Source: an optimization exercise on an open RTL-to-GDS flow (aim: small area, a short achievable clock period and few clock cycles). Production flows keep margins and buffers that such runs may drop. RTL that was checked went through simulation tests only; none was proved equivalent to the original. Not every run is shown, and edits may drop behaviour that the tests do not exercise. The RTL of runs 2 and 5 to 8 was laid out without a check of its function. With no activity given, the tool overestimates toggling in this design, so its power and IR-drop figures are unreliable.

==> design/flow/design.v <==
module fp_mult(
    input  logic [31:0] a,
    input  logic [31:0] b,
    output logic [31:0] result
);
    logic sign_a, sign_b;
    logic [7:0] exp_a, exp_b;
    logic [23:0] mant_a, mant_b;
    assign sign_a = a[31];
    assign exp_a = a[30:23];
    assign mant_a = (exp_a == 0) ? {1'b0, a[22:0]} : {1'b1, a[22:0]};
    assign sign_b = b[31];
    assign exp_b = b[30:23];
    assign mant_b = (exp_b == 0) ? {1'b0, b[22:0]} : {1'b1, b[22:0]};
    logic sign_res;
    assign sign_res = sign_a ^ sign_b;
    logic [8:0] exp_sum;
    assign exp_sum = exp_a + exp_b - 8'd127;
    logic [47:0] mant_prod;
    assign mant_prod = mant_a * mant_b;
    logic [7:0] final_exp;
    logic [22:0] final_mant;
    always_comb begin
        if (mant_prod[47]) begin
            final_mant = mant_prod[46:24];
            final_exp  = exp_sum + 1;
        end else begin
            final_mant = mant_prod[45:23];
            final_exp  = exp_sum;
        end
    end
    assign result = {sign_res, final_exp, final_mant};
endmodule
module fp_add(
    input  logic [31:0] a,
    input  logic [31:0] b,
    output logic [31:0] result
);
    logic sign_a, sign_b;
    logic [7:0] exp_a, exp_b;
    logic [23:0] mant_a, mant_b;
    assign sign_a = a[31];
    assign exp_a = a[30:23];
    assign mant_a = (exp_a == 0) ? {1'b0, a[22:0]} : {1'b1, a[22:0]};
    assign sign_b = b[31];
    assign exp_b = b[30:23];
    assign mant_b = (exp_b == 0) ? {1'b0, b[22:0]} : {1'b1, b[22:0]};
    logic [7:0] exp_diff;
    logic [23:0] aligned_a, aligned_b;
    logic [7:0] exp_max;
    always_comb begin
        if (exp_a > exp_b) begin
            exp_diff = exp_a - exp_b;
            aligned_a = mant_a;
            aligned_b = mant_b >> exp_diff;
            exp_max = exp_a;
        end else begin
            exp_diff = exp_b - exp_a;
            aligned_a = mant_a >> exp_diff;
            aligned_b = mant_b;
            exp_max = exp_b;
        end
    end
    logic [24:0] mant_sum;
    logic result_sign;
    always_comb begin
        if (sign_a == sign_b) begin
            mant_sum = aligned_a + aligned_b;
            result_sign = sign_a;
        end else begin
            if (aligned_a > aligned_b) begin
                mant_sum = aligned_a - aligned_b;
                result_sign = sign_a;
            end else begin
                mant_sum = aligned_b - aligned_a;
                result_sign = sign_b;
            end
        end
    end
    logic [7:0] final_exp;
    logic [22:0] final_mant;
    always_comb begin
        final_exp = exp_max;
        if (mant_sum[24]) begin
            final_mant = mant_sum[23:1];
            final_exp = exp_max + 1;
        end else begin
            final_mant = mant_sum[22:0];
        end
    end
    assign result = {result_sign, final_exp, final_mant};
endmodule
module matrix_vector_mul_fp #(
    parameter int M = 2,   
    parameter int N = 4    
)(
    input  logic             clk,
    input  logic             rst,
    input  logic             start,
    input  logic [M*N*32-1:0] matrix,    
    input  logic [N*32-1:0]   vector,    
    output logic [M*32-1:0]   result,    
    output logic             done
);
    logic [31:0] products [M][N];
    logic        compute_pending;
    genvar i, j;
    generate
        for (i = 0; i < M; i++) begin: ROWS
            for (j = 0; j < N; j++) begin: COLS
                fp_mult mul_inst (
                    .a(matrix[(i*N+j)*32 +: 32]),
                    .b(vector[j*32 +: 32]),
                    .result(products[i][j])
                );
            end
        end
    endgenerate
    generate
        for (i = 0; i < M; i++) begin: ADD_ROWS
            logic [31:0] sum0, sum1;
            logic [31:0] sum_final;
            fp_add add0 (.a(products[i][0]), .b(products[i][1]), .result(sum0));
            fp_add add1 (.a(products[i][2]), .b(products[i][3]), .result(sum1));
            fp_add add2 (.a(sum0),           .b(sum1),           .result(sum_final));
            always_ff @(posedge clk or posedge rst) begin
                if (rst)
                    result[i*32 +: 32] <= 32'b0;
                else if (compute_pending)
                    result[i*32 +: 32] <= sum_final;
            end
        end
    endgenerate
    always_ff @(posedge clk or posedge rst) begin
        if (rst) begin
            compute_pending <= 0;
            done <= 0;
        end else begin
            compute_pending <= start;
            done <= compute_pending;  
        end
    end
endmodule
==> design/flow/run.sh <==
#!/bin/bash
# synth_recipe.tcl (not shown) runs the flow's synth.tcl, then flattens the netlist and writes it again
# the make line also repeats each setting of config.mk as NAME=value (left out here)
make -C /OpenROAD-flow-scripts/flow DESIGN_CONFIG=/design/flow/config.mk WORK_HOME=/design/flow/orfs CLKGATE_MAP_FILE= SYNTH_SCRIPT=/design/flow/synth_recipe.tcl finish
==> design/flow/config.mk <==
export PLATFORM = sky130hd
export DESIGN_NAME = matrix_vector_mul_fp
export DESIGN_NICKNAME = matrix_vector_mul_fp
export VERILOG_FILES = /design/flow/design.v
export SDC_FILE = /design/flow/constraint.sdc
export NUM_CORES = 8
export LEC_CHECK = 0
export CAP_MARGIN = 20
export CORE_MARGIN = 2
export CORE_UTILIZATION = 40
export SLEW_MARGIN = 20
==> design/flow/constraint.sdc <==
create_clock -name core_clock -period 30.0 [get_ports {clk}]
set_input_delay 6.0000 -clock core_clock [delete_from_list [all_inputs] [get_ports {clk}]]
set_output_delay 6.0000 -clock core_clock [all_outputs]
set_load 0.01 [all_outputs]
==> flow_summary.json, run 1 <==
{
  "synthToLayoutAreaGrowth_pct": 6.94,
  "endpoint_kind": "flop",
  "yosysTopAreaCell": "fa_1",
  "critical_path.startpoint": "matrix[133]",
  "layout.nets": 31189,
  "muxShareOfSynthArea_pct": 2.76,
  "vias_per_cell": 5.58,
  "drt-initial-drc-count": 14104,
  "synthAdderAreaFrac_pct": 50.9,
  "synth_top_area_share_pct": 38.6,
  "grt_pass1_vias": 183586,
  "synth.cell_area_sq_um": 201000,
  "crit_slowest_cell": "clkdlybuf4s50_1",
  "finalSetupViolCount": 0,
  "finalCriticalPeriod_ns": 29.06,
  "outcome": "complete, no violations",
  "synthCells": 25147,
  "fillers": 50961,
  "antenna_found_initial": 40,
  "wl_per_cell_microns": 23.1,
  "core_sq_um": 501000,
  "synth-xor-area-share_pct": 2.46,
  "grt_max_degree": 67,
  "drt-pass1-iter-count": 8,
  "cts.clk_slew.worst_paths_ns": 0.06
}
Testbench counts for the RTL of run 1, summed over its fixed seeds: cycles 64,000.
[run 1: through the flow]
stage                     setup TNS (ns)  hold WS [ns]  worst slack (ns)  cell area (sq um)
final                                  0         0.513             0.937             215000
after CTS                              0         0.515            0.0749             215000
after global routing            -0.00466         0.530          -0.00466             215000
after global placement            -11.95         0.489            -0.765             215000
after detailed placement           -6.44         0.486            -0.589             215000
after floorplan                        0         0.372              4.25             201000
[run 1: layout make-up]
type	instances	area, sq um	share of cell area, %
diodes	15	37.5	0.0174
clock buffers	10	239	0.111
clock inverters	6	90.1	0.0419
inverters	4652	17500	8.12
multi-input cells	18990	177000	82.4
flip-flops and latches	66	1660	0.769
well taps	6681	8360	3.89
repair buffers	1233	10100	4.70
[run 1: path summary, 6_finish.rpt]
kind,to,slack (ns),cells after the start
min,result[37],0.51,1
min reg2reg,result[37],0.51,1
max,result[44],0.94,82
min in group asynchronous,done,6.14,2
max reg2reg,result[6],28.04,2
max in group asynchronous,compute_pending,22.85,3
[run 1: what timing repair did]
action                     CTS  global route
hold buffers                 0             0
resized for setup            1            34
buffers inserted             0             4
pin swaps                    0             2
setup endpoints to repair    3            62
[run 1: critical path, delay by kind of cell]
kind	cells	cell delay, ns
compound gates	31	7.47
xor+xnor	1	0.17
fa+ha+maj	13	5.53
buf+inv	11	2.72
mux	5	1.11
simple gates	21	6.26
[run 1: logic make-up (layout without fill, tap and decap cells)]
kind of cell,Yosys count,in the layout
muxes,518,518
adders and majority gates,5853,5853
DFF,66,66
AOI/OAI and AO/OA,3770,3770
other,0,15
buffers and inverters,6091,5901
and+or+nand+nor,8305,8305
xor gates and xnor gates,544,544
[run 1: layer usage]
metal | track usage, % | part of all wire, % | wire (microns) | up-vias
met5 | 0 | 0.010 | 74 | -
met4 | 11.8 | 5.1 | 36900 | 10
met3 | 4.19 | 7.4 | 54000 | 1335
met2 | 46.9 | 46 | 335000 | 6754
met1 | 38.1 | 42 | 305000 | 89748
li1 | - | - | - | 78834
[run 1: sequential cells by signal, indices dropped and copies added (netlist names)]
| name | count |
|---|---|
| result | 64 |
| compute_pending | 1 |
| done | 1 |
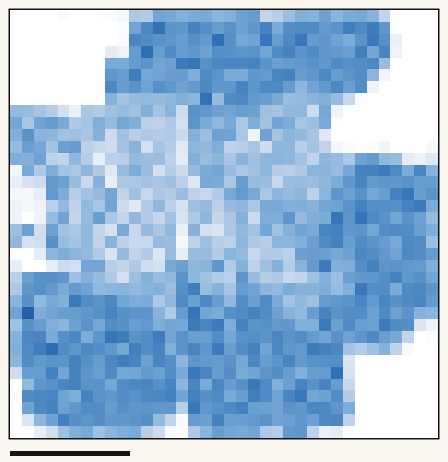
Run 1: cell area per tile
The bar under the picture is 200 microns long. The die is cut into 36 by 36 equal tiles; white is low, dark blue is high, 0 to 100% covered.
- emptiest ninth of the die: upper left
- nearly empty tiles: 15%
- mean over tiles: 41%
- fullest tile: 80%
- tiles over 75% full: 0.20%

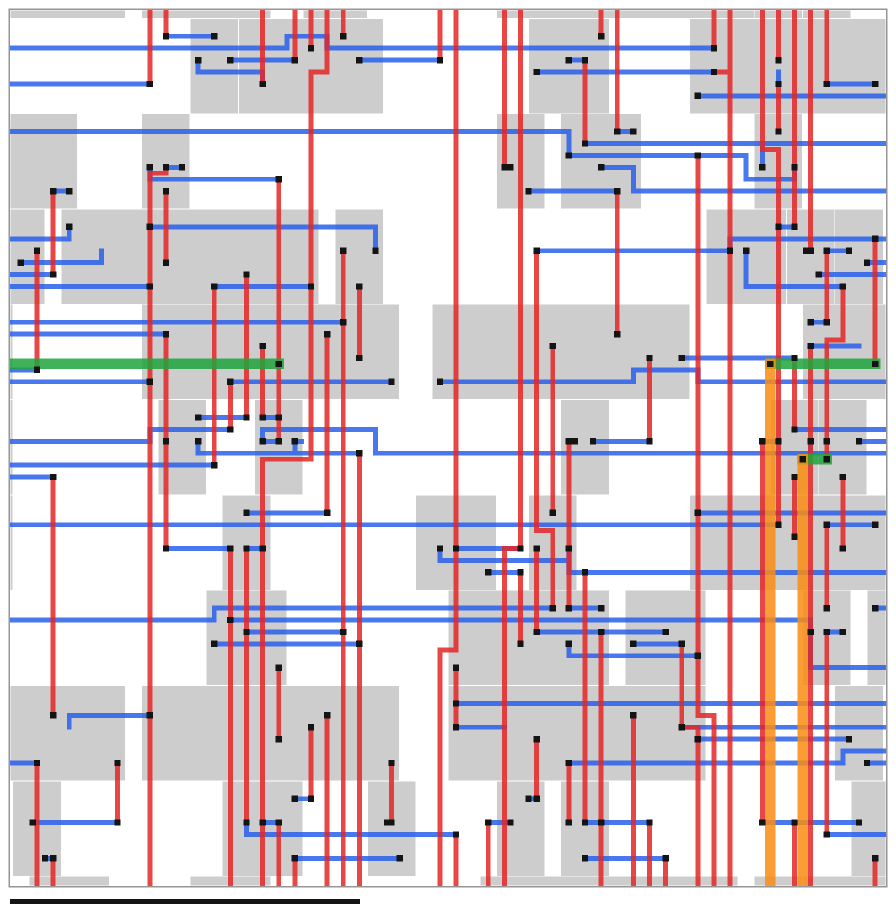
Run 1: layout detail
The bar under the picture is 10 microns long. Window x 344 to 369, y 201 to 226 microns. Cells in gray, sequential cells in the stronger gray; small squares are vias.
- green: M3
- blue: M1
- red: M2
- orange: M4
- sequential cells in the window: 0
- most frequent: nand2_1 (13), inv_1 (8)
- cells with their middle in the window: 38

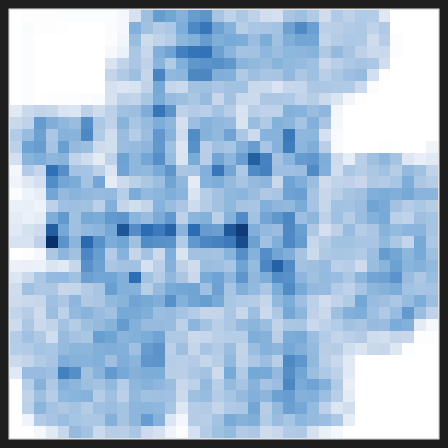
Run 1: signal metal coverage by tile
The die is cut into 36 by 36 equal tiles; white is low, dark blue is high, scaled to the fullest tile. Values are wire area over tile area, all layers added.
- mean over tiles: 0.24
- tiles over half the peak: 14%
- fullest tile: 0.74
- nearly empty tiles: 15%
- densest ninth of the die: center

Run 1, the whole layout, all layers:
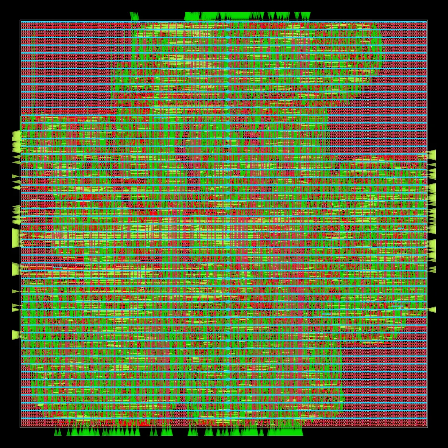

==> run 2: too many edits to list; what changed since run 1 <==
design/flow/design.v: 143 -> 1208 lines; modules unchanged: 0
  fp_booth_enc: new, 18 lines
  fp_mult: edited, 33 -> 23 lines
  booth_mul: new, 1003 lines
  fp_add_exp: new, 36 lines
  fp_add_core: new, 25 lines
  matrix_vector_mul_fp: edited, 51 -> 103 lines
  removed: fp_add
==> module fp_add_exp as of run 2 <==
module fp_add_exp (
    input  logic [7:0] ba,
    input  logic       ca,
    input  logic [7:0] bb,
    input  logic       cb,
    output logic       gt,      
    output logic       eq,      
    output logic [4:0] d,       
    output logic       dz,      
    output logic [7:0] emax
);
    logic [3:0] gt_v, eq_v, dz_v;
    logic [4:0] d_v [4];
    logic [7:0] emax_v [4];
    genvar k;
    generate
        for (k = 0; k < 4; k++) begin: V
            logic [7:0] ea, eb;
            logic [8:0] dab, dba;
            assign ea = ba + ((k & 2) != 0 ? 8'd1 : 8'd0);
            assign eb = bb + ((k & 1) != 0 ? 8'd1 : 8'd0);
            assign dab = {1'b0, ea} - {1'b0, eb};
            assign dba = {1'b0, eb} - {1'b0, ea};
            assign gt_v[k]   = dba[8];
            assign eq_v[k]   = (ea == eb);
            assign d_v[k]    = dba[8] ? dab[4:0] : dba[4:0];
            assign dz_v[k]   = dba[8] ? (dab[7:0] >= 8'd24) : (dba[7:0] >= 8'd24);
            assign emax_v[k] = dba[8] ? ea : eb;
        end
    endgenerate
    assign gt   = gt_v[{ca, cb}];
    assign eq   = eq_v[{ca, cb}];
    assign d    = d_v[{ca, cb}];
    assign dz   = dz_v[{ca, cb}];
    assign emax = emax_v[{ca, cb}];
endmodule
==> module fp_booth_enc as of run 2 <==
module fp_booth_enc (
    input  logic [23:0] b,
    output logic [12:0] bo,
    output logic [12:0] bt,
    output logic [12:0] bn,
    output logic        bz
);
    logic [26:0] x;               
    assign x = {2'b00, b, 1'b0};
    always_comb begin
        for (int k = 0; k < 13; k++) begin
            bo[k] = x[2*k+1] ^ x[2*k];
            bt[k] = (x[2*k+2] & ~x[2*k+1] & ~x[2*k]) | (~x[2*k+2] & x[2*k+1] & x[2*k]);
            bn[k] = x[2*k+2];
        end
    end
    assign bz = b[23];
endmodule
==> module fp_add_core as of run 2 <==
module fp_add_core (
    input  logic        sa,
    input  logic [23:0] ma,
    input  logic        sb,
    input  logic [23:0] mb,
    input  logic        gt,
    input  logic        eq,
    input  logic [4:0]  d,
    input  logic        dz,
    output logic        sign,
    output logic [24:0] s
);
    logic [23:0] big, sml, sh;
    logic [24:0] far, near;
    logic        same, sel_near;
    assign big   = gt ? ma : mb;
    assign sml = gt ? mb : ma;
    assign sh    = dz ? 24'd0 : (sml >> d);
    assign same  = (sa == sb);
    assign far   = same ? ({1'b0, big} + {1'b0, sh}) : ({1'b0, big} - {1'b0, sh});
    assign sel_near = eq & ~same & (ma > mb);
    assign near  = {1'b0, ma} - {1'b0, mb};
    assign s     = sel_near ? near : far;
    assign sign  = sel_near ? sa : (gt ? sa : sb);
endmodule
==> module fp_mult as of run 2 <==
module fp_mult (
    input  logic [31:0] a,
    input  logic [7:0]  eb,
    input  logic        sb,
    input  logic [12:0] bo,
    input  logic [12:0] bt,
    input  logic [12:0] bn,
    input  logic        bz,
    output logic        sign,
    output logic [7:0]  ebase,
    output logic [24:0] p
);
    logic [47:0] s0, s1, prod;
    booth_mul u_mul (
        .a({a[30:23] != 8'd0, a[22:0]}),
        .bo(bo), .bt(bt), .bn(bn), .bz(bz),
        .s0(s0), .s1(s1)
    );
    assign prod  = s0 + s1;
    assign p     = prod[47:23];
    assign ebase = a[30:23] + eb - 8'd127;
    assign sign  = a[31] ^ sb;
endmodule
==> module matrix_vector_mul_fp as of run 2 <==
module matrix_vector_mul_fp #(
    parameter int M = 2,
    parameter int N = 4
)(
    input  logic              clk,
    input  logic              rst,
    input  logic              start,
    input  logic [M*N*32-1:0] matrix,
    input  logic [N*32-1:0]   vector,
    output logic [M*32-1:0]   result,
    output logic              done
);
    genvar i, j;
    logic [12:0] bo [N], bt [N], bn [N];
    logic        bz [N];
    generate
        for (j = 0; j < N; j++) begin: ENC
            fp_booth_enc u_enc (
                .b({vector[j*32+23 +: 8] != 8'd0, vector[j*32 +: 23]}),
                .bo(bo[j]), .bt(bt[j]), .bn(bn[j]), .bz(bz[j])
            );
        end
    endgenerate
    generate
        for (i = 0; i < M; i++) begin: ROW
            logic        ps [N];
            logic [7:0]  pe [N];      
            logic [24:0] pp [N];      
            logic [7:0]  ee [N];      
            logic [23:0] pm [N];      
            for (j = 0; j < N; j++) begin: COL
                fp_mult u_mul (
                    .a(matrix[(i*N+j)*32 +: 32]),
                    .eb(vector[j*32+23 +: 8]), .sb(vector[j*32+31]),
                    .bo(bo[j]), .bt(bt[j]), .bn(bn[j]), .bz(bz[j]),
                    .sign(ps[j]), .ebase(pe[j]), .p(pp[j])
                );
                assign ee[j] = pe[j] + {7'd0, pp[j][24]};
                assign pm[j] = {ee[j] != 8'd0, pp[j][24] ? pp[j][23:1] : pp[j][22:0]};
            end
            logic       gt1 [2], eq1 [2], dz1 [2];
            logic [4:0] d1 [2];
            logic [7:0] em1 [2];
            for (j = 0; j < 2; j++) begin: X1
                fp_add_exp u_exp (
                    .ba(pe[2*j]), .ca(pp[2*j][24]),
                    .bb(pe[2*j+1]), .cb(pp[2*j+1][24]),
                    .gt(gt1[j]), .eq(eq1[j]), .d(d1[j]), .dz(dz1[j]), .emax(em1[j])
                );
            end
            logic        q_sa [2], q_sb [2], q_gt [2], q_eq [2], q_dz [2];
            logic [23:0] q_ma [2], q_mb [2];
            logic [4:0]  q_d [2];
            logic [7:0]  q_em [2];
            for (j = 0; j < 2; j++) begin: Q
                always_ff @(posedge clk) begin
                    q_sa[j] <= ps[2*j];
                    q_sb[j] <= ps[2*j+1];
                    q_ma[j] <= pm[2*j];
                    q_mb[j] <= pm[2*j+1];
                    q_gt[j] <= gt1[j];
                    q_eq[j] <= eq1[j];
                    q_d[j]  <= d1[j];
                    q_dz[j] <= dz1[j];
                    q_em[j] <= em1[j];
                end
            end
            logic        s1s [2];
            logic [24:0] s1 [2];
            logic [7:0]  e1 [2];
            logic [23:0] m1 [2];
            for (j = 0; j < 2; j++) begin: A1
                fp_add_core u_add (
                    .sa(q_sa[j]), .ma(q_ma[j]), .sb(q_sb[j]), .mb(q_mb[j]),
                    .gt(q_gt[j]), .eq(q_eq[j]), .d(q_d[j]), .dz(q_dz[j]),
                    .sign(s1s[j]), .s(s1[j])
                );
                assign e1[j] = q_em[j] + {7'd0, s1[j][24]};
                assign m1[j] = {e1[j] != 8'd0, s1[j][24] ? s1[j][23:1] : s1[j][22:0]};
            end
            logic       gt2, eq2, dz2;
            logic [4:0] d2;
            logic [7:0] em2;
            fp_add_exp u_exp2 (
                .ba(q_em[0]), .ca(s1[0][24]), .bb(q_em[1]), .cb(s1[1][24]),
                .gt(gt2), .eq(eq2), .d(d2), .dz(dz2), .emax(em2)
            );
            logic        s2s;
            logic [24:0] s2;
            fp_add_core u_add2 (
                .sa(s1s[0]), .ma(m1[0]), .sb(s1s[1]), .mb(m1[1]),
                .gt(gt2), .eq(eq2), .d(d2), .dz(dz2),
                .sign(s2s), .s(s2)
            );
            assign result[i*32 +: 32] = {s2s, em2 + {7'd0, s2[24]},
                                         s2[24] ? s2[23:1] : s2[22:0]};
        end
    endgenerate
    always_ff @(posedge clk or posedge rst) begin
        if (rst) done <= 1'b0;
        else     done <= start;
    end
endmodule
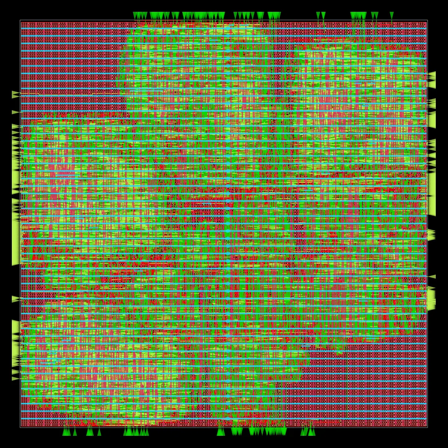
Run 2: the whole layout, all layers
Die X: 739 microns
Die Height: 739 microns
design area: 223000 sq um

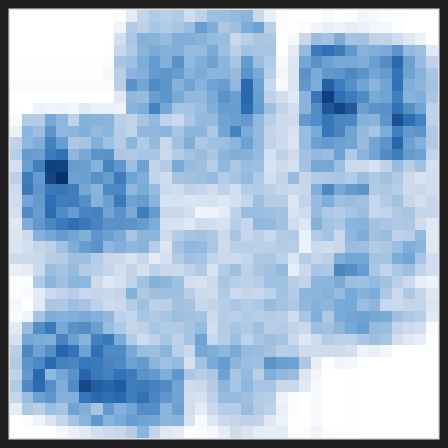
Run 2: signal metal coverage by tile
The die is cut into 37 by 37 equal tiles; white is low, dark blue is high, scaled to the fullest tile. Values are wire area over tile area, all layers added.
- nearly empty tiles: 13%
- emptiest ninth of the die: lower right
- fullest tile: 0.95
- mean over tiles: 0.32
Total GRT Usage: 34.5%
WL/cell: 27.8 microns
Detailed Route WL: 996000 microns
via count: 241613

==> flow_summary.json, run 2 <==
{
  "cts.repair.resized": 0,
  "grt_pass1_vias": 223968,
  "drt-pass1-iter-count": 15,
  "cts_hold_buf": 0,
  "cts.clk_slew.worst_paths_ns": 0.05,
  "synth_top_area_share_pct": 20.1,
  "path_buf_inv": 6,
  "cts_setup_buffers": 0,
  "multi_input_area_sq_um": 187000,
  "finalSetupViolCount": 0,
  "critPathTopFamily": "compound AO/OA/AOI/OAI gates",
  "placed_area_sq_um": 222000,
  "top_regs": "ROW.q_ma (96), ROW.q_mb (96), ROW.q_em (32)",
  "crit_slowest_cell": "mux2i_4",
  "layout.nets": 32420,
  "vias_per_cell": 6.75,
  "outcome": "complete, no violations",
  "core_sq_um": 537000,
  "endpoint_kind": "primary output",
  "worst_slack_ns": 5.68,
  "dp_slack_ns": 6.49,
  "antenna_found_initial": 83,
  "setup-tns-final_ns": 0,
  "synth.cell_area_sq_um": 216000,
  "synthCells": 30738,
  "drt-initial-drc-count": 35476,
  "critical_path.startpoint": "ROW[0].q_gt[1]",
  "fillers": 55949
}
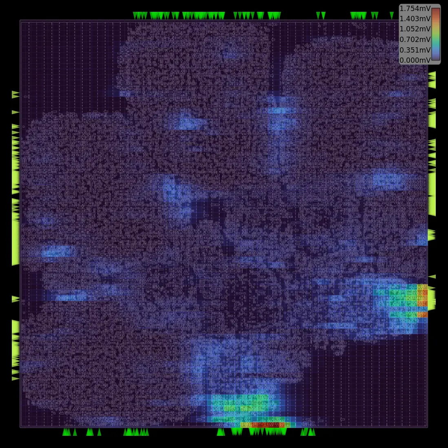
Run 2: static IR drop

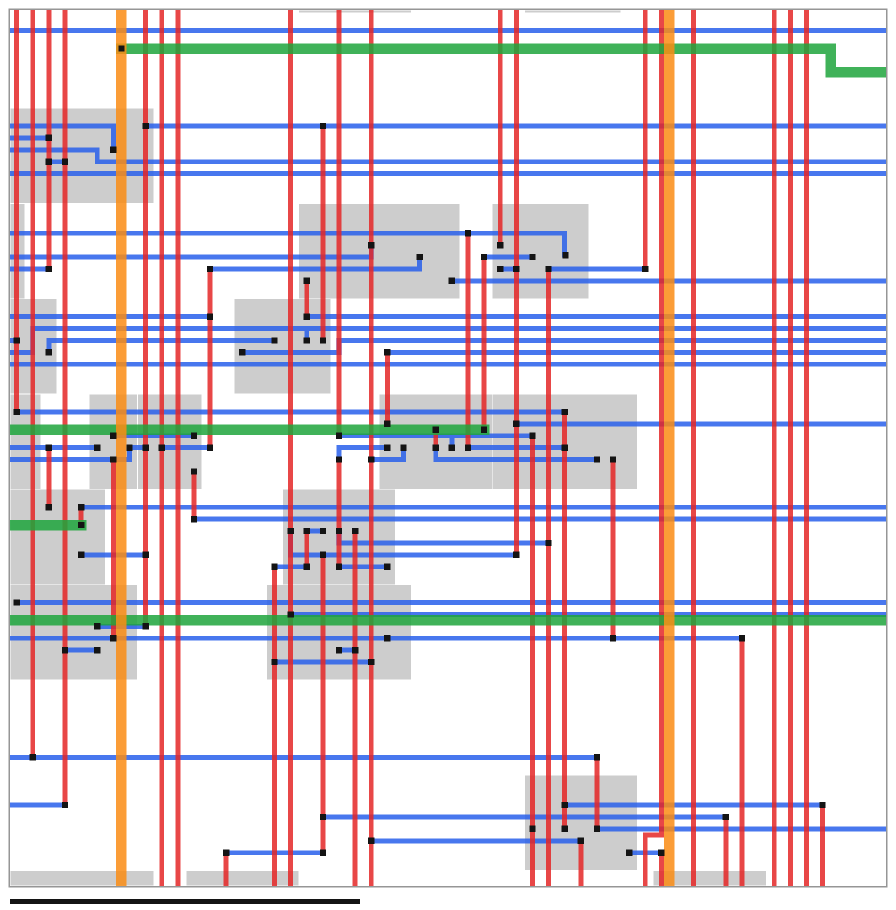
Run 2: layout detail
The bar under the picture is 10 microns long. Window x 357 to 382, y 209 to 234 microns. Cells in gray, sequential cells in the stronger gray; small squares are vias.
- blue: M1
- orange: M4
- green: M3
- red: M2
- sequential cells in the window: 0
- cells with their middle in the window: 12
- most frequent: mux2_2 (3), a22o_1 (2), ha_1 (2)

## run 2: changes by cell type after synthesis, sizes merged, moves of 497 or more
cell and change:
a221oi +999, fa -1714, inv -1670, a21oi +2135, buf +497, ha -662
a22oi +1299, o21ai +1890, nand2 -1922, nor2 +1447, a211oi +636, clkbuf +1508
and2 -1597, o22ai +784
## run 2: path summary, 6_finish.rpt
check	end	slack [ns]	cells after the start
max in group asynchronous	done	24.41	2
setup / recovery	result[29]	5.68	67
hold / removal	done	5.50	2
min in group core_clock	done	5.80	1
## run 2: logic make-up after synthesis
logic type               count (synthesis)  synth area share (%)
flip-flops                             265                  2.46
XOR/XNOR                               918                  3.73
AND/OR/NAND/NOR                       6607                  13.4
buffers and inverters                 6481                  11.4
adder cells (fa/ha/maj)               3734                  28.9
multiplexers                           733                  4.37
AO/OA/AOI/OAI                        12000                  35.7
## run 2: stage by stage
step	hold WS (ns)	std cells	util, %
CTS	5.43	35765	41.6
global placement	6.14	35701	41.3
detailed placement	6.15	35701	41.3
floorplan	5.73	30738	-
finish	5.50	35819	41.6
global route	5.49	35779	41.6
## run 2: final cells by class
cell class	count	share of cell area, %
well taps	7181	4.02
flip-flops and latches	265	2.39
clock inverters	18	0.0667
repair buffers	1227	4.31
inverters	3037	5.11
multi-input cells	23992	83.6
clock buffers	46	0.443
diodes	53	0.0594
## run 2: layer usage
layer,global-route usage (%),part of all wire (%),up-vias
met1,47.5,40,115684
met4,14.9,5.2,46
met3,8.79,13,3245
met5,0.0437,0.036,-
li1,-,-,105579
met2,50.9,42,17059
Run 2, cell area per tile:
The bar under the picture is 200 microns long. The die is cut into 37 by 37 equal tiles; white is low, dark blue is high, 0 to 100% covered.
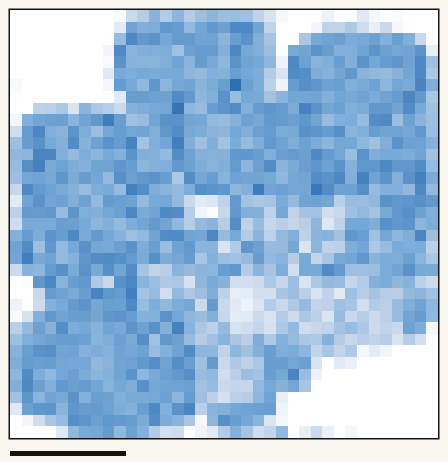

--- run 3 (diff from run 2) ---
--- a/design/flow/design.v
+++ b/design/flow/design.v
@@ -16,6 +16,15 @@
     end
     assign bz = b[23];
 endmodule
+module fp_cpa48 (
+    input  logic [47:0] s0,
+    input  logic [47:0] s1,
+    output logic [24:0] p
+);
+    logic [47:0] sum;
+    assign sum = s0 + s1;
+    assign p   = sum[47:23];
+endmodule
 module fp_mult (
     input  logic [31:0] a,
     input  logic [7:0]  eb,
@@ -28,14 +37,13 @@
     output logic [7:0]  ebase,
     output logic [24:0] p
 );
-    logic [47:0] s0, s1, prod;
+    logic [47:0] s0, s1;
     booth_mul u_mul (
         .a({a[30:23] != 8'd0, a[22:0]}),
         .bo(bo), .bt(bt), .bn(bn), .bz(bz),
         .s0(s0), .s1(s1)
     );
-    assign prod  = s0 + s1;
-    assign p     = prod[47:23];
+    fp_cpa48 u_cpa (.s0(s0), .s1(s1), .p(p));
     assign ebase = a[30:23] + eb - 8'd127;
     assign sign  = a[31] ^ sb;
 endmodule
@@ -1047,61 +1055,227 @@
     input  logic       ca,
     input  logic [7:0] bb,
     input  logic       cb,
-    output logic       gt,      
-    output logic       eq,      
-    output logic [4:0] d,       
-    output logic       dz,      
+    output logic       gt,
+    output logic       eq,
+    output logic [4:0] d,
+    output logic       dz,
     output logic [7:0] emax
 );
-    logic [3:0] gt_v, eq_v, dz_v;
-    logic [4:0] d_v [4];
-    logic [7:0] emax_v [4];
-    genvar k;
-    generate
-        for (k = 0; k < 4; k++) begin: V
-            logic [7:0] ea, eb;
-            logic [8:0] dab, dba;
-            assign ea = ba + ((k & 2) != 0 ? 8'd1 : 8'd0);
-            assign eb = bb + ((k & 1) != 0 ? 8'd1 : 8'd0);
-            assign dab = {1'b0, ea} - {1'b0, eb};
-            assign dba = {1'b0, eb} - {1'b0, ea};
-            assign gt_v[k]   = dba[8];
-            assign eq_v[k]   = (ea == eb);
-            assign d_v[k]    = dba[8] ? dab[4:0] : dba[4:0];
-            assign dz_v[k]   = dba[8] ? (dab[7:0] >= 8'd24) : (dba[7:0] >= 8'd24);
-            assign emax_v[k] = dba[8] ? ea : eb;
+    logic [8:0] x, y, xp, xm, yp, ym;
+    assign x  = {1'b0, ba} - {1'b0, bb};
+    assign y  = {1'b0, bb} - {1'b0, ba};
+    assign xp = x + 9'd1;
+    assign xm = x - 9'd1;
+    assign yp = y + 9'd1;
+    assign ym = y - 9'd1;
+    logic xneg, xz, xm1, xp1, xge2;
+    assign xneg = x[8];
+    assign xz   = (x == 9'd0);
+    assign xm1  = (x == 9'h1FF);    
+    assign xp1  = (x == 9'd1);
+    assign xge2 = ~xneg & ~xz & ~xp1;
+    logic [8:0] a0, a1, a2;
+    logic gt0, gt1, gt2, eq0, eq1, eq2;
+    assign a0 = xneg ? y : x;          assign gt0 = ~xneg & ~xz;  assign eq0 = xz;
+    assign a1 = xneg ? ym : xp;        assign gt1 = ~xneg;        assign eq1 = xm1;
+    assign a2 = (xneg | xz) ? yp : xm; assign gt2 = xge2;         assign eq2 = xp1;
+    logic [7:0] bai, bbi;
+    assign bai = ba + 8'd1;
+    assign bbi = bb + 8'd1;
+    logic wa, wb;
+    assign wa = ca & (ba == 8'hFF);
+    assign wb = cb & (bb == 8'hFF);
+    logic [7:0] ea, eb;
+    assign ea = ca ? bai : ba;
+    assign eb = cb ? bbi : bb;
+    logic [8:0] ad;
+    logic gtn, eqn;
+    always_comb begin
+        case ({ca, cb})
+            2'b10:   begin ad = a1; gtn = gt1; eqn = eq1; end
+            2'b01:   begin ad = a2; gtn = gt2; eqn = eq2; end
+            default: begin ad = a0; gtn = gt0; eqn = eq0; end
+        endcase
+        if (wa | wb) begin
+            gt = ~wa & (ea != 8'd0);
+            eq = (ea == eb);
+            ad = {1'b0, wa ? eb : ea};
+        end else begin
+            gt = gtn;
+            eq = eqn;
         end
-    endgenerate
-    assign gt   = gt_v[{ca, cb}];
-    assign eq   = eq_v[{ca, cb}];
-    assign d    = d_v[{ca, cb}];
-    assign dz   = dz_v[{ca, cb}];
-    assign emax = emax_v[{ca, cb}];
+    end
+    assign d    = ad[4:0];
+    assign dz   = (ad >= 9'd24);
+    assign emax = gt ? ea : eb;
 endmodule
-module fp_add_core (
-    input  logic        sa,
+module fp_add_exp_ser (
+    input  logic [7:0] ba, input logic ca, input logic [7:0] bb, input logic cb,
+    output logic gt, output logic eq, output logic [4:0] d, output logic dz, output logic [7:0] emax);
+    logic [7:0] ea, eb; logic [8:0] dab, dba;
+    assign ea = ba + {7'd0, ca};
+    assign eb = bb + {7'd0, cb};
+    assign dab = {1'b0, ea} - {1'b0, eb};
+    assign dba = {1'b0, eb} - {1'b0, ea};
+    assign gt = dba[8];
+    assign eq = (ea == eb);
+    assign d  = dba[8] ? dab[4:0] : dba[4:0];
+    assign dz = dba[8] ? (dab[7:0] >= 8'd24) : (dba[7:0] >= 8'd24);
+    assign emax = dba[8] ? ea : eb;
+endmodule
+module fp_norm (
+    input  logic [7:0]  e,
+    input  logic [24:0] p,
+    output logic [23:0] m
+);
+    assign m = {p[24] ? (e != 8'hFF) : (e != 8'h00), p[24] ? p[23:1] : p[22:0]};
+endmodule
+module fp_mcmp (
     input  logic [23:0] ma,
-    input  logic        sb,
     input  logic [23:0] mb,
-    input  logic        gt,
-    input  logic        eq,
+    output logic        gt
+);
+    assign gt = ma > mb;
+endmodule
+module fp_sub24 (
+    input  logic [23:0] ma,
+    input  logic [23:0] mb,
+    output logic [24:0] s
+);
+    assign s = {1'b0, ma} - {1'b0, mb};
+endmodule
+module fp_add_order (
+    input  logic        sa,
+    input  logic [7:0]  ea,
+    input  logic [24:0] pa,
+    input  logic        sb,
+    input  logic [7:0]  eb,
+    input  logic [24:0] pb,
+    output logic        sbig,
+    output logic        sub,
+    output logic [23:0] big,
+    output logic [23:0] shc,
+    output logic [2:0]  df,
+    output logic [7:0]  emax
+);
+    logic [23:0] ma, mb, sml;
+    logic        gt, eq, mgt, swap, dz;
+    logic [4:0]  d;
+    fp_norm u_na (.e(ea), .p(pa), .m(ma));
+    fp_norm u_nb (.e(eb), .p(pb), .m(mb));
+    fp_add_exp_ser u_exp (
+        .ba(ea), .ca(pa[24]), .bb(eb), .cb(pb[24]),
+        .gt(gt), .eq(eq), .d(d), .dz(dz), .emax(emax)
+    );
+    fp_mcmp u_cmp (.ma(ma), .mb(mb), .gt(mgt));
+    assign swap = gt | (eq & mgt);
+    assign big  = swap ? ma : mb;
+    assign sml  = swap ? mb : ma;
+    assign sbig = swap ? sa : sb;
+    assign sub  = sa ^ sb;
+    fp_shift_coarse u_shc (.m(sml), .sub(sub), .d(d[4:3]), .dz(dz), .y(shc));
+    assign df   = d[2:0];
+endmodule
+module fp_shift_coarse (
+    input  logic [23:0] m,
+    input  logic        sub,
+    input  logic [1:0]  d,
+    input  logic        dz,
+    output logic [23:0] y
+);
+    logic [23:0] x;
+    assign x = m ^ {24{sub}};
+    always_comb begin
+        case (d)
+            2'd0:    y = x;
+            2'd1:    y = {{8{sub}}, x[23:8]};
+            default: y = {{16{sub}}, x[23:16]};
+        endcase
+        if (dz) y = {24{sub}};
+    end
+endmodule
+module fp_shift_fill (
+    input  logic [23:0] m,
+    input  logic        f,
     input  logic [4:0]  d,
     input  logic        dz,
-    output logic        sign,
+    output logic [23:0] y
+);
+    logic [47:0] x;
+    assign x = {{24{f}}, m} >> d;
+    assign y = dz ? {24{f}} : x[23:0];
+endmodule
+module fp_shift_fine (
+    input  logic [23:0] m,
+    input  logic        sub,
+    input  logic [2:0]  d,
+    output logic [23:0] y
+);
+    logic [31:0] x;
+    assign x = {{8{sub}}, m} >> d;
+    assign y = x[23:0];
+endmodule
+module fp_add25 (
+    input  logic [24:0] a,
+    input  logic [24:0] b,
+    input  logic        c,
+    output logic [24:0] s
+);
+    logic [25:0] t;
+    assign t = {a, 1'b1} + {b, c};
+    assign s = t[25:1];
+endmodule
+module fp_add_finish (
+    input  logic [23:0] big,
+    input  logic [23:0] shc,
+    input  logic        sub,
+    input  logic [2:0]  df,
     output logic [24:0] s
 );
-    logic [23:0] big, sml, sh;
-    logic [24:0] far, near;
-    logic        same, sel_near;
-    assign big   = gt ? ma : mb;
-    assign sml = gt ? mb : ma;
-    assign sh    = dz ? 24'd0 : (sml >> d);
-    assign same  = (sa == sb);
-    assign far   = same ? ({1'b0, big} + {1'b0, sh}) : ({1'b0, big} - {1'b0, sh});
-    assign sel_near = eq & ~same & (ma > mb);
-    assign near  = {1'b0, ma} - {1'b0, mb};
-    assign s     = sel_near ? near : far;
-    assign sign  = sel_near ? sa : (gt ? sa : sb);
+    logic [23:0] sh;
+    fp_shift_fine u_sh (.m(shc), .sub(sub), .d(df), .y(sh));
+    fp_add25 u_add (.a({1'b0, big}), .b({sub, sh}), .c(sub), .s(s));
+endmodule
+module fp_add2 (
+    input  logic        sa,
+    input  logic [7:0]  ea,
+    input  logic [24:0] pa,
+    input  logic        sb,
+    input  logic [7:0]  eb,
+    input  logic [24:0] pb,
+    output logic [31:0] y
+);
+    logic [23:0] ma, mb, big, sha, shb, sh;
+    logic        gt, eq, dz, mgt, sub, sel_near, sign;
+    logic [4:0]  d;
+    logic [7:0]  emax;
+    logic [24:0] far, near, s;
+    fp_norm u_na (.e(ea), .p(pa), .m(ma));
+    fp_norm u_nb (.e(eb), .p(pb), .m(mb));
+    fp_add_exp u_exp (
+        .ba(ea), .ca(pa[24]), .bb(eb), .cb(pb[24]),
+        .gt(gt), .eq(eq), .d(d), .dz(dz), .emax(emax)
+    );
+    assign sub = sa ^ sb;
+    fp_shift_fill u_sha (.m(ma ^ {24{sub}}), .f(sub), .d(d), .dz(dz), .y(sha));
+    fp_shift_fill u_shb (.m(mb ^ {24{sub}}), .f(sub), .d(d), .dz(dz), .y(shb));
+    assign big = gt ? ma : mb;
+    assign sh  = gt ? shb : sha;
+    fp_add25 u_as (.a({1'b0, big}), .b({sub, sh}), .c(sub), .s(far));
+    fp_mcmp  u_cmp (.ma(ma), .mb(mb), .gt(mgt));
+    fp_sub24 u_near (.ma(ma), .mb(mb), .s(near));
+    assign sel_near = eq & sub & mgt;
+    assign s    = sel_near ? near : far;
+    assign sign = sel_near ? sa : (gt ? sa : sb);
+    fp_pack u_pack (.sign(sign), .e(emax), .s(s), .y(y));
+endmodule
+module fp_pack (
+    input  logic        sign,
+    input  logic [7:0]  e,
+    input  logic [24:0] s,
+    output logic [31:0] y
+);
+    assign y = {sign, s[24] ? e + 8'd1 : e, s[24] ? s[23:1] : s[22:0]};
 endmodule
 module matrix_vector_mul_fp #(
     parameter int M = 2,
@@ -1131,8 +1305,6 @@
             logic        ps [N];
             logic [7:0]  pe [N];      
             logic [24:0] pp [N];      
-            logic [7:0]  ee [N];      
-            logic [23:0] pm [N];      
             for (j = 0; j < N; j++) begin: COL
                 fp_mult u_mul (
                     .a(matrix[(i*N+j)*32 +: 32]),
@@ -1140,65 +1312,43 @@
                     .bo(bo[j]), .bt(bt[j]), .bn(bn[j]), .bz(bz[j]),
                     .sign(ps[j]), .ebase(pe[j]), .p(pp[j])
                 );
-                assign ee[j] = pe[j] + {7'd0, pp[j][24]};
-                assign pm[j] = {ee[j] != 8'd0, pp[j][24] ? pp[j][23:1] : pp[j][22:0]};
             end
-            logic       gt1 [2], eq1 [2], dz1 [2];
-            logic [4:0] d1 [2];
-            logic [7:0] em1 [2];
-            for (j = 0; j < 2; j++) begin: X1
-                fp_add_exp u_exp (
-                    .ba(pe[2*j]), .ca(pp[2*j][24]),
-                    .bb(pe[2*j+1]), .cb(pp[2*j+1][24]),
-                    .gt(gt1[j]), .eq(eq1[j]), .d(d1[j]), .dz(dz1[j]), .emax(em1[j])
-                );
-            end
-            logic        q_sa [2], q_sb [2], q_gt [2], q_eq [2], q_dz [2];
-            logic [23:0] q_ma [2], q_mb [2];
-            logic [4:0]  q_d [2];
+            logic        o_sbig [2], o_sub [2];
+            logic [23:0] o_big [2], o_shc [2];
+            logic [2:0]  o_d [2];
+            logic [7:0]  o_em [2];
+            logic        q_sbig [2], q_sub [2];
+            logic [23:0] q_big [2], q_shc [2];
+            logic [2:0]  q_d [2];
             logic [7:0]  q_em [2];
-            for (j = 0; j < 2; j++) begin: Q
+            for (j = 0; j < 2; j++) begin: A1
+                fp_add_order u_ord (
+                    .sa(ps[2*j]), .ea(pe[2*j]), .pa(pp[2*j]),
+                    .sb(ps[2*j+1]), .eb(pe[2*j+1]), .pb(pp[2*j+1]),
+                    .sbig(o_sbig[j]), .sub(o_sub[j]), .big(o_big[j]), .shc(o_shc[j]),
+                    .df(o_d[j]), .emax(o_em[j])
+                );
                 always_ff @(posedge clk) begin
-                    q_sa[j] <= ps[2*j];
-                    q_sb[j] <= ps[2*j+1];
-                    q_ma[j] <= pm[2*j];
-                    q_mb[j] <= pm[2*j+1];
-                    q_gt[j] <= gt1[j];
-                    q_eq[j] <= eq1[j];
-                    q_d[j]  <= d1[j];
-                    q_dz[j] <= dz1[j];
-                    q_em[j] <= em1[j];
+                    q_sbig[j] <= o_sbig[j];
+                    q_sub[j]  <= o_sub[j];
+                    q_big[j]  <= o_big[j];
+                    q_shc[j]  <= o_shc[j];
+                    q_d[j]    <= o_d[j];
+                    q_em[j]   <= o_em[j];
                 end
             end
-            logic        s1s [2];
             logic [24:0] s1 [2];
-            logic [7:0]  e1 [2];
-            logic [23:0] m1 [2];
-            for (j = 0; j < 2; j++) begin: A1
-                fp_add_core u_add (
-                    .sa(q_sa[j]), .ma(q_ma[j]), .sb(q_sb[j]), .mb(q_mb[j]),
-                    .gt(q_gt[j]), .eq(q_eq[j]), .d(q_d[j]), .dz(q_dz[j]),
-                    .sign(s1s[j]), .s(s1[j])
+            for (j = 0; j < 2; j++) begin: F1
+                fp_add_finish u_fin (
+                    .big(q_big[j]), .shc(q_shc[j]), .sub(q_sub[j]),
+                    .df(q_d[j]), .s(s1[j])
                 );
-                assign e1[j] = q_em[j] + {7'd0, s1[j][24]};
-                assign m1[j] = {e1[j] != 8'd0, s1[j][24] ? s1[j][23:1] : s1[j][22:0]};
             end
-            logic       gt2, eq2, dz2;
-            logic [4:0] d2;
-            logic [7:0] em2;
-            fp_add_exp u_exp2 (
-                .ba(q_em[0]), .ca(s1[0][24]), .bb(q_em[1]), .cb(s1[1][24]),
-                .gt(gt2), .eq(eq2), .d(d2), .dz(dz2), .emax(em2)
-            );
-            logic        s2s;
-            logic [24:0] s2;
-            fp_add_core u_add2 (
-                .sa(s1s[0]), .ma(m1[0]), .sb(s1s[1]), .mb(m1[1]),
-                .gt(gt2), .eq(eq2), .d(d2), .dz(dz2),
-                .sign(s2s), .s(s2)
+            fp_add2 u_add2 (
+                .sa(q_sbig[0]), .ea(q_em[0]), .pa(s1[0]),
+                .sb(q_sbig[1]), .eb(q_em[1]), .pb(s1[1]),
+                .y(result[i*32 +: 32])
             );
-            assign result[i*32 +: 32] = {s2s, em2 + {7'd0, s2[24]},
-                                         s2[24] ? s2[23:1] : s2[22:0]};
         end
     endgenerate
     always_ff @(posedge clk or posedge rst) begin
--- a/design/flow/config.mk
+++ b/design/flow/config.mk
@@ -9,3 +9,4 @@
 export CORE_MARGIN = 2
 export CORE_UTILIZATION = 40
 export SLEW_MARGIN = 20
+export SYNTH_HIERARCHICAL = 1
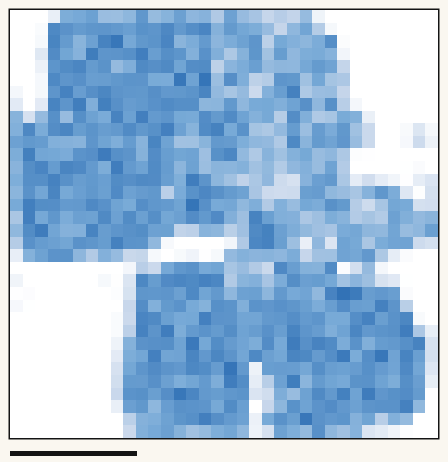
Run 3: cell area per tile
The bar under the picture is 200 microns long. The die is cut into 34 by 34 equal tiles; white is low, dark blue is high, 0 to 100% covered.
- mean over tiles: 38%
- fullest tile: 73%
- emptiest ninth of the die: lower left
- nearly empty tiles: 21%
Core ar.: 445000 sq um
effective utilization at floorplan: 40.2%
utilization after layout: 40.7%

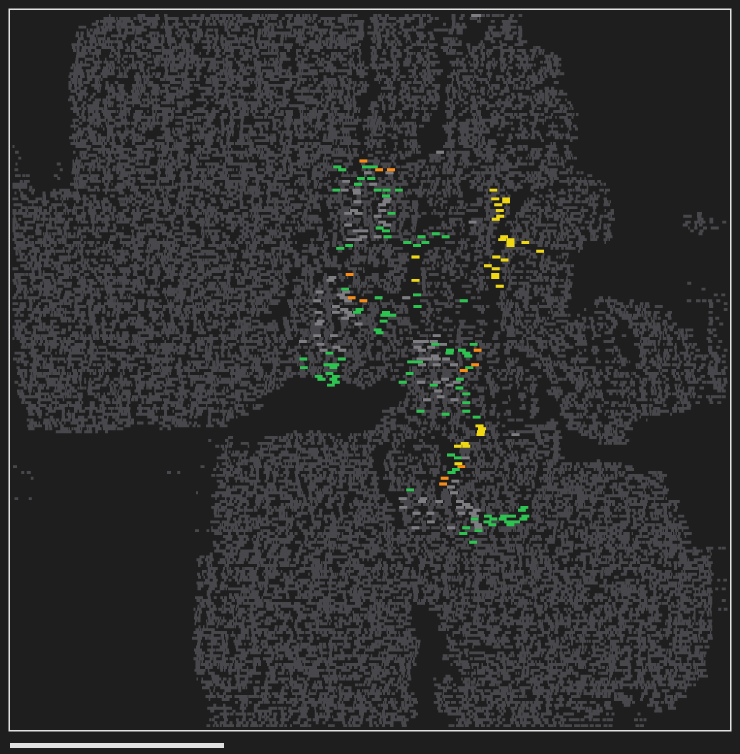
Run 3: sequential cells grouped by signal name
The bar under the picture is 200 microns long. Other sequential cells in the stronger gray, the rest of the logic in the fainter gray.
- yellow: ROW.q_em (sequential cells 32)
- orange: ROW.q_d (sequential cells 12)
- green: ROW.q_big (sequential cells 96)
- not colored: 105
Register Area: 4910 sq um
sequential cell area share: 2.71%

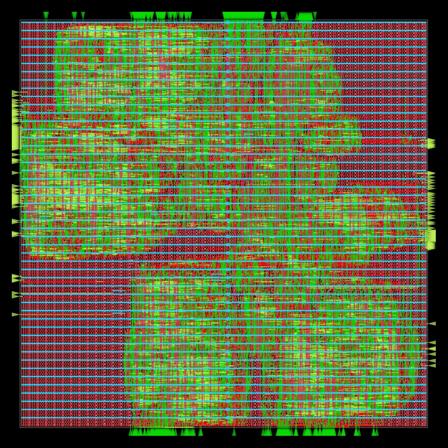
Run 3: the whole layout, all layers
die area: 453000 sq um
Detailed Route WL: 651000 microns
Layout Cells excl Fill: 25065
design area: 181000 sq um
Ports: 452

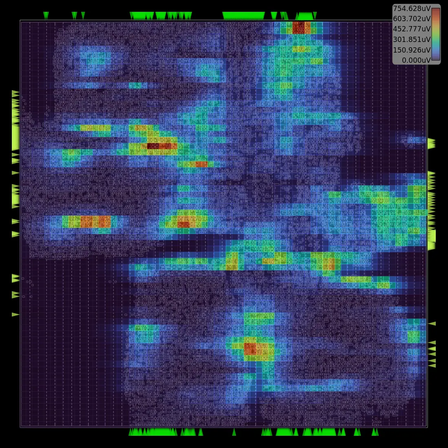
Run 3: static IR drop

==> flow_summary.json, run 3 <==
{
  "drt-pass1-iter-count": 9,
  "crit_slowest_cell": "dfxtp_1",
  "drt-initial-drc-count": 16386,
  "finalSetupViolCount": 0,
  "cts.repair.resized": 0,
  "cts.path.max_buffers": 3,
  "tightest_slew_ns": 1.23,
  "route.vias.total": 151206,
  "final_common_cell": "inv_1",
  "cts_tree": "built",
  "worst_slack_ns": 10.22,
  "cts_setup_buffers": 0,
  "wl_per_cell_microns": 26.0,
  "period_share_pct": 65.9,
  "placed_area_sq_um": 180000,
  "dpl.cell_count": 24977,
  "outcome": "complete, no violations",
  "grt_pass1_vias": 153915,
  "track_usage_pct": 27.9,
  "cts_hold_buf": 0,
  "antenna_found_initial": 47,
  "vias_per_cell": 6.03,
  "cts.clk_slew.worst_paths_ns": 0.09,
  "dp_slack_ns": 11.04,
  "synth.cell_area_sq_um": 179000,
  "yosysWarnings": 58,
  "setup-tns-final_ns": 0,
  "endpoint_kind": "primary output",
  "max_slew_margin_pct": 15.9,
  "drtAntennaViolNets": 0,
  "synthCells": 20606,
  "finalCriticalPeriod_ns": 19.78
}
Testbench counts for the RTL of run 3, summed over its fixed seeds: cycles 32,000.
==> run 3: cell count changes in the layout (fill, tap and decap cells not counted), moves of 992 or more <==
cell / delta
nand2_1: -1061
nor2_1: -2076
xnor2_1: +1644
o21ai_0: -2259
a21oi_1: -2514
a221oi_1: -992
==> run 3: how the worst max path moves through the flow <==
| stage | startpoint | end | slack [ns] | cells after the start |
|---|---|---|---|---|
| global route | ROW[1].q_d[0][0] | result[62] | 9.38 | 40 |
| CTS | ROW[1].q_d[0][1] | result[62] | 10.35 | 38 |
| floorplan | vector[2] | ROW[0].q_shc[0][7] | 14.23 | 40 |
| detailed placement | ROW[1].q_d[0][1] | result[62] | 11.04 | 38 |
| finish | ROW[1].q_d[0][0] | result[62] | 10.22 | 40 |
| global placement | ROW[1].q_d[0][0] | result[62] | 10.92 | 39 |
==> run 3: critical path, delay by kind of cell, from the launching register on <==
family | cells | cell delay [ns]
muxes | 3 | 1.50
and+or+nand+nor | 10 | 3.11
AOI/OAI and AO/OA | 20 | 5.00
buffers and inverters | 4 | 1.79
adders and majority gates | 2 | 0.57
DFF | 1 | 0.94
xor gates and xnor gates | 1 | 0.19
==> run 3: through the flow <==
| stage | hold WS (ns) |
|---|---|
| floorplan | 5.73 |
| global placement | 6.14 |
| detailed placement | 6.15 |
| CTS | 5.48 |
| global route | 5.49 |
| finish | 5.50 |
==> run 3: cell type report <==
cell class	count	area, sq um
well taps	5928	7420
diodes	36	90.1
flip-flops and latches	245	4910
fillers	44745	264000
repair buffers	865	7280
inverters	2611	9810
clock inverters	19	280
clock buffers	33	761
multi-input cells	15328	151000
==> run 3: routing by layer <==
layer	track usage, %	vias up	wire, microns
met4	12.7	16	34000
met3	4.60	1657	60000
met5	0.0744	-	103
met2	44.4	8274	291000
met1	37.0	74893	265000
li1	-	66366	-
Run 3, signal metal coverage by tile:
The die is cut into 34 by 34 equal tiles; white is low, dark blue is high, scaled to the fullest tile. Values are wire area over tile area, all layers added.
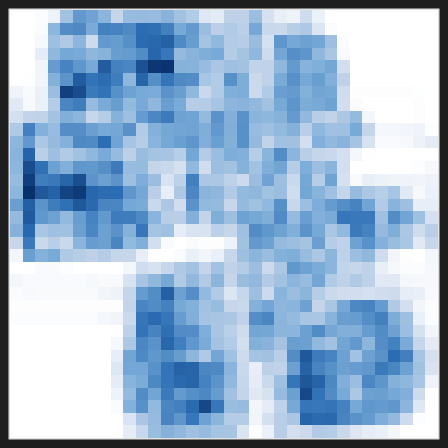

--- run 4 (diff from run 3) ---
==> design/flow/flow/run.sh (new file) <==
#!/bin/bash
# The standard layout, with the buffers of synthesis removed at floorplan
# (the resizer buffers the nets again, with placement known), timing repair
# aiming for 16 ns of setup slack, and buf_4 cells as the port buffers.
# make's output goes to standard.log, each step's tool output to the ORFS
# logs under orfs/logs.
bash standard.sh REMOVE_ABC_BUFFERS=1 SETUP_SLACK_MARGIN=16 BUFFER_PORTS_ARGS="-buffer_cell sky130_fd_sc_hd__buf_4" finish > standard.log 2>&1
==> design/flow/standard.sh (new file) <==
#!/bin/bash
# synth_recipe.tcl (not shown) runs the flow's synth.tcl, then flattens the netlist and writes it again
# the make line also repeats each setting of config.mk as NAME=value (left out here)
make -C /OpenROAD-flow-scripts/flow DESIGN_CONFIG=/design/flow/config.mk WORK_HOME=/design/flow/orfs CLKGATE_MAP_FILE= SYNTH_SCRIPT=/design/flow/synth_recipe.tcl "${@:-finish}"
removed: design/flow/run.sh
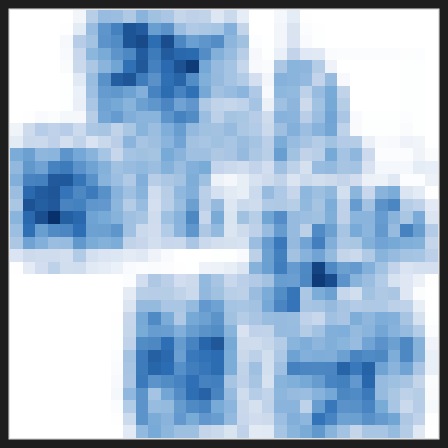
Run 4: signal metal coverage by tile
The die is cut into 34 by 34 equal tiles; white is low, dark blue is high, scaled to the fullest tile. Values are wire area over tile area, all layers added.
- nearly empty tiles: 23%
- mean over tiles: 0.27
- densest ninth of the die: bottom center
- tiles over half the peak: 22%
- fullest tile: 0.88

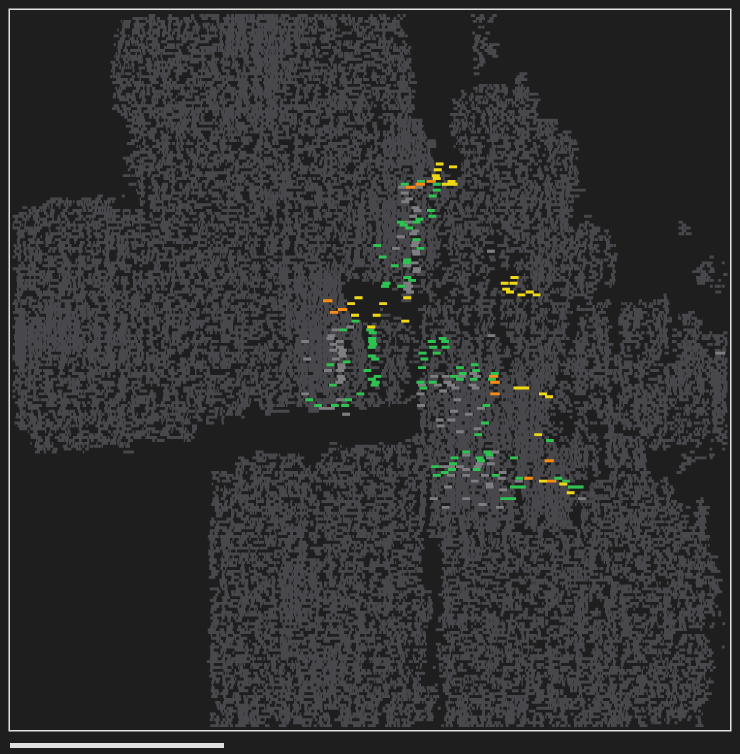
Run 4: sequential cells grouped by signal name
The bar under the picture is 200 microns long. Other sequential cells in the stronger gray, the rest of the logic in the fainter gray.
sequential cell area share: 2.43%
utilization after layout: 45.8%
Register Area: 4950 sq um

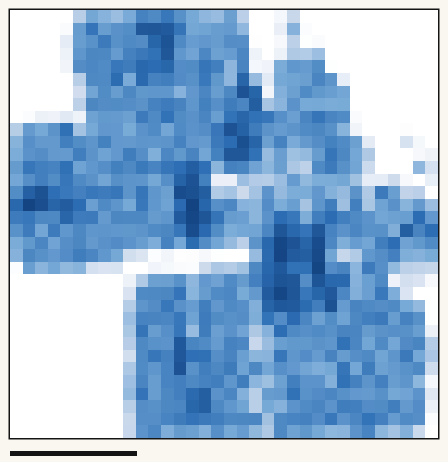
Run 4: cell area per tile
The bar under the picture is 200 microns long. The die is cut into 34 by 34 equal tiles; white is low, dark blue is high, 0 to 100% covered.

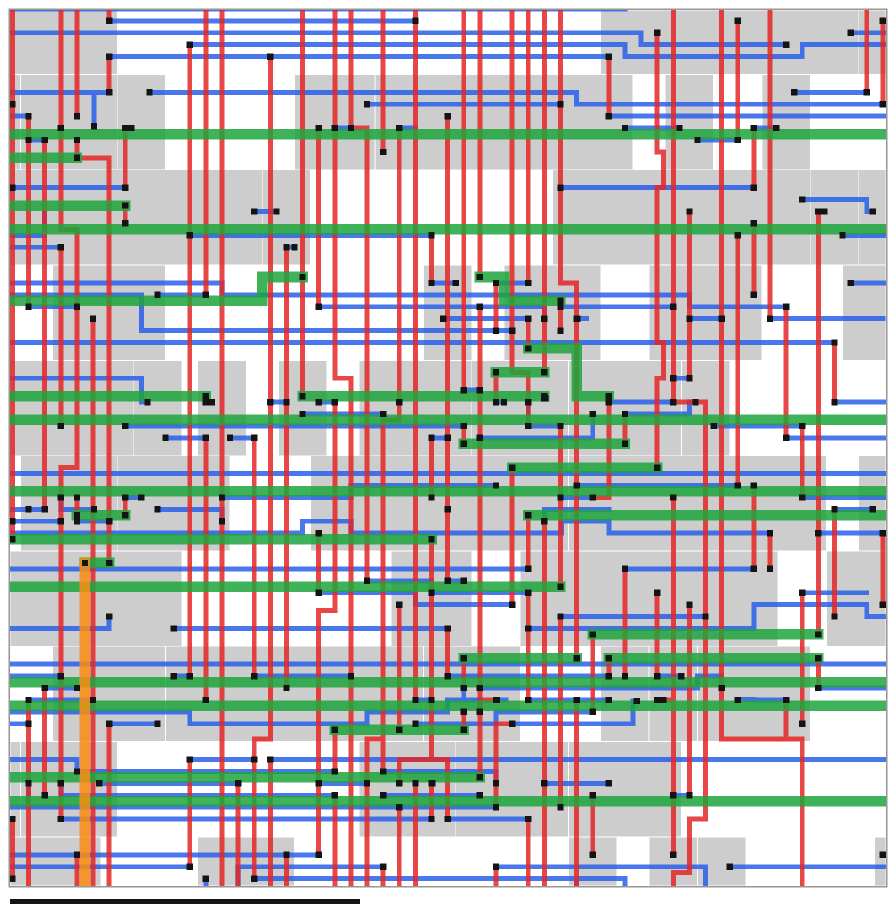
Run 4: layout detail
The bar under the picture is 10 microns long. Window x 324 to 349, y 189 to 214 microns. Cells in gray, sequential cells in the stronger gray; small squares are vias.
- blue: M1
- red: M2
- orange: M4
- green: M3
- sequential cells in the window: 0
- most frequent: inv_1 (13), fa_1 (9)
- cells with their middle in the window: 46

==> flow_summary.json, run 4 <==
{
  "vias_per_cell": 6.18,
  "wl_per_cell_microns": 27.2,
  "multi_input_area_sq_um": 159000,
  "yosysWarnings": 58,
  "dpl.hpwl_microns": 451000,
  "finalSetupViolCount": 0,
  "outcome": "complete, no violations",
  "drt-pass1-iter-count": 10,
  "route.vias.total": 160587,
  "max_slew_margin_pct": 15.3,
  "setup-tns-final_ns": 0,
  "crit_slowest_cell": "a2111o_1",
  "track_usage_pct": 30.0,
  "boundaryPins": 452,
  "antenna_found_initial": 26,
  "cts_max_level": 1,
  "critical_path.startpoint": "ROW[1].q_d[0][0]",
  "grt_pass1_vias": 163149,
  "final_common_cell": "inv_1",
  "core_sq_um": 445000,
  "drtAntennaViolNets": 0,
  "placed_area_sq_um": 178000,
  "final_area_sq_um": 204000,
  "dpl.cell_count": 24808,
  "cts.clk_slew.worst_paths_ns": 0.09,
  "grt_max_degree": 58,
  "wl_microns": 707000,
  "use_met3_pct": 8.21,
  "finalCriticalPeriod_ns": 15.53,
  "fillers": 41942,
  "cts_tree": "built",
  "cts.path.max_buffers": 3,
  "endpoint_kind": "primary output",
  "die_area_sq_um": 453000,
  "use_met2_pct": 46.1,
  "grt.busiest_layer": "met2",
  "synth.cell_area_sq_um": 179000,
  "dp_slack_ns": 11.43,
  "worst_slack_ns": 14.47,
  "start_util_pct": 40.2,
  "synthCells": 20606,
  "fin_cells": 25979
}
[run 4: worst max-delay path by stage]
stage | endpoint | slack [ns] | cells past startpoint
final | result[62] | 14.47 | 42
after global routing | result[62] | 14.21 | 43
after CTS | result[62] | 14.72 | 43
after detailed placement | ROW[1].q_shc[0][7] | 11.43 | 39
after global placement | result[28] | 11.52 | 39
after floorplan | result[30] | 5.05 | 32
[run 4: critical path: cells and delay by family, from the launching register on]
kind	cells	cell delay (ns)
AO/OA/AOI/OAI	19	3.92
AND/OR/NAND/NOR	10	1.88
buffers and inverters	7	1.17
multiplexers	3	0.77
adder cells (fa/ha/maj)	2	0.47
flip-flops	1	0.44
XOR/XNOR	1	0.22
[run 4: metrics by stage]
stage          util, %  hold slack [ns]
2_1_floorplan        -             5.73
3_3_place_gp      39.9             5.84
3_5_place_dp      39.9             5.85
4_1_cts           44.9             5.15
5_1_grt           45.8             5.16
6_report          45.8             5.16
[run 4: area by class of cell]
| type | count | area share (%) |
|---|---|---|
| clock inverters | 19 | 0.117 |
| flip-flops and latches | 245 | 2.43 |
| multi-input cells | 15349 | 77.8 |
| diodes | 22 | 0.0270 |
| clock buffers | 36 | 0.404 |
| repair buffers | 1769 | 10.7 |
| inverters | 2611 | 4.87 |
| well taps | 5928 | 3.64 |
[run 4: timing repair]
item | CTS | global route
hold buffers | 0 | 0
gates cloned | 198 | 4
endpoints found under the hold margin | 0 | 0
gates resized for setup | 2111 | 560
setup endpoints to repair | 302 | 298
pin swaps | 566 | 282
setup buffers | 738 | 152
[run 4: routing by layer]
layer / vias up / part of all wire (%)
met5: - / 0.013
met4: 10 / 6.7
met3: 2571 / 12
met2: 10338 / 43
met1: 79290 / 38
li1: 68378 / -
Run 4, the whole layout, all layers:
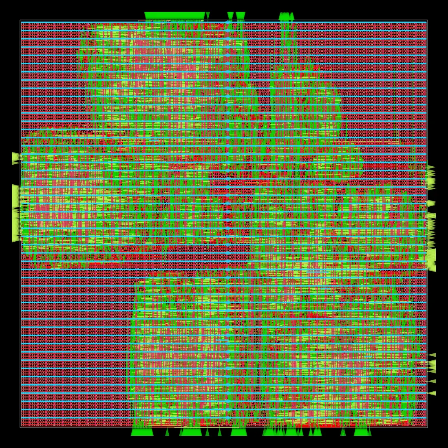

## Run 5: large edit since run 4, in outline
design/flow/design.v: 1358 -> 1080 lines; modules unchanged: 17
  booth_mul: edited, 1003 -> 717 lines
  fp_fa: new, 4 lines
  fp_ha: new, 4 lines
==> module fp_fa as of run 5 <==
module fp_fa (input logic a, input logic b, input logic ci, output logic s, output logic co);
  assign s  = a ^ b ^ ci;
  assign co = (a & b) | (a & ci) | (b & ci);
endmodule
==> module fp_ha as of run 5 <==
module fp_ha (input logic a, input logic b, output logic s, output logic c);
  assign s = a ^ b;
  assign c = a & b;
endmodule
==> design/flow/flow/run.sh (replaced) <==
#!/bin/bash
# The standard layout with two changes to synthesis and to timing repair:
# synthesis runs flow/synth.tcl (the standard flow's script, with ABC mapping by
# flow/abc_map.script, which does no buffering or sizing), and timing repair
# aims for 16 ns of setup slack, with buf_4 cells as the port buffers.
# make's output goes to synth.log and layout.log, each step's tool output
# to the ORFS logs under orfs/logs.
set -e
export FLOW_ABC_SCRIPT=$PWD/flow/abc_map.script
bash standard.sh SYNTH_SCRIPT=$PWD/flow/synth.tcl synth > synth.log 2>&1
bash standard.sh SETUP_SLACK_MARGIN=16 BUFFER_PORTS_ARGS="-buffer_cell sky130_fd_sc_hd__buf_4" finish > layout.log 2>&1
==> design/flow/flow/abc_map.script (new file) <==
&get -n
&st
&dch
&nf
&st
&syn2
&if -g -K 6
&synch2
&nf
&st
&syn2
&if -g -K 6
&synch2
&nf
&st
&syn2
&if -g -K 6
&synch2
&nf
&st
&syn2
&if -g -K 6
&synch2
&nf
&st
&syn2
&if -g -K 6
&synch2
&nf
&put
topo
stime -c
==> design/flow/flow/synth.tcl (new file) <==
# The standard flow's synthesis script (synth_recipe.tcl) with one change: ABC maps with
# flow/abc_map.script, which leaves out the buffering and sizing steps of
# the standard ABC script (the resizer does those after placement).
proc synth {args} { yosys synth -nofsm -noshare {*}$args }
proc abc {args} {
  set i [lsearch -exact $args -script]
  if { $i >= 0 } {
    lset args [expr {$i + 1}] $::env(FLOW_ABC_SCRIPT)
  }
  yosys abc {*}$args
}
source $::env(SCRIPTS_DIR)/synth.tcl
# left out here: clear keep_hierarchy, flatten, clean up, hide names made inside functions, write 1_2_yosys.v
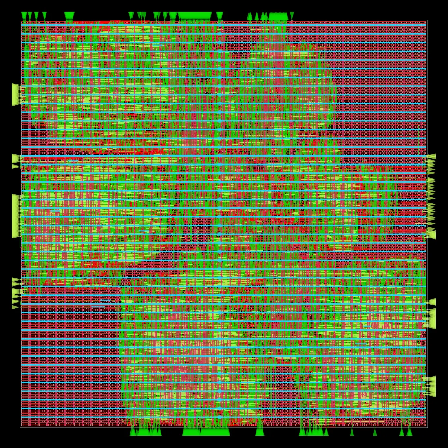
Run 5: the whole layout, all layers
Layout Cells excl Fill: 23193
Die X: 636 microns
Detailed Route WL: 662000 microns

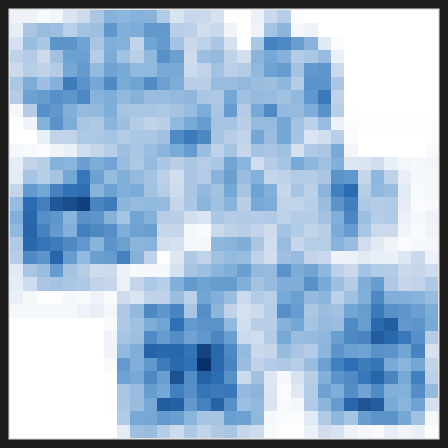
Run 5: signal metal coverage by tile
The die is cut into 32 by 32 equal tiles; white is low, dark blue is high, scaled to the fullest tile. Values are wire area over tile area, all layers added.
- mean over tiles: 0.28
- tiles over half the peak: 24%
- fullest tile: 0.86
WL/cell: 28.5 microns
via count: 150448
Total GRT Usage: 31.3%

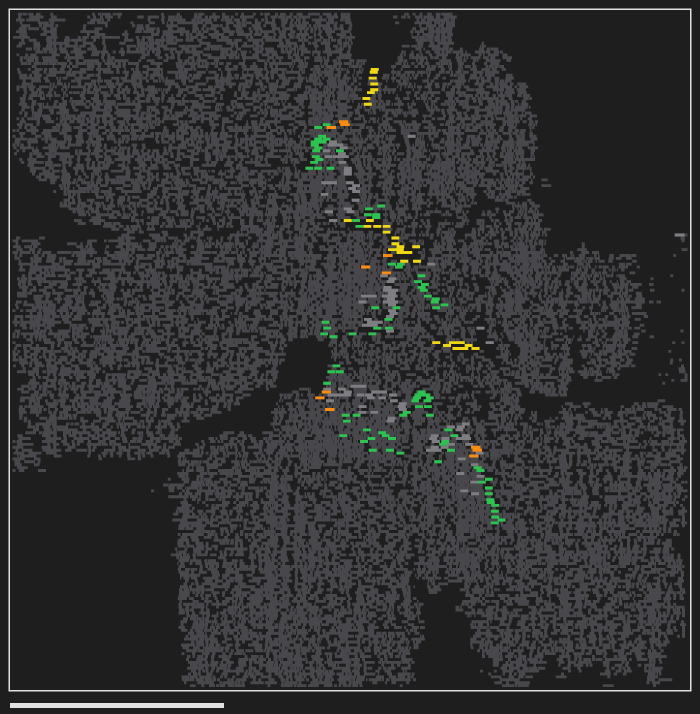
Run 5: sequential cells grouped by signal name
The bar under the picture is 200 microns long. Other sequential cells in the stronger gray, the rest of the logic in the fainter gray.
- yellow: ROW.q_em (sequential cells 32)
- green: ROW.q_big (sequential cells 96)
- orange: ROW.q_d (sequential cells 12)

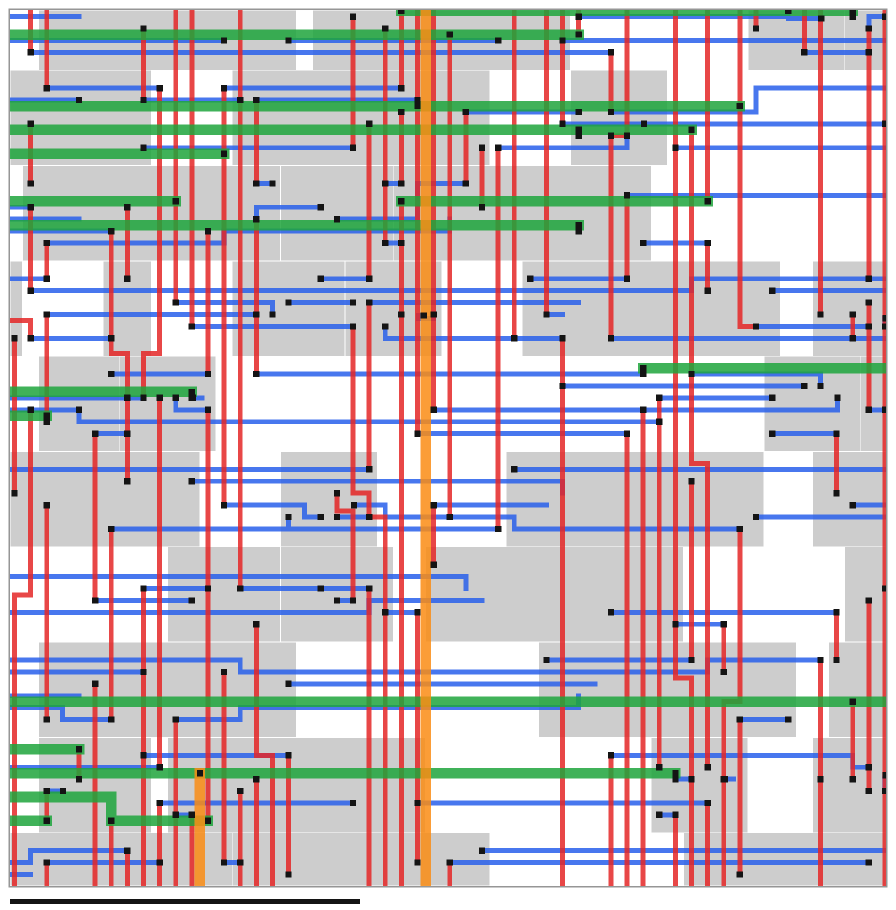
Run 5: layout detail
The bar under the picture is 10 microns long. Window x 306 to 331, y 178 to 203 microns. Cells in gray, sequential cells in the stronger gray; small squares are vias.
- orange: M4
- red: M2
- green: M3
- blue: M1
- sequential cells in the window: 0
- cells with their middle in the window: 34
- most frequent: fa_1 (16), a22oi_1 (9), xnor2_1 (6)

==> flow_summary.json, run 5 <==
{
  "max_slew_margin_pct": 3.00,
  "crit_path_frequent_cell": "buf_6",
  "die_area_sq_um": 405000,
  "drtAntennaViolNets": 0,
  "cts_tree": "built",
  "core_sq_um": 399000,
  "critPathMaxFanout": 7,
  "drive_gt1_share_pct": 20.1,
  "finalCriticalPeriod_ns": 15.47,
  "synthCells": 16984,
  "endpoint_kind": "primary output",
  "grt_pass1_vias": 152123,
  "vias_per_cell": 6.49,
  "cts_buffers": 30,
  "critical_path.startpoint": "ROW[1].q_d[0][1]",
  "dpl.cell_count": 22089,
  "grt_max_degree": 59,
  "yosysWarnings": 58,
  "crit_slowest_cell": "or3_4",
  "synthToLayoutAreaGrowth_pct": 21.4,
  "dpl.hpwl_microns": 418000,
  "start_util_pct": 40.1,
  "final_common_cell": "xnor2_1",
  "boundaryPins": 452,
  "drt-initial-drc-count": 17238,
  "synth.cell_area_sq_um": 160000,
  "fillers": 36679,
  "final_max_slew_viol_count": 0,
  "outcome": "complete, no violations",
  "worstPathRequired_ns": 24.00,
  "globalRouteOverflowTotal": 0,
  "worstPathArrival_ns": 9.47,
  "cts_max_level": 1,
  "cts.path.max_buffers": 3,
  "drt-pass1-iter-count": 7,
  "utilization_pct": 48.7,
  "hold_class": "in -> async",
  "cts.clk_slew.worst_paths_ns": 0.10,
  "hold_viol_final": 0,
  "drcViolationCount": 0,
  "antenna_found_initial": 17,
  "grt_pass1_wl_microns": 983000,
  "setup-tns-final_ns": 0,
  "finalSetupViolCount": 0
}
==> run 5: worst max-delay path by stage <==
stage / to / slack, ns / cells after the start
final: result[62] / 14.53 / 40
after global routing: result[62] / 14.24 / 41
after CTS: result[62] / 14.72 / 40
after detailed placement: ROW[0].q_shc[1][4] / 11.39 / 33
after global placement: ROW[0].q_shc[0][1] / 11.56 / 37
after floorplan: ROW[0].q_shc[1][0] / 14.03 / 33
==> run 5: critical path: cells and delay by family, from the launching register on <==
family                   cells  cell delay, ns
AO/OA/AOI/OAI               18            3.68
XOR/XNOR                     2            0.76
adder cells (fa/ha/maj)      2            0.46
buffers and inverters        8            1.13
flip-flops                   1            0.38
multiplexers                 3            0.74
AND/OR/NAND/NOR              7            1.66
==> run 5: layout make-up <==
cell class | count | area, sq um | share of cell area, %
flip-flops and latches | 245 | 4950 | 2.55
repair buffers | 1674 | 20300 | 10.5
multi-input cells | 15261 | 159000 | 81.7
well taps | 5265 | 6590 | 3.39
diodes | 15 | 37.5 | 0.0193
inverters | 677 | 2670 | 1.38
clock buffers | 40 | 830 | 0.427
clock inverters | 16 | 203 | 0.104
==> run 5: through the flow <==
stage | worst slack [ns] | hold WS [ns] | cell area (sq um)
3_3_place_gp | 11.56 | 5.84 | 170000
2_1_floorplan | 14.03 | 5.72 | 164000
5_1_grt | 14.24 | 5.16 | 194000
3_5_place_dp | 11.39 | 5.84 | 170000
6_report | 14.53 | 5.17 | 194000
4_1_cts | 14.72 | 5.13 | 189000
==> run 5: per-layer routing <==
metal / GRT usage [%] / up-vias / routed length, microns
met2: 48.4 / 9236 / 289000
met1: 40.3 / 75115 / 257000
met4: 17.4 / 16 / 43800
met5: 0.118 / - / 112
li1: - / 63879 / -
met3: 7.20 / 2202 / 71800
==> run 5: what timing repair did <==
item	CTS	global route
hold endpoints to repair	0	0
endpoints found under the setup margin	302	291
hold buffers	0	0
pin swaps	443	407
cloned	176	15
resized for setup	1890	667
setup buffers	623	218
Run 5, cell area per tile:
The bar under the picture is 200 microns long. The die is cut into 32 by 32 equal tiles; white is low, dark blue is high, 0 to 100% covered.
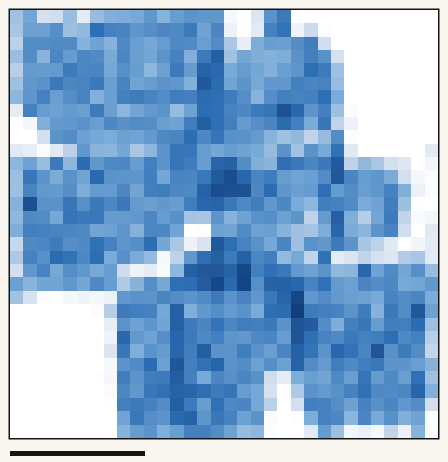

--- run 6 (diff from run 5) ---
--- a/design/flow/design.v
+++ b/design/flow/design.v
@@ -777,59 +777,75 @@
     input  logic       ca,
     input  logic [7:0] bb,
     input  logic       cb,
-    output logic       gt,
-    output logic       eq,
-    output logic [4:0] d,
-    output logic       dz,
+    output logic       gt,      
+    output logic       eq,      
+    output logic [4:0] d,       
+    output logic       dz,      
     output logic [7:0] emax
 );
-    logic [8:0] x, y, xp, xm, yp, ym;
+    logic [7:0] v [4];
+    fp_add_exp_cases u_cases (.ba(ba), .bb(bb), .v00(v[0]), .v01(v[1]), .v10(v[2]), .v11(v[3]));
+    fp_pick4 #(.W(8)) u_pick (.v0(v[0]), .v1(v[1]), .v2(v[2]), .v3(v[3]), .s({ca, cb}),
+                              .y({gt, eq, d, dz}));
+    logic [7:0] ea, eb;
+    assign ea   = ba + {7'd0, ca};
+    assign eb   = bb + {7'd0, cb};
+    assign emax = gt ? ea : eb;
+endmodule
+module fp_add_exp_cases (
+    input  logic [7:0] ba,
+    input  logic [7:0] bb,
+    output logic [7:0] v00,
+    output logic [7:0] v01,
+    output logic [7:0] v10,
+    output logic [7:0] v11
+);
+    logic [8:0] x, y, a0;
     assign x  = {1'b0, ba} - {1'b0, bb};
     assign y  = {1'b0, bb} - {1'b0, ba};
-    assign xp = x + 9'd1;
-    assign xm = x - 9'd1;
-    assign yp = y + 9'd1;
-    assign ym = y - 9'd1;
-    logic xneg, xz, xm1, xp1, xge2;
+    logic xneg, xz, xpos, xm1, xp1;
     assign xneg = x[8];
     assign xz   = (x == 9'd0);
+    assign xpos = ~xneg & ~xz;
     assign xm1  = (x == 9'h1FF);    
     assign xp1  = (x == 9'd1);
-    assign xge2 = ~xneg & ~xz & ~xp1;
-    logic [8:0] a0, a1, a2;
-    logic gt0, gt1, gt2, eq0, eq1, eq2;
-    assign a0 = xneg ? y : x;          assign gt0 = ~xneg & ~xz;  assign eq0 = xz;
-    assign a1 = xneg ? ym : xp;        assign gt1 = ~xneg;        assign eq1 = xm1;
-    assign a2 = (xneg | xz) ? yp : xm; assign gt2 = xge2;         assign eq2 = xp1;
-    logic [7:0] bai, bbi;
-    assign bai = ba + 8'd1;
-    assign bbi = bb + 8'd1;
-    logic wa, wb;
-    assign wa = ca & (ba == 8'hFF);
-    assign wb = cb & (bb == 8'hFF);
-    logic [7:0] ea, eb;
-    assign ea = ca ? bai : ba;
-    assign eb = cb ? bbi : bb;
-    logic [8:0] ad;
-    logic gtn, eqn;
-    always_comb begin
-        case ({ca, cb})
-            2'b10:   begin ad = a1; gtn = gt1; eqn = eq1; end
-            2'b01:   begin ad = a2; gtn = gt2; eqn = eq2; end
-            default: begin ad = a0; gtn = gt0; eqn = eq0; end
-        endcase
-        if (wa | wb) begin
-            gt = ~wa & (ea != 8'd0);
-            eq = (ea == eb);
-            ad = {1'b0, wa ? eb : ea};
-        end else begin
-            gt = gtn;
-            eq = eqn;
-        end
-    end
-    assign d    = ad[4:0];
-    assign dz   = (ad >= 9'd24);
-    assign emax = gt ? ea : eb;
+    assign a0   = xneg ? y : x;     
+    logic ge23, ge24, ge25;
+    assign ge23 = (a0 >= 9'd23);
+    assign ge24 = (a0 >= 9'd24);
+    assign ge25 = (a0 >= 9'd25);
+    logic [4:0] ainc, adec;
+    assign ainc = a0[4:0] + 5'd1;
+    assign adec = a0[4:0] - 5'd1;
+    logic fa, fb;                   
+    assign fa = (ba == 8'hFF);
+    assign fb = (bb == 8'hFF);
+    logic [4:0] bai, bbi;           
+    assign bai = ba[4:0] + 5'd1;
+    assign bbi = bb[4:0] + 5'd1;
+    logic [7:0] c0, c1, c2;
+    assign c0 = {xpos, xz, a0[4:0], ge24};
+    assign c1 = {~xneg, xm1, xneg ? adec : ainc, xneg ? ge25 : ge23};
+    assign c2 = {xpos & ~xp1, xp1, xpos ? adec : ainc, xpos ? ge25 : ge23};
+    assign v00 = c0;
+    assign v10 = fa ? {1'b0, bb == 8'd0, bb[4:0], bb >= 8'd24} : c1;
+    assign v01 = fb ? {ba != 8'd0, ba == 8'd0, ba[4:0], ba >= 8'd24} : c2;
+    assign v11 = (fa & fb) ? {1'b0, 1'b1, 5'd0, 1'b0}
+               : fa        ? {1'b0, 1'b0, bbi, bb >= 8'd23}
+               : fb        ? {1'b1, 1'b0, bai, ba >= 8'd23}
+                           : c0;
+endmodule
+module fp_pick4 #(
+    parameter int W = 1
+)(
+    input  logic [W-1:0] v0,
+    input  logic [W-1:0] v1,
+    input  logic [W-1:0] v2,
+    input  logic [W-1:0] v3,
+    input  logic [1:0]   s,
+    output logic [W-1:0] y
+);
+    assign y = s[1] ? (s[0] ? v3 : v2) : (s[0] ? v1 : v0);
 endmodule
 module fp_add_exp_ser (
     input  logic [7:0] ba, input logic ca, input logic [7:0] bb, input logic cb,
@@ -873,28 +889,29 @@
     input  logic        sb,
     input  logic [7:0]  eb,
     input  logic [24:0] pb,
-    output logic        sbig,
+    output logic        sign,
     output logic        sub,
+    output logic        neg,
     output logic [23:0] big,
     output logic [23:0] shc,
     output logic [2:0]  df,
     output logic [7:0]  emax
 );
     logic [23:0] ma, mb, sml;
-    logic        gt, eq, mgt, swap, dz;
+    logic        gt, eq, mgt, dz;
     logic [4:0]  d;
     fp_norm u_na (.e(ea), .p(pa), .m(ma));
     fp_norm u_nb (.e(eb), .p(pb), .m(mb));
-    fp_add_exp_ser u_exp (
+    fp_add_exp u_exp (
         .ba(ea), .ca(pa[24]), .bb(eb), .cb(pb[24]),
         .gt(gt), .eq(eq), .d(d), .dz(dz), .emax(emax)
     );
     fp_mcmp u_cmp (.ma(ma), .mb(mb), .gt(mgt));
-    assign swap = gt | (eq & mgt);
-    assign big  = swap ? ma : mb;
-    assign sml  = swap ? mb : ma;
-    assign sbig = swap ? sa : sb;
     assign sub  = sa ^ sb;
+    assign neg  = eq & sub & mgt;
+    assign big  = gt ? ma : mb;
+    assign sml  = gt ? mb : ma;
+    assign sign = (gt | neg) ? sa : sb;
     fp_shift_coarse u_shc (.m(sml), .sub(sub), .d(d[4:3]), .dz(dz), .y(shc));
     assign df   = d[2:0];
 endmodule
@@ -951,12 +968,15 @@
     input  logic [23:0] big,
     input  logic [23:0] shc,
     input  logic        sub,
+    input  logic        neg,
     input  logic [2:0]  df,
     output logic [24:0] s
 );
     logic [23:0] sh;
+    logic [24:0] t;
     fp_shift_fine u_sh (.m(shc), .sub(sub), .d(df), .y(sh));
-    fp_add25 u_add (.a({1'b0, big}), .b({sub, sh}), .c(sub), .s(s));
+    fp_add25 u_add (.a({1'b0, big}), .b({sub, sh}), .c(sub & ~neg), .s(t));
+    assign s = t ^ {25{neg}};
 endmodule
 module fp_add2 (
     input  logic        sa,
@@ -1035,11 +1055,11 @@
                     .sign(ps[j]), .ebase(pe[j]), .p(pp[j])
                 );
             end
-            logic        o_sbig [2], o_sub [2];
+            logic        o_sbig [2], o_sub [2], o_neg [2];
             logic [23:0] o_big [2], o_shc [2];
             logic [2:0]  o_d [2];
             logic [7:0]  o_em [2];
-            logic        q_sbig [2], q_sub [2];
+            logic        q_sbig [2], q_sub [2], q_neg [2];
             logic [23:0] q_big [2], q_shc [2];
             logic [2:0]  q_d [2];
             logic [7:0]  q_em [2];
@@ -1047,12 +1067,13 @@
                 fp_add_order u_ord (
                     .sa(ps[2*j]), .ea(pe[2*j]), .pa(pp[2*j]),
                     .sb(ps[2*j+1]), .eb(pe[2*j+1]), .pb(pp[2*j+1]),
-                    .sbig(o_sbig[j]), .sub(o_sub[j]), .big(o_big[j]), .shc(o_shc[j]),
+                    .sign(o_sbig[j]), .sub(o_sub[j]), .neg(o_neg[j]), .big(o_big[j]), .shc(o_shc[j]),
                     .df(o_d[j]), .emax(o_em[j])
                 );
                 always_ff @(posedge clk) begin
                     q_sbig[j] <= o_sbig[j];
                     q_sub[j]  <= o_sub[j];
+                    q_neg[j]  <= o_neg[j];
                     q_big[j]  <= o_big[j];
                     q_shc[j]  <= o_shc[j];
                     q_d[j]    <= o_d[j];
@@ -1062,7 +1083,7 @@
             logic [24:0] s1 [2];
             for (j = 0; j < 2; j++) begin: F1
                 fp_add_finish u_fin (
-                    .big(q_big[j]), .shc(q_shc[j]), .sub(q_sub[j]),
+                    .big(q_big[j]), .shc(q_shc[j]), .sub(q_sub[j]), .neg(q_neg[j]),
                     .df(q_d[j]), .s(s1[j])
                 );
             end
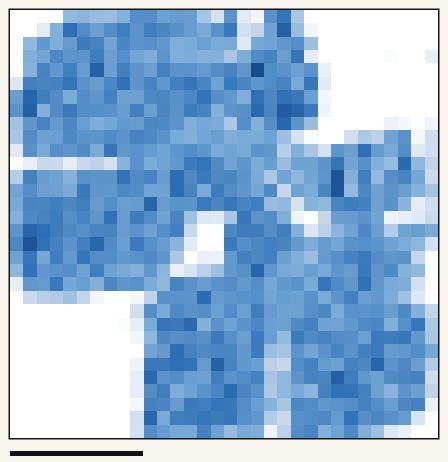
Run 6: cell area per tile
The bar under the picture is 200 microns long. The die is cut into 32 by 32 equal tiles; white is low, dark blue is high, 0 to 100% covered.
- mean over tiles: 44%
- fullest tile: 89%
- emptiest ninth of the die: lower left
- tiles over 75% full: 2.8%

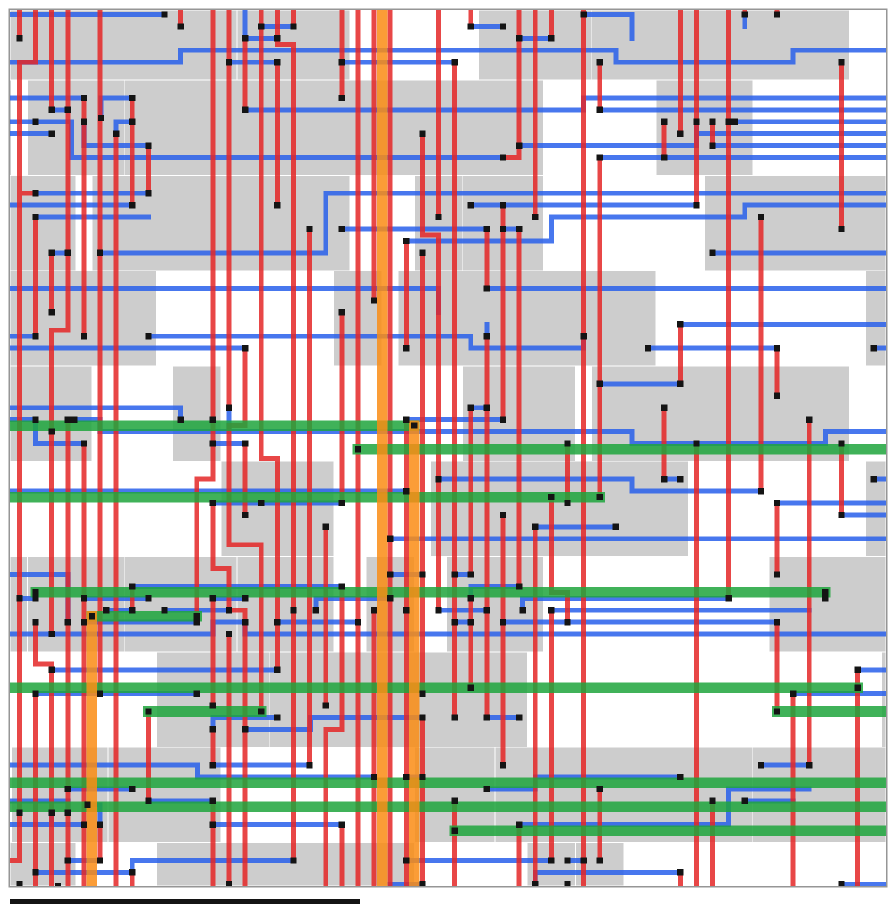
Run 6: layout detail
The bar under the picture is 10 microns long. Window x 310 to 335, y 181 to 206 microns. Cells in gray, sequential cells in the stronger gray; small squares are vias.

==> flow_summary.json, run 6 <==
{
  "track_usage_pct": 29.5,
  "fillers": 38835,
  "worstPathRequired_ns": 24.00,
  "synth.cell_area_sq_um": 164000,
  "drt-initial-drc-count": 16785,
  "core_sq_um": 410000,
  "hold_viol_final": 0,
  "grt_pass1_wl_microns": 963000,
  "hold_ws_ns": 5.16,
  "wl_per_cell_microns": 27.7,
  "synthToLayoutAreaGrowth_pct": 15.3,
  "route.vias.total": 152248,
  "yosysWarnings": 65,
  "globalRouteOverflowTotal": 0,
  "vias_per_cell": 6.46,
  "endpoint_kind": "primary output",
  "cts_max_level": 1,
  "outcome": "complete, no violations",
  "boundaryPins": 452,
  "synthCells": 17592,
  "die_area_sq_um": 416000,
  "final_common_cell": "xnor2_1",
  "finalSetupViolCount": 0,
  "critical_path.startpoint": "ROW[1].q_d[1][2]",
  "cts_tree": "built",
  "final_max_slew_viol_count": 0,
  "critPathMaxFanout": 12,
  "cts.clk_slew.worst_paths_ns": 0.09,
  "drcViolationCount": 0,
  "finalCriticalPeriod_ns": 15.06
}
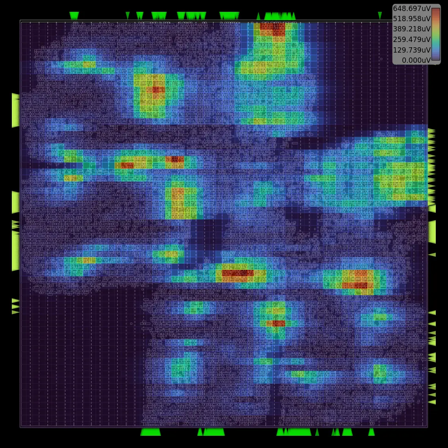
Run 6: static IR drop

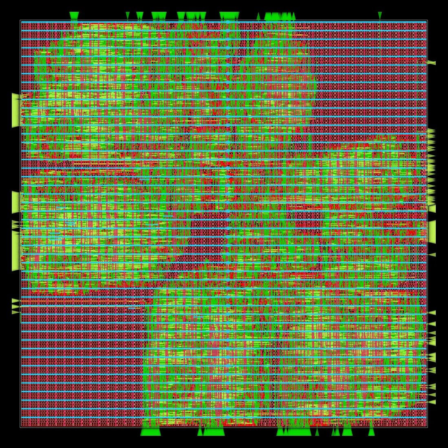
Run 6: the whole layout, all layers
design area: 190000 sq um
utilization after layout: 46.3%
Layout Cells excl Fill: 23550
Detailed Route WL: 652000 microns
Die X: 645 microns

## run 6: cell count changes in the layout (fill, tap and decap cells not counted), moves of 76 or more
cell	before	now
a22oi_1	2093	1985
a22oi_2	151	263
buf_4	1019	826
buf_6	243	122
clkinv_1	624	701
ha_1	934	1057
ha_4	146	70
mux2_1	434	543
mux2_4	286	151
nand2_1	788	924
nand3_1	206	299
o21ai_0	285	375
xor2_1	223	354
## run 6: timing repair
action / in CTS / in global routing
resized for setup: 1100 / 423
pin swaps: 162 / 204
setup endpoints to repair: 306 / 162
cloned: 89 / 57
buffers inserted: 261 / 165
## run 6: path summary, 6_finish.rpt
kind	end
setup / recovery	result[33]
hold / removal	done
max in group asynchronous	done
min in group core_clock	done
## run 6: final cells by class
class	instances	area (sq um)	area share, %
multi-input combinational	15821	159000	84.0
tap	5451	6820	3.60
antenna	14	35.0	0.0185
sequential	249	5080	2.68
inverter	711	2730	1.44
timing repair buffer	1247	14600	7.70
clock buffer	41	855	0.451
clock inverter	16	220	0.116
## run 6: metal layers
metal / part of all wire [%] / wire, microns / track usage, %
met1: 40 / 258000 / 39.2
met5: 0.021 / 135 / 0
met4: 5.1 / 33300 / 12.5
met2: 44 / 289000 / 46.4
met3: 11 / 71500 / 6.01
## run 6: critical path, delay by kind of cell, from the launching register on
kind | cells | cell delay [ns]
multiplexers | 6 | 2.35
buffers and inverters | 9 | 1.41
XOR/XNOR | 1 | 0.27
adder cells (fa/ha/maj) | 2 | 0.57
flip-flops | 1 | 0.40
AO/OA/AOI/OAI | 14 | 2.70
AND/OR/NAND/NOR | 4 | 0.68
## run 6: through the flow
stage	std cells	util, %	instance area, sq um	setup slack [ns]
after floorplan	17592	-	169000	15.38
after global placement	22905	42.7	175000	13.04
after detailed placement	22907	42.7	175000	13.01
after CTS	23314	45.2	185000	15.04
after global routing	23542	46.3	190000	14.67
final	23550	46.3	190000	14.94
Run 6, sequential cells grouped by signal name:
The bar under the picture is 200 microns long. Other sequential cells in the stronger gray, the rest of the logic in the fainter gray.
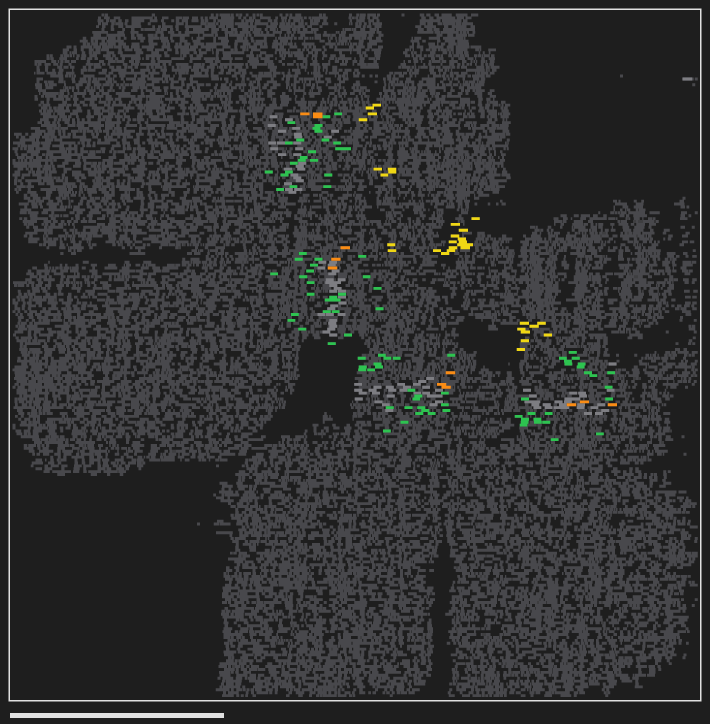

--- run 7 (diff from run 6) ---
--- a/design/flow/design.v
+++ b/design/flow/design.v
@@ -875,13 +875,6 @@
 );
     assign gt = ma > mb;
 endmodule
-module fp_sub24 (
-    input  logic [23:0] ma,
-    input  logic [23:0] mb,
-    output logic [24:0] s
-);
-    assign s = {1'b0, ma} - {1'b0, mb};
-endmodule
 module fp_add_order (
     input  logic        sa,
     input  logic [7:0]  ea,
@@ -988,10 +981,10 @@
     output logic [31:0] y
 );
     logic [23:0] ma, mb, big, sha, shb, sh;
-    logic        gt, eq, dz, mgt, sub, sel_near, sign;
+    logic        gt, eq, dz, mgt, sub, neg, sign;
     logic [4:0]  d;
     logic [7:0]  emax;
-    logic [24:0] far, near, s;
+    logic [24:0] t, s;
     fp_norm u_na (.e(ea), .p(pa), .m(ma));
     fp_norm u_nb (.e(eb), .p(pb), .m(mb));
     fp_add_exp u_exp (
@@ -1003,12 +996,11 @@
     fp_shift_fill u_shb (.m(mb ^ {24{sub}}), .f(sub), .d(d), .dz(dz), .y(shb));
     assign big = gt ? ma : mb;
     assign sh  = gt ? shb : sha;
-    fp_add25 u_as (.a({1'b0, big}), .b({sub, sh}), .c(sub), .s(far));
-    fp_mcmp  u_cmp (.ma(ma), .mb(mb), .gt(mgt));
-    fp_sub24 u_near (.ma(ma), .mb(mb), .s(near));
-    assign sel_near = eq & sub & mgt;
-    assign s    = sel_near ? near : far;
-    assign sign = sel_near ? sa : (gt ? sa : sb);
+    fp_mcmp u_cmp (.ma(ma), .mb(mb), .gt(mgt));
+    assign neg  = eq & sub & mgt;
+    fp_add25 u_as (.a({1'b0, big}), .b({sub, sh}), .c(sub & ~neg), .s(t));
+    assign s    = t ^ {25{neg}};
+    assign sign = (gt | neg) ? sa : sb;
     fp_pack u_pack (.sign(sign), .e(emax), .s(s), .y(y));
 endmodule
 module fp_pack (
==> design/flow/flow/run.sh (replaced) <==
#!/bin/bash
# The standard layout with two changes to synthesis and to timing repair:
# synthesis runs flow/synth.tcl (the standard flow's script, with ABC mapping by
# flow/abc_map.script, which does no buffering or sizing), and timing repair
# aims for 18 ns of setup slack, with buf_4 cells as the port buffers.
# make's output goes to synth.log and layout.log, each step's tool output
# to the ORFS logs under orfs/logs.
set -e
export FLOW_ABC_SCRIPT=$PWD/flow/abc_map.script
bash standard.sh SYNTH_SCRIPT=$PWD/flow/synth.tcl synth > synth.log 2>&1
bash standard.sh SETUP_SLACK_MARGIN=18 BUFFER_PORTS_ARGS="-buffer_cell sky130_fd_sc_hd__buf_4" finish > layout.log 2>&1
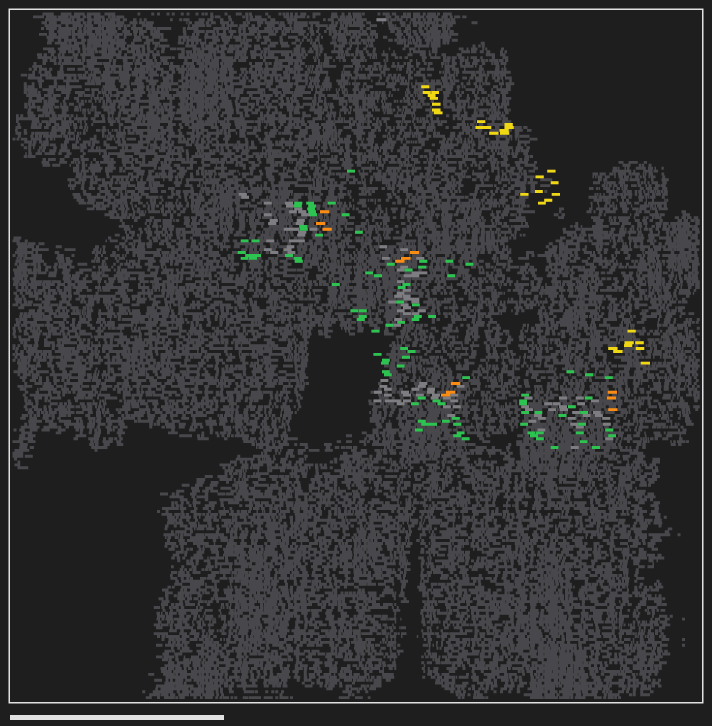
Run 7: sequential cells grouped by signal name
The bar under the picture is 200 microns long. Other sequential cells in the stronger gray, the rest of the logic in the fainter gray.
- green: ROW.q_big (sequential cells 96)
- yellow: ROW.q_em (sequential cells 32)
- orange: ROW.q_d (sequential cells 12)
- not colored: 109
utilization after layout: 49.7%
Register Area: 5080 sq um
sequential cell area share: 2.48%

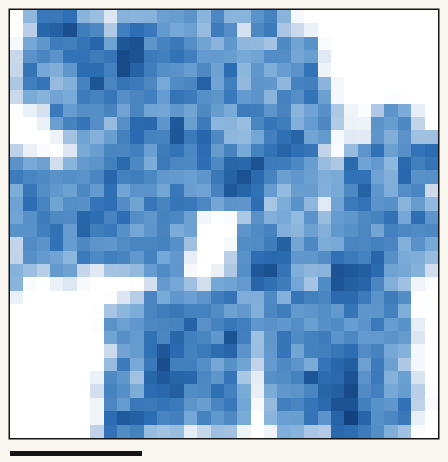
Run 7: cell area per tile
The bar under the picture is 200 microns long. The die is cut into 32 by 32 equal tiles; white is low, dark blue is high, 0 to 100% covered.
- nearly empty tiles: 17%
- fullest tile: 93%
- tiles over 75% full: 9.4%
- mean over tiles: 47%
Core ar.: 413000 sq um
effective utilization at floorplan: 40.1%

==> flow_summary.json, run 7 <==
{
  "finalSetupViolCount": 0,
  "endpoint_kind": "primary output",
  "fillers": 37404,
  "outcome": "complete, no violations",
  "cts_max_level": 2,
  "final_common_cell": "xnor2_1",
  "die_w_microns": 647,
  "drcViolationCount": 0,
  "yosysWarnings": 65,
  "die_area_sq_um": 419000,
  "worstPathRequired_ns": 24.00,
  "cts_tree": "built",
  "cts.clk_slew.worst_paths_ns": 0.07,
  "drt-initial-drc-count": 20139,
  "hold_viol_final": 0,
  "finalCriticalPeriod_ns": 15.10,
  "grt_pass1_wl_microns": 1070000,
  "globalRouteOverflowTotal": 0,
  "synthCells": 17960,
  "boundaryPins": 452,
  "final_max_slew_viol_count": 0,
  "vias_per_cell": 6.59
}
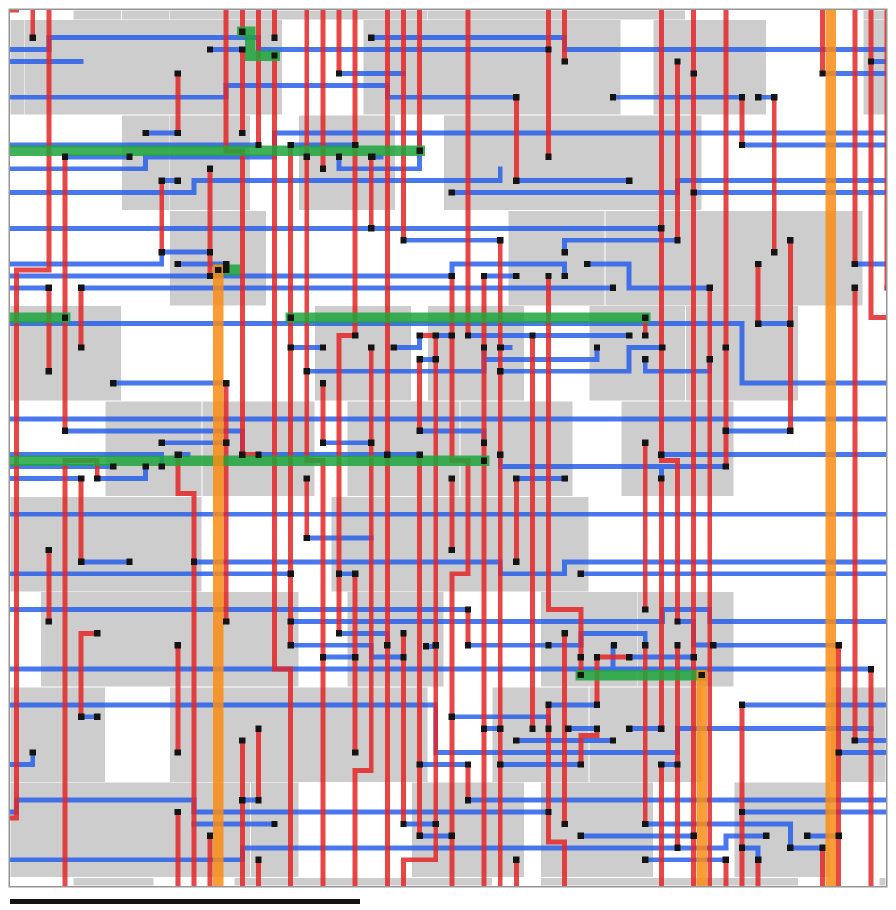
Run 7: layout detail
The bar under the picture is 10 microns long. Window x 311 to 336, y 182 to 207 microns. Cells in gray, sequential cells in the stronger gray; small squares are vias.
- blue: M1
- orange: M4
- green: M3
- red: M2
- most frequent: a22oi_1 (11), xnor2_1 (9), fa_1 (9)
- cells with their middle in the window: 33
- sequential cells in the window: 0

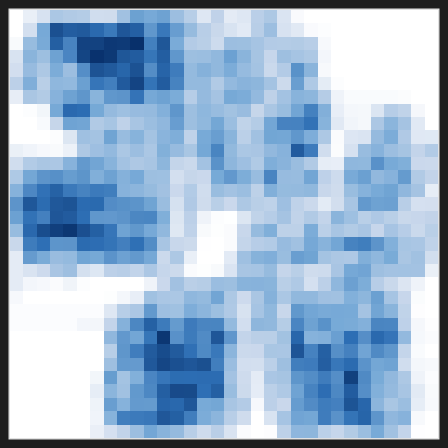
Run 7: signal metal coverage by tile
The die is cut into 32 by 32 equal tiles; white is low, dark blue is high, scaled to the fullest tile. Values are wire area over tile area, all layers added.
- fullest tile: 0.86
- mean over tiles: 0.31
- emptiest ninth of the die: upper right
Detailed Route WL: 729000 microns
Total GRT Usage: 33.4%
via count: 161443
WL/cell: 29.8 microns

==> run 7: final cells by class <==
class	count	area share (%)
Tap cell	5474	3.34
Multi-Input combinational cell	16158	80.8
Timing Repair Buffer	1787	11.3
Inverter	731	1.38
Antenna cell	23	0.0281
Clock buffer	43	0.460
Sequential cell	249	2.48
Clock inverter	19	0.155
==> run 7: metal layers <==
| metal | routed length, microns | GRT usage [%] |
|---|---|---|
| met4 | 44500 | 16.2 |
| met3 | 97300 | 10.9 |
| met1 | 282000 | 43.5 |
| met5 | 509 | 0.208 |
| met2 | 305000 | 49.6 |
==> run 7: what timing repair did <==
action,4_1_cts,5_1_grt
buffers inserted,611,243
cloned,230,17
pin swaps,518,461
endpoints found under the setup margin,308,308
gates resized for setup,1921,726
==> run 7: worst max-delay path, delay by kind of cell (launching register included) <==
family	cells	cell delay [ns]
xor gates and xnor gates	2	0.48
and+or+nand+nor	5	1.02
DFF	1	0.41
AOI/OAI and AO/OA	12	2.89
muxes	5	2.15
buffers and inverters	5	0.84
adders and majority gates	2	0.62
==> run 7: worst max-delay path by stage <==
stage	from	slack (ns)	endpoint
floorplan	ROW[1].q_d[1][1]	14.38	result[62]
global placement	ROW[1].q_d[0][0]	13.45	result[60]
detailed placement	vector[101]	13.60	ROW[1].q_sbig[1]
CTS	ROW[1].q_d[1][1]	15.11	result[37]
global route	ROW[1].q_d[1][1]	14.74	result[54]
finish	ROW[1].q_d[1][1]	14.90	result[54]
==> run 7: stage by stage <==
step	instance area [sq um]	worst slack, ns	cells
after floorplan	171000	14.38	17960
after global placement	177000	13.45	23297
after detailed placement	177000	13.60	23298
after CTS	199000	15.11	24201
after global routing	205000	14.74	24467
final	205000	14.90	24484
Run 7, static IR drop:
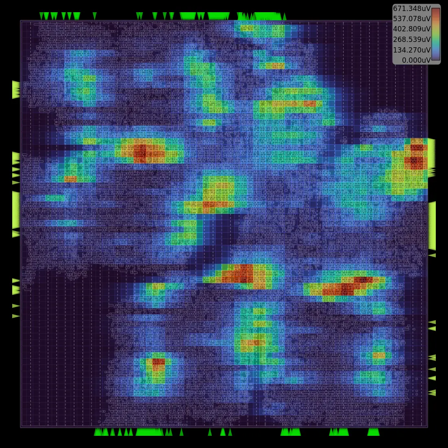

--- run 8 (diff from run 7) ---
--- a/design/flow/design.v
+++ b/design/flow/design.v
@@ -882,16 +882,16 @@
     input  logic        sb,
     input  logic [7:0]  eb,
     input  logic [24:0] pb,
-    output logic        sign,
+    output logic        sbig,
     output logic        sub,
-    output logic        neg,
+    output logic        eqsub,
     output logic [23:0] big,
     output logic [23:0] shc,
     output logic [2:0]  df,
     output logic [7:0]  emax
 );
     logic [23:0] ma, mb, sml;
-    logic        gt, eq, mgt, dz;
+    logic        gt, eq, dz;
     logic [4:0]  d;
     fp_norm u_na (.e(ea), .p(pa), .m(ma));
     fp_norm u_nb (.e(eb), .p(pb), .m(mb));
@@ -899,14 +899,13 @@
         .ba(ea), .ca(pa[24]), .bb(eb), .cb(pb[24]),
         .gt(gt), .eq(eq), .d(d), .dz(dz), .emax(emax)
     );
-    fp_mcmp u_cmp (.ma(ma), .mb(mb), .gt(mgt));
-    assign sub  = sa ^ sb;
-    assign neg  = eq & sub & mgt;
-    assign big  = gt ? ma : mb;
-    assign sml  = gt ? mb : ma;
-    assign sign = (gt | neg) ? sa : sb;
+    assign sub   = sa ^ sb;
+    assign eqsub = eq & sub;
+    assign big   = gt ? ma : mb;
+    assign sml   = gt ? mb : ma;
+    assign sbig  = gt ? sa : sb;
     fp_shift_coarse u_shc (.m(sml), .sub(sub), .d(d[4:3]), .dz(dz), .y(shc));
-    assign df   = d[2:0];
+    assign df    = d[2:0];
 endmodule
 module fp_shift_coarse (
     input  logic [23:0] m,
@@ -957,19 +956,50 @@
     assign t = {a, 1'b1} + {b, c};
     assign s = t[25:1];
 endmodule
+module fp_add25cc (
+    input  logic [24:0] a,
+    input  logic [24:0] b,
+    output logic [24:0] s0,
+    output logic [24:0] s1
+);
+    logic [24:0] p, g, gg, pp;
+    assign p = a ^ b;
+    assign g = a & b;
+    always_comb begin
+        gg = g;
+        pp = p;
+        for (int l = 0; l < 5; l++) begin
+            for (int i = 24; i >= 0; i--) begin
+                if (((i >> l) & 1) == 1) begin
+                    gg[i] = gg[i] | (pp[i] & gg[((i >> l) << l) - 1]);
+                    pp[i] = pp[i] & pp[((i >> l) << l) - 1];
+                end
+            end
+        end
+    end
+    assign s0 = p ^ {gg[23:0], 1'b0};
+    assign s1 = p ^ {gg[23:0] | pp[23:0], 1'b1};
+endmodule
 module fp_add_finish (
     input  logic [23:0] big,
     input  logic [23:0] shc,
     input  logic        sub,
-    input  logic        neg,
+    input  logic        eqsub,
+    input  logic        sa,
+    input  logic        sbig,
     input  logic [2:0]  df,
+    output logic        sign,
     output logic [24:0] s
 );
     logic [23:0] sh;
-    logic [24:0] t;
+    logic [24:0] s0, s1;
+    logic        mgt, neg;
     fp_shift_fine u_sh (.m(shc), .sub(sub), .d(df), .y(sh));
-    fp_add25 u_add (.a({1'b0, big}), .b({sub, sh}), .c(sub & ~neg), .s(t));
-    assign s = t ^ {25{neg}};
+    fp_add25cc u_add (.a({1'b0, big}), .b({sub, sh}), .s0(s0), .s1(s1));
+    fp_mcmp u_cmp (.ma(~shc), .mb(big), .gt(mgt));
+    assign neg  = eqsub & mgt;
+    assign s    = neg ? ~s0 : (sub ? s1 : s0);
+    assign sign = neg ? sa : sbig;
 endmodule
 module fp_add2 (
     input  logic        sa,
@@ -1001,15 +1031,16 @@
     fp_add25 u_as (.a({1'b0, big}), .b({sub, sh}), .c(sub & ~neg), .s(t));
     assign s    = t ^ {25{neg}};
     assign sign = (gt | neg) ? sa : sb;
-    fp_pack u_pack (.sign(sign), .e(emax), .s(s), .y(y));
+    fp_pack u_pack (.sign(sign), .e(emax), .e1(emax + 8'd1), .s(s), .y(y));
 endmodule
 module fp_pack (
     input  logic        sign,
     input  logic [7:0]  e,
+    input  logic [7:0]  e1,
     input  logic [24:0] s,
     output logic [31:0] y
 );
-    assign y = {sign, s[24] ? e + 8'd1 : e, s[24] ? s[23:1] : s[22:0]};
+    assign y = {sign, s[24] ? e1 : e, s[24] ? s[23:1] : s[22:0]};
 endmodule
 module matrix_vector_mul_fp #(
     parameter int M = 2,
@@ -1047,11 +1078,11 @@
                     .sign(ps[j]), .ebase(pe[j]), .p(pp[j])
                 );
             end
-            logic        o_sbig [2], o_sub [2], o_neg [2];
+            logic        o_sbig [2], o_sub [2], o_eqs [2];
             logic [23:0] o_big [2], o_shc [2];
             logic [2:0]  o_d [2];
             logic [7:0]  o_em [2];
-            logic        q_sbig [2], q_sub [2], q_neg [2];
+            logic        q_sbig [2], q_sub [2], q_eqs [2], q_sa [2];
             logic [23:0] q_big [2], q_shc [2];
             logic [2:0]  q_d [2];
             logic [7:0]  q_em [2];
@@ -1059,29 +1090,31 @@
                 fp_add_order u_ord (
                     .sa(ps[2*j]), .ea(pe[2*j]), .pa(pp[2*j]),
                     .sb(ps[2*j+1]), .eb(pe[2*j+1]), .pb(pp[2*j+1]),
-                    .sign(o_sbig[j]), .sub(o_sub[j]), .neg(o_neg[j]), .big(o_big[j]), .shc(o_shc[j]),
+                    .sbig(o_sbig[j]), .sub(o_sub[j]), .eqsub(o_eqs[j]), .big(o_big[j]), .shc(o_shc[j]),
                     .df(o_d[j]), .emax(o_em[j])
                 );
                 always_ff @(posedge clk) begin
                     q_sbig[j] <= o_sbig[j];
                     q_sub[j]  <= o_sub[j];
-                    q_neg[j]  <= o_neg[j];
+                    q_eqs[j]  <= o_eqs[j];
+                    q_sa[j]   <= ps[2*j];
                     q_big[j]  <= o_big[j];
                     q_shc[j]  <= o_shc[j];
                     q_d[j]    <= o_d[j];
                     q_em[j]   <= o_em[j];
                 end
             end
+            logic        s1s [2];
             logic [24:0] s1 [2];
             for (j = 0; j < 2; j++) begin: F1
                 fp_add_finish u_fin (
-                    .big(q_big[j]), .shc(q_shc[j]), .sub(q_sub[j]), .neg(q_neg[j]),
-                    .df(q_d[j]), .s(s1[j])
+                    .big(q_big[j]), .shc(q_shc[j]), .sub(q_sub[j]), .eqsub(q_eqs[j]),
+                    .sa(q_sa[j]), .sbig(q_sbig[j]), .df(q_d[j]), .sign(s1s[j]), .s(s1[j])
                 );
             end
             fp_add2 u_add2 (
-                .sa(q_sbig[0]), .ea(q_em[0]), .pa(s1[0]),
-                .sb(q_sbig[1]), .eb(q_em[1]), .pb(s1[1]),
+                .sa(s1s[0]), .ea(q_em[0]), .pa(s1[0]),
+                .sb(s1s[1]), .eb(q_em[1]), .pb(s1[1]),
                 .y(result[i*32 +: 32])
             );
         end
==> design/flow/flow/run.sh (replaced) <==
#!/bin/bash
# The standard layout with two changes to synthesis and to timing repair:
# synthesis runs flow/synth.tcl (the standard flow's script, with ABC mapping by
# flow/abc_map.script, which does no buffering or sizing), and timing repair
# aims for 15.5 ns of setup slack, with buf_4 cells as the port buffers.
# make's output goes to synth.log and layout.log, each step's tool output
# to the ORFS logs under orfs/logs.
set -e
export FLOW_ABC_SCRIPT=$PWD/flow/abc_map.script
bash standard.sh SYNTH_SCRIPT=$PWD/flow/synth.tcl synth > synth.log 2>&1
bash standard.sh SETUP_SLACK_MARGIN=15.5 BUFFER_PORTS_ARGS="-buffer_cell sky130_fd_sc_hd__buf_4" finish > layout.log 2>&1
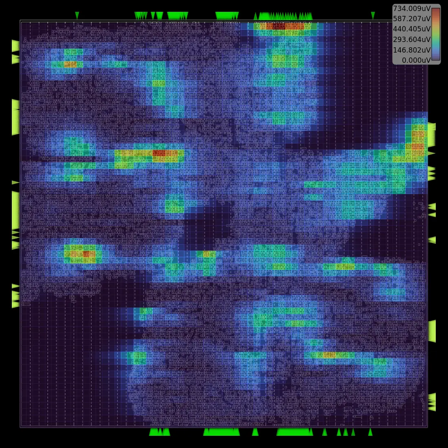
Run 8: static IR drop

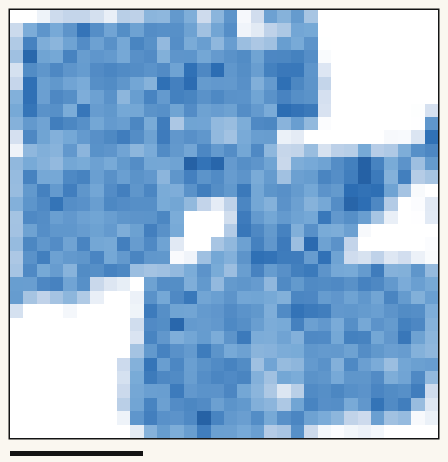
Run 8: cell area per tile
The bar under the picture is 200 microns long. The die is cut into 32 by 32 equal tiles; white is low, dark blue is high, 0 to 100% covered.
- nearly empty tiles: 19%
- fullest tile: 80%
- emptiest ninth of the die: lower left
- mean over tiles: 42%
- tiles over 75% full: 1.4%
effective utilization at floorplan: 40.1%
Core ar.: 410000 sq um
utilization after layout: 44.5%

==> flow_summary.json, run 8 <==
{
  "fin_cells": 23448,
  "synthCells": 17724,
  "yosysWarnings": 72,
  "vias_per_cell": 6.42,
  "path_class": "reg -> out",
  "highest_layer": "met5",
  "wl_met1_microns": 250000,
  "endpoint_kind": "primary output",
  "wl_met2_microns": 282000,
  "wl_microns": 626000,
  "wl_per_cell_microns": 26.7,
  "route.vias.total": 150610,
  "drcViolationCount": 0,
  "cts_max_level": 2,
  "boundaryPins": 452,
  "worstPathRequired_ns": 24.00,
  "grt_pass1_wl_microns": 948000,
  "gp_congestion": 0.951,
  "track_usage_pct": 29.0,
  "die_w_microns": 645,
  "final_common_cell": "xnor2_1",
  "globalRouteOverflowTotal": 0,
  "drt-initial-drc-count": 15953,
  "fp.dieH_microns": 645,
  "drt-pass1-iter-count": 7,
  "dpl.cell_count": 23023,
  "finalSetupViolCount": 0,
  "tightest_slew_ns": 1.33,
  "die_area_sq_um": 416000,
  "hold_viol_final": 0,
  "wl_met3_microns": 61700,
  "cts.clk_slew.worst_paths_ns": 0.08,
  "outcome": "complete, no violations"
}
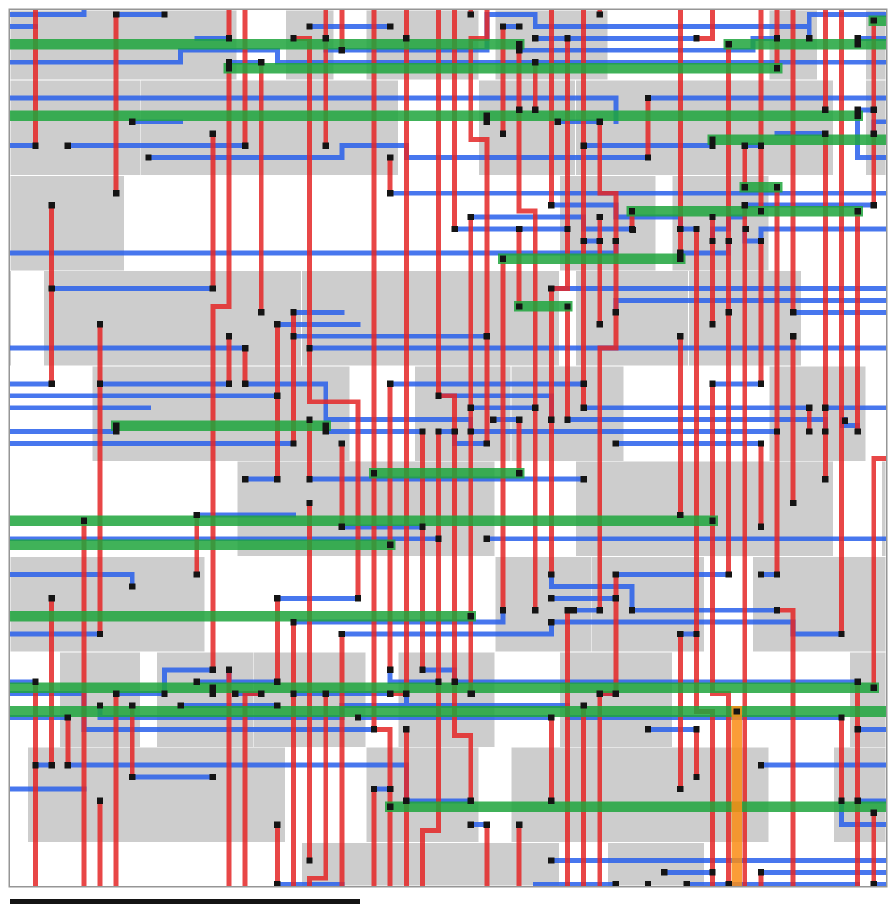
Run 8: layout detail
The bar under the picture is 10 microns long. Window x 310 to 335, y 181 to 206 microns. Cells in gray, sequential cells in the stronger gray; small squares are vias.
- red: M2
- orange: M4
- green: M3
- blue: M1
- sequential cells in the window: 0
- most frequent: fa_1 (13), a22oi_1 (9), xnor2_1 (9)
- cells with their middle in the window: 34

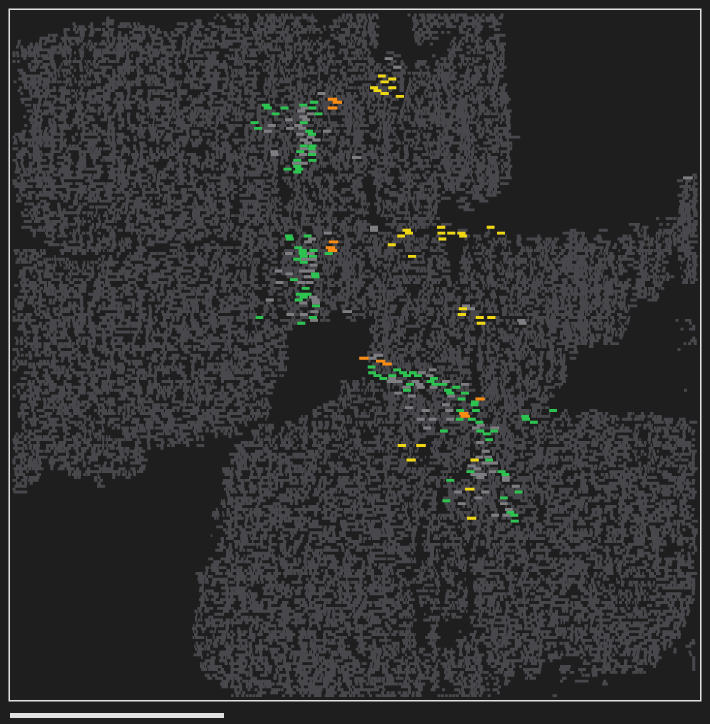
Run 8: sequential cells grouped by signal name
The bar under the picture is 200 microns long. Other sequential cells in the stronger gray, the rest of the logic in the fainter gray.
- orange: ROW.q_d (sequential cells 12)
- green: ROW.q_big (sequential cells 96)
- yellow: ROW.q_em (sequential cells 32)
- not colored: 113

[run 8: per-stage QoR]
step | util, % | cell area (sq um) | setup slack [ns] | hold WS (ns)
final | 44.5 | 182000 | 14.91 | 5.18
after global routing | 44.5 | 182000 | 14.64 | 5.17
after CTS | 44.0 | 180000 | 15.05 | 5.14
after detailed placement | 42.2 | 173000 | 13.56 | 5.84
after global placement | 42.2 | 173000 | 13.72 | 5.84
after floorplan | - | 167000 | 14.29 | 5.72
[run 8: worst paths after layout]
kind,startpoint,endpoint,slack (ns),cells after the start
setup / recovery,ROW[1].q_d[1][1],result[33],14.91,35
hold / removal,rst,done,5.18,2
max in group asynchronous,rst,done,24.74,2
min in group core_clock,start,done,5.46,1
[run 8: routing by layer]
metal	vias to the layer above	track usage, %
met5	-	0
met4	22	13.0
met3	1806	5.52
met2	8911	46.2
met1	74900	37.9
li1	64971	-
[run 8: worst max-delay path: cells and delay by family (launching register included)]
family | cells | cell delay, ns
AO/OA/AOI/OAI | 13 | 2.99
XOR/XNOR | 1 | 0.19
adder cells (fa/ha/maj) | 2 | 0.59
buffers and inverters | 8 | 1.17
flip-flops | 1 | 0.40
multiplexers | 5 | 1.69
AND/OR/NAND/NOR | 6 | 1.43
[run 8: layout make-up]
cell class / count / area (sq um)
Clock inverter: 20 / 273
Timing Repair Buffer: 1011 / 10100
Multi-Input combinational cell: 15842 / 156000
Clock buffer: 42 / 922
Tap cell: 5451 / 6820
Inverter: 815 / 3090
Antenna cell: 14 / 35.0
Fill cell: 39641 / 227000
Sequential cell: 253 / 5160
[run 8: what timing repair did]
action / 4_1_cts / 5_1_grt
cloned: 49 / 17
pin swaps: 89 / 55
gates resized for setup: 705 / 324
setup endpoints to repair: 290 / 169
setup buffers: 203 / 80

==> screenshots <==
Static IR drop.
panel A
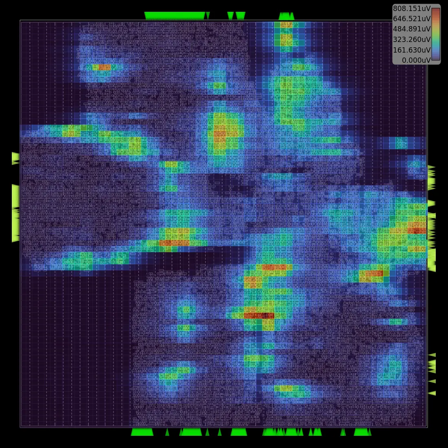
panel B
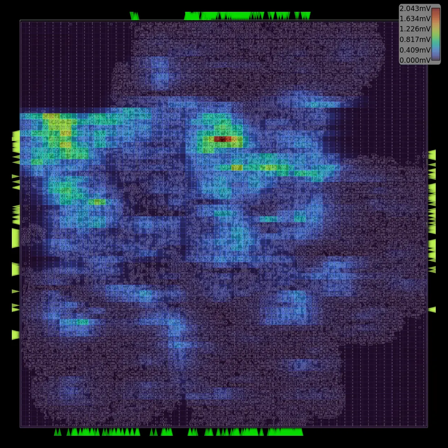
panel C
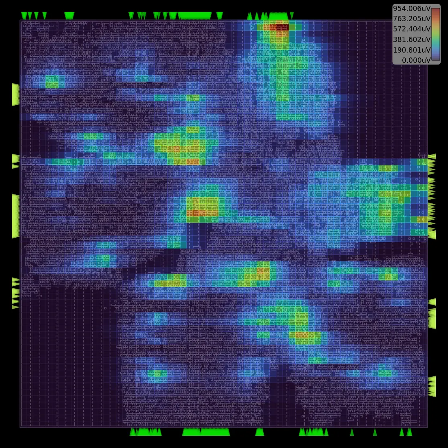
For run 1, see panel B.
For run 4, see panel A.
For run 5, see panel C.

[port drivers added, routing unchanged]
In the flow no input, the clock included, has a driving cell. The finished layouts below were timed again as built, in two steps.
Step 1: set_driving_cell puts a clkbuf_16 on clk and a buf_2 on each other input, an assumption about the parent block.
Step 2 times the ports against the registers' clock, not the clock port: input delays grow and output delays shrink by t, the midpoint of the rising clock arrivals with the driver on.
a / b / c = ideal / step 1 / step 2; a / b = the first two.
| run | t (ns) | setup slack, ns | worst setup path after step 2 |
|---|---|---|---|
| run 1 | 0.465 | 0.937 / 0.975 / 0.510 | input to register |
| run 2 | 0.715 | 5.675 / 5.584 / 6.299 | register to output |
| run 3 | 0.698 | 10.224 / 10.129 / 10.826 | register to output |
| run 4 | 0.732 | 14.469 / 14.362 / 14.066 | input to register |
| run 5 | 0.707 | 14.527 / 14.449 / 14.229 | input to register |
| run 6 | 0.725 | 14.935 / 14.853 / 15.295 | input to register |
| run 7 | 0.698 | 14.899 / 14.800 / 15.498 | register to output |
| run 8 | 0.693 | 14.915 / 14.834 / 15.027 | input to register |
After both steps setup and hold are still met in every run listed. For run 1, which loses most, drivers alone change the setup slack by +0.038 ns; drivers and shift together by -0.427 ns.
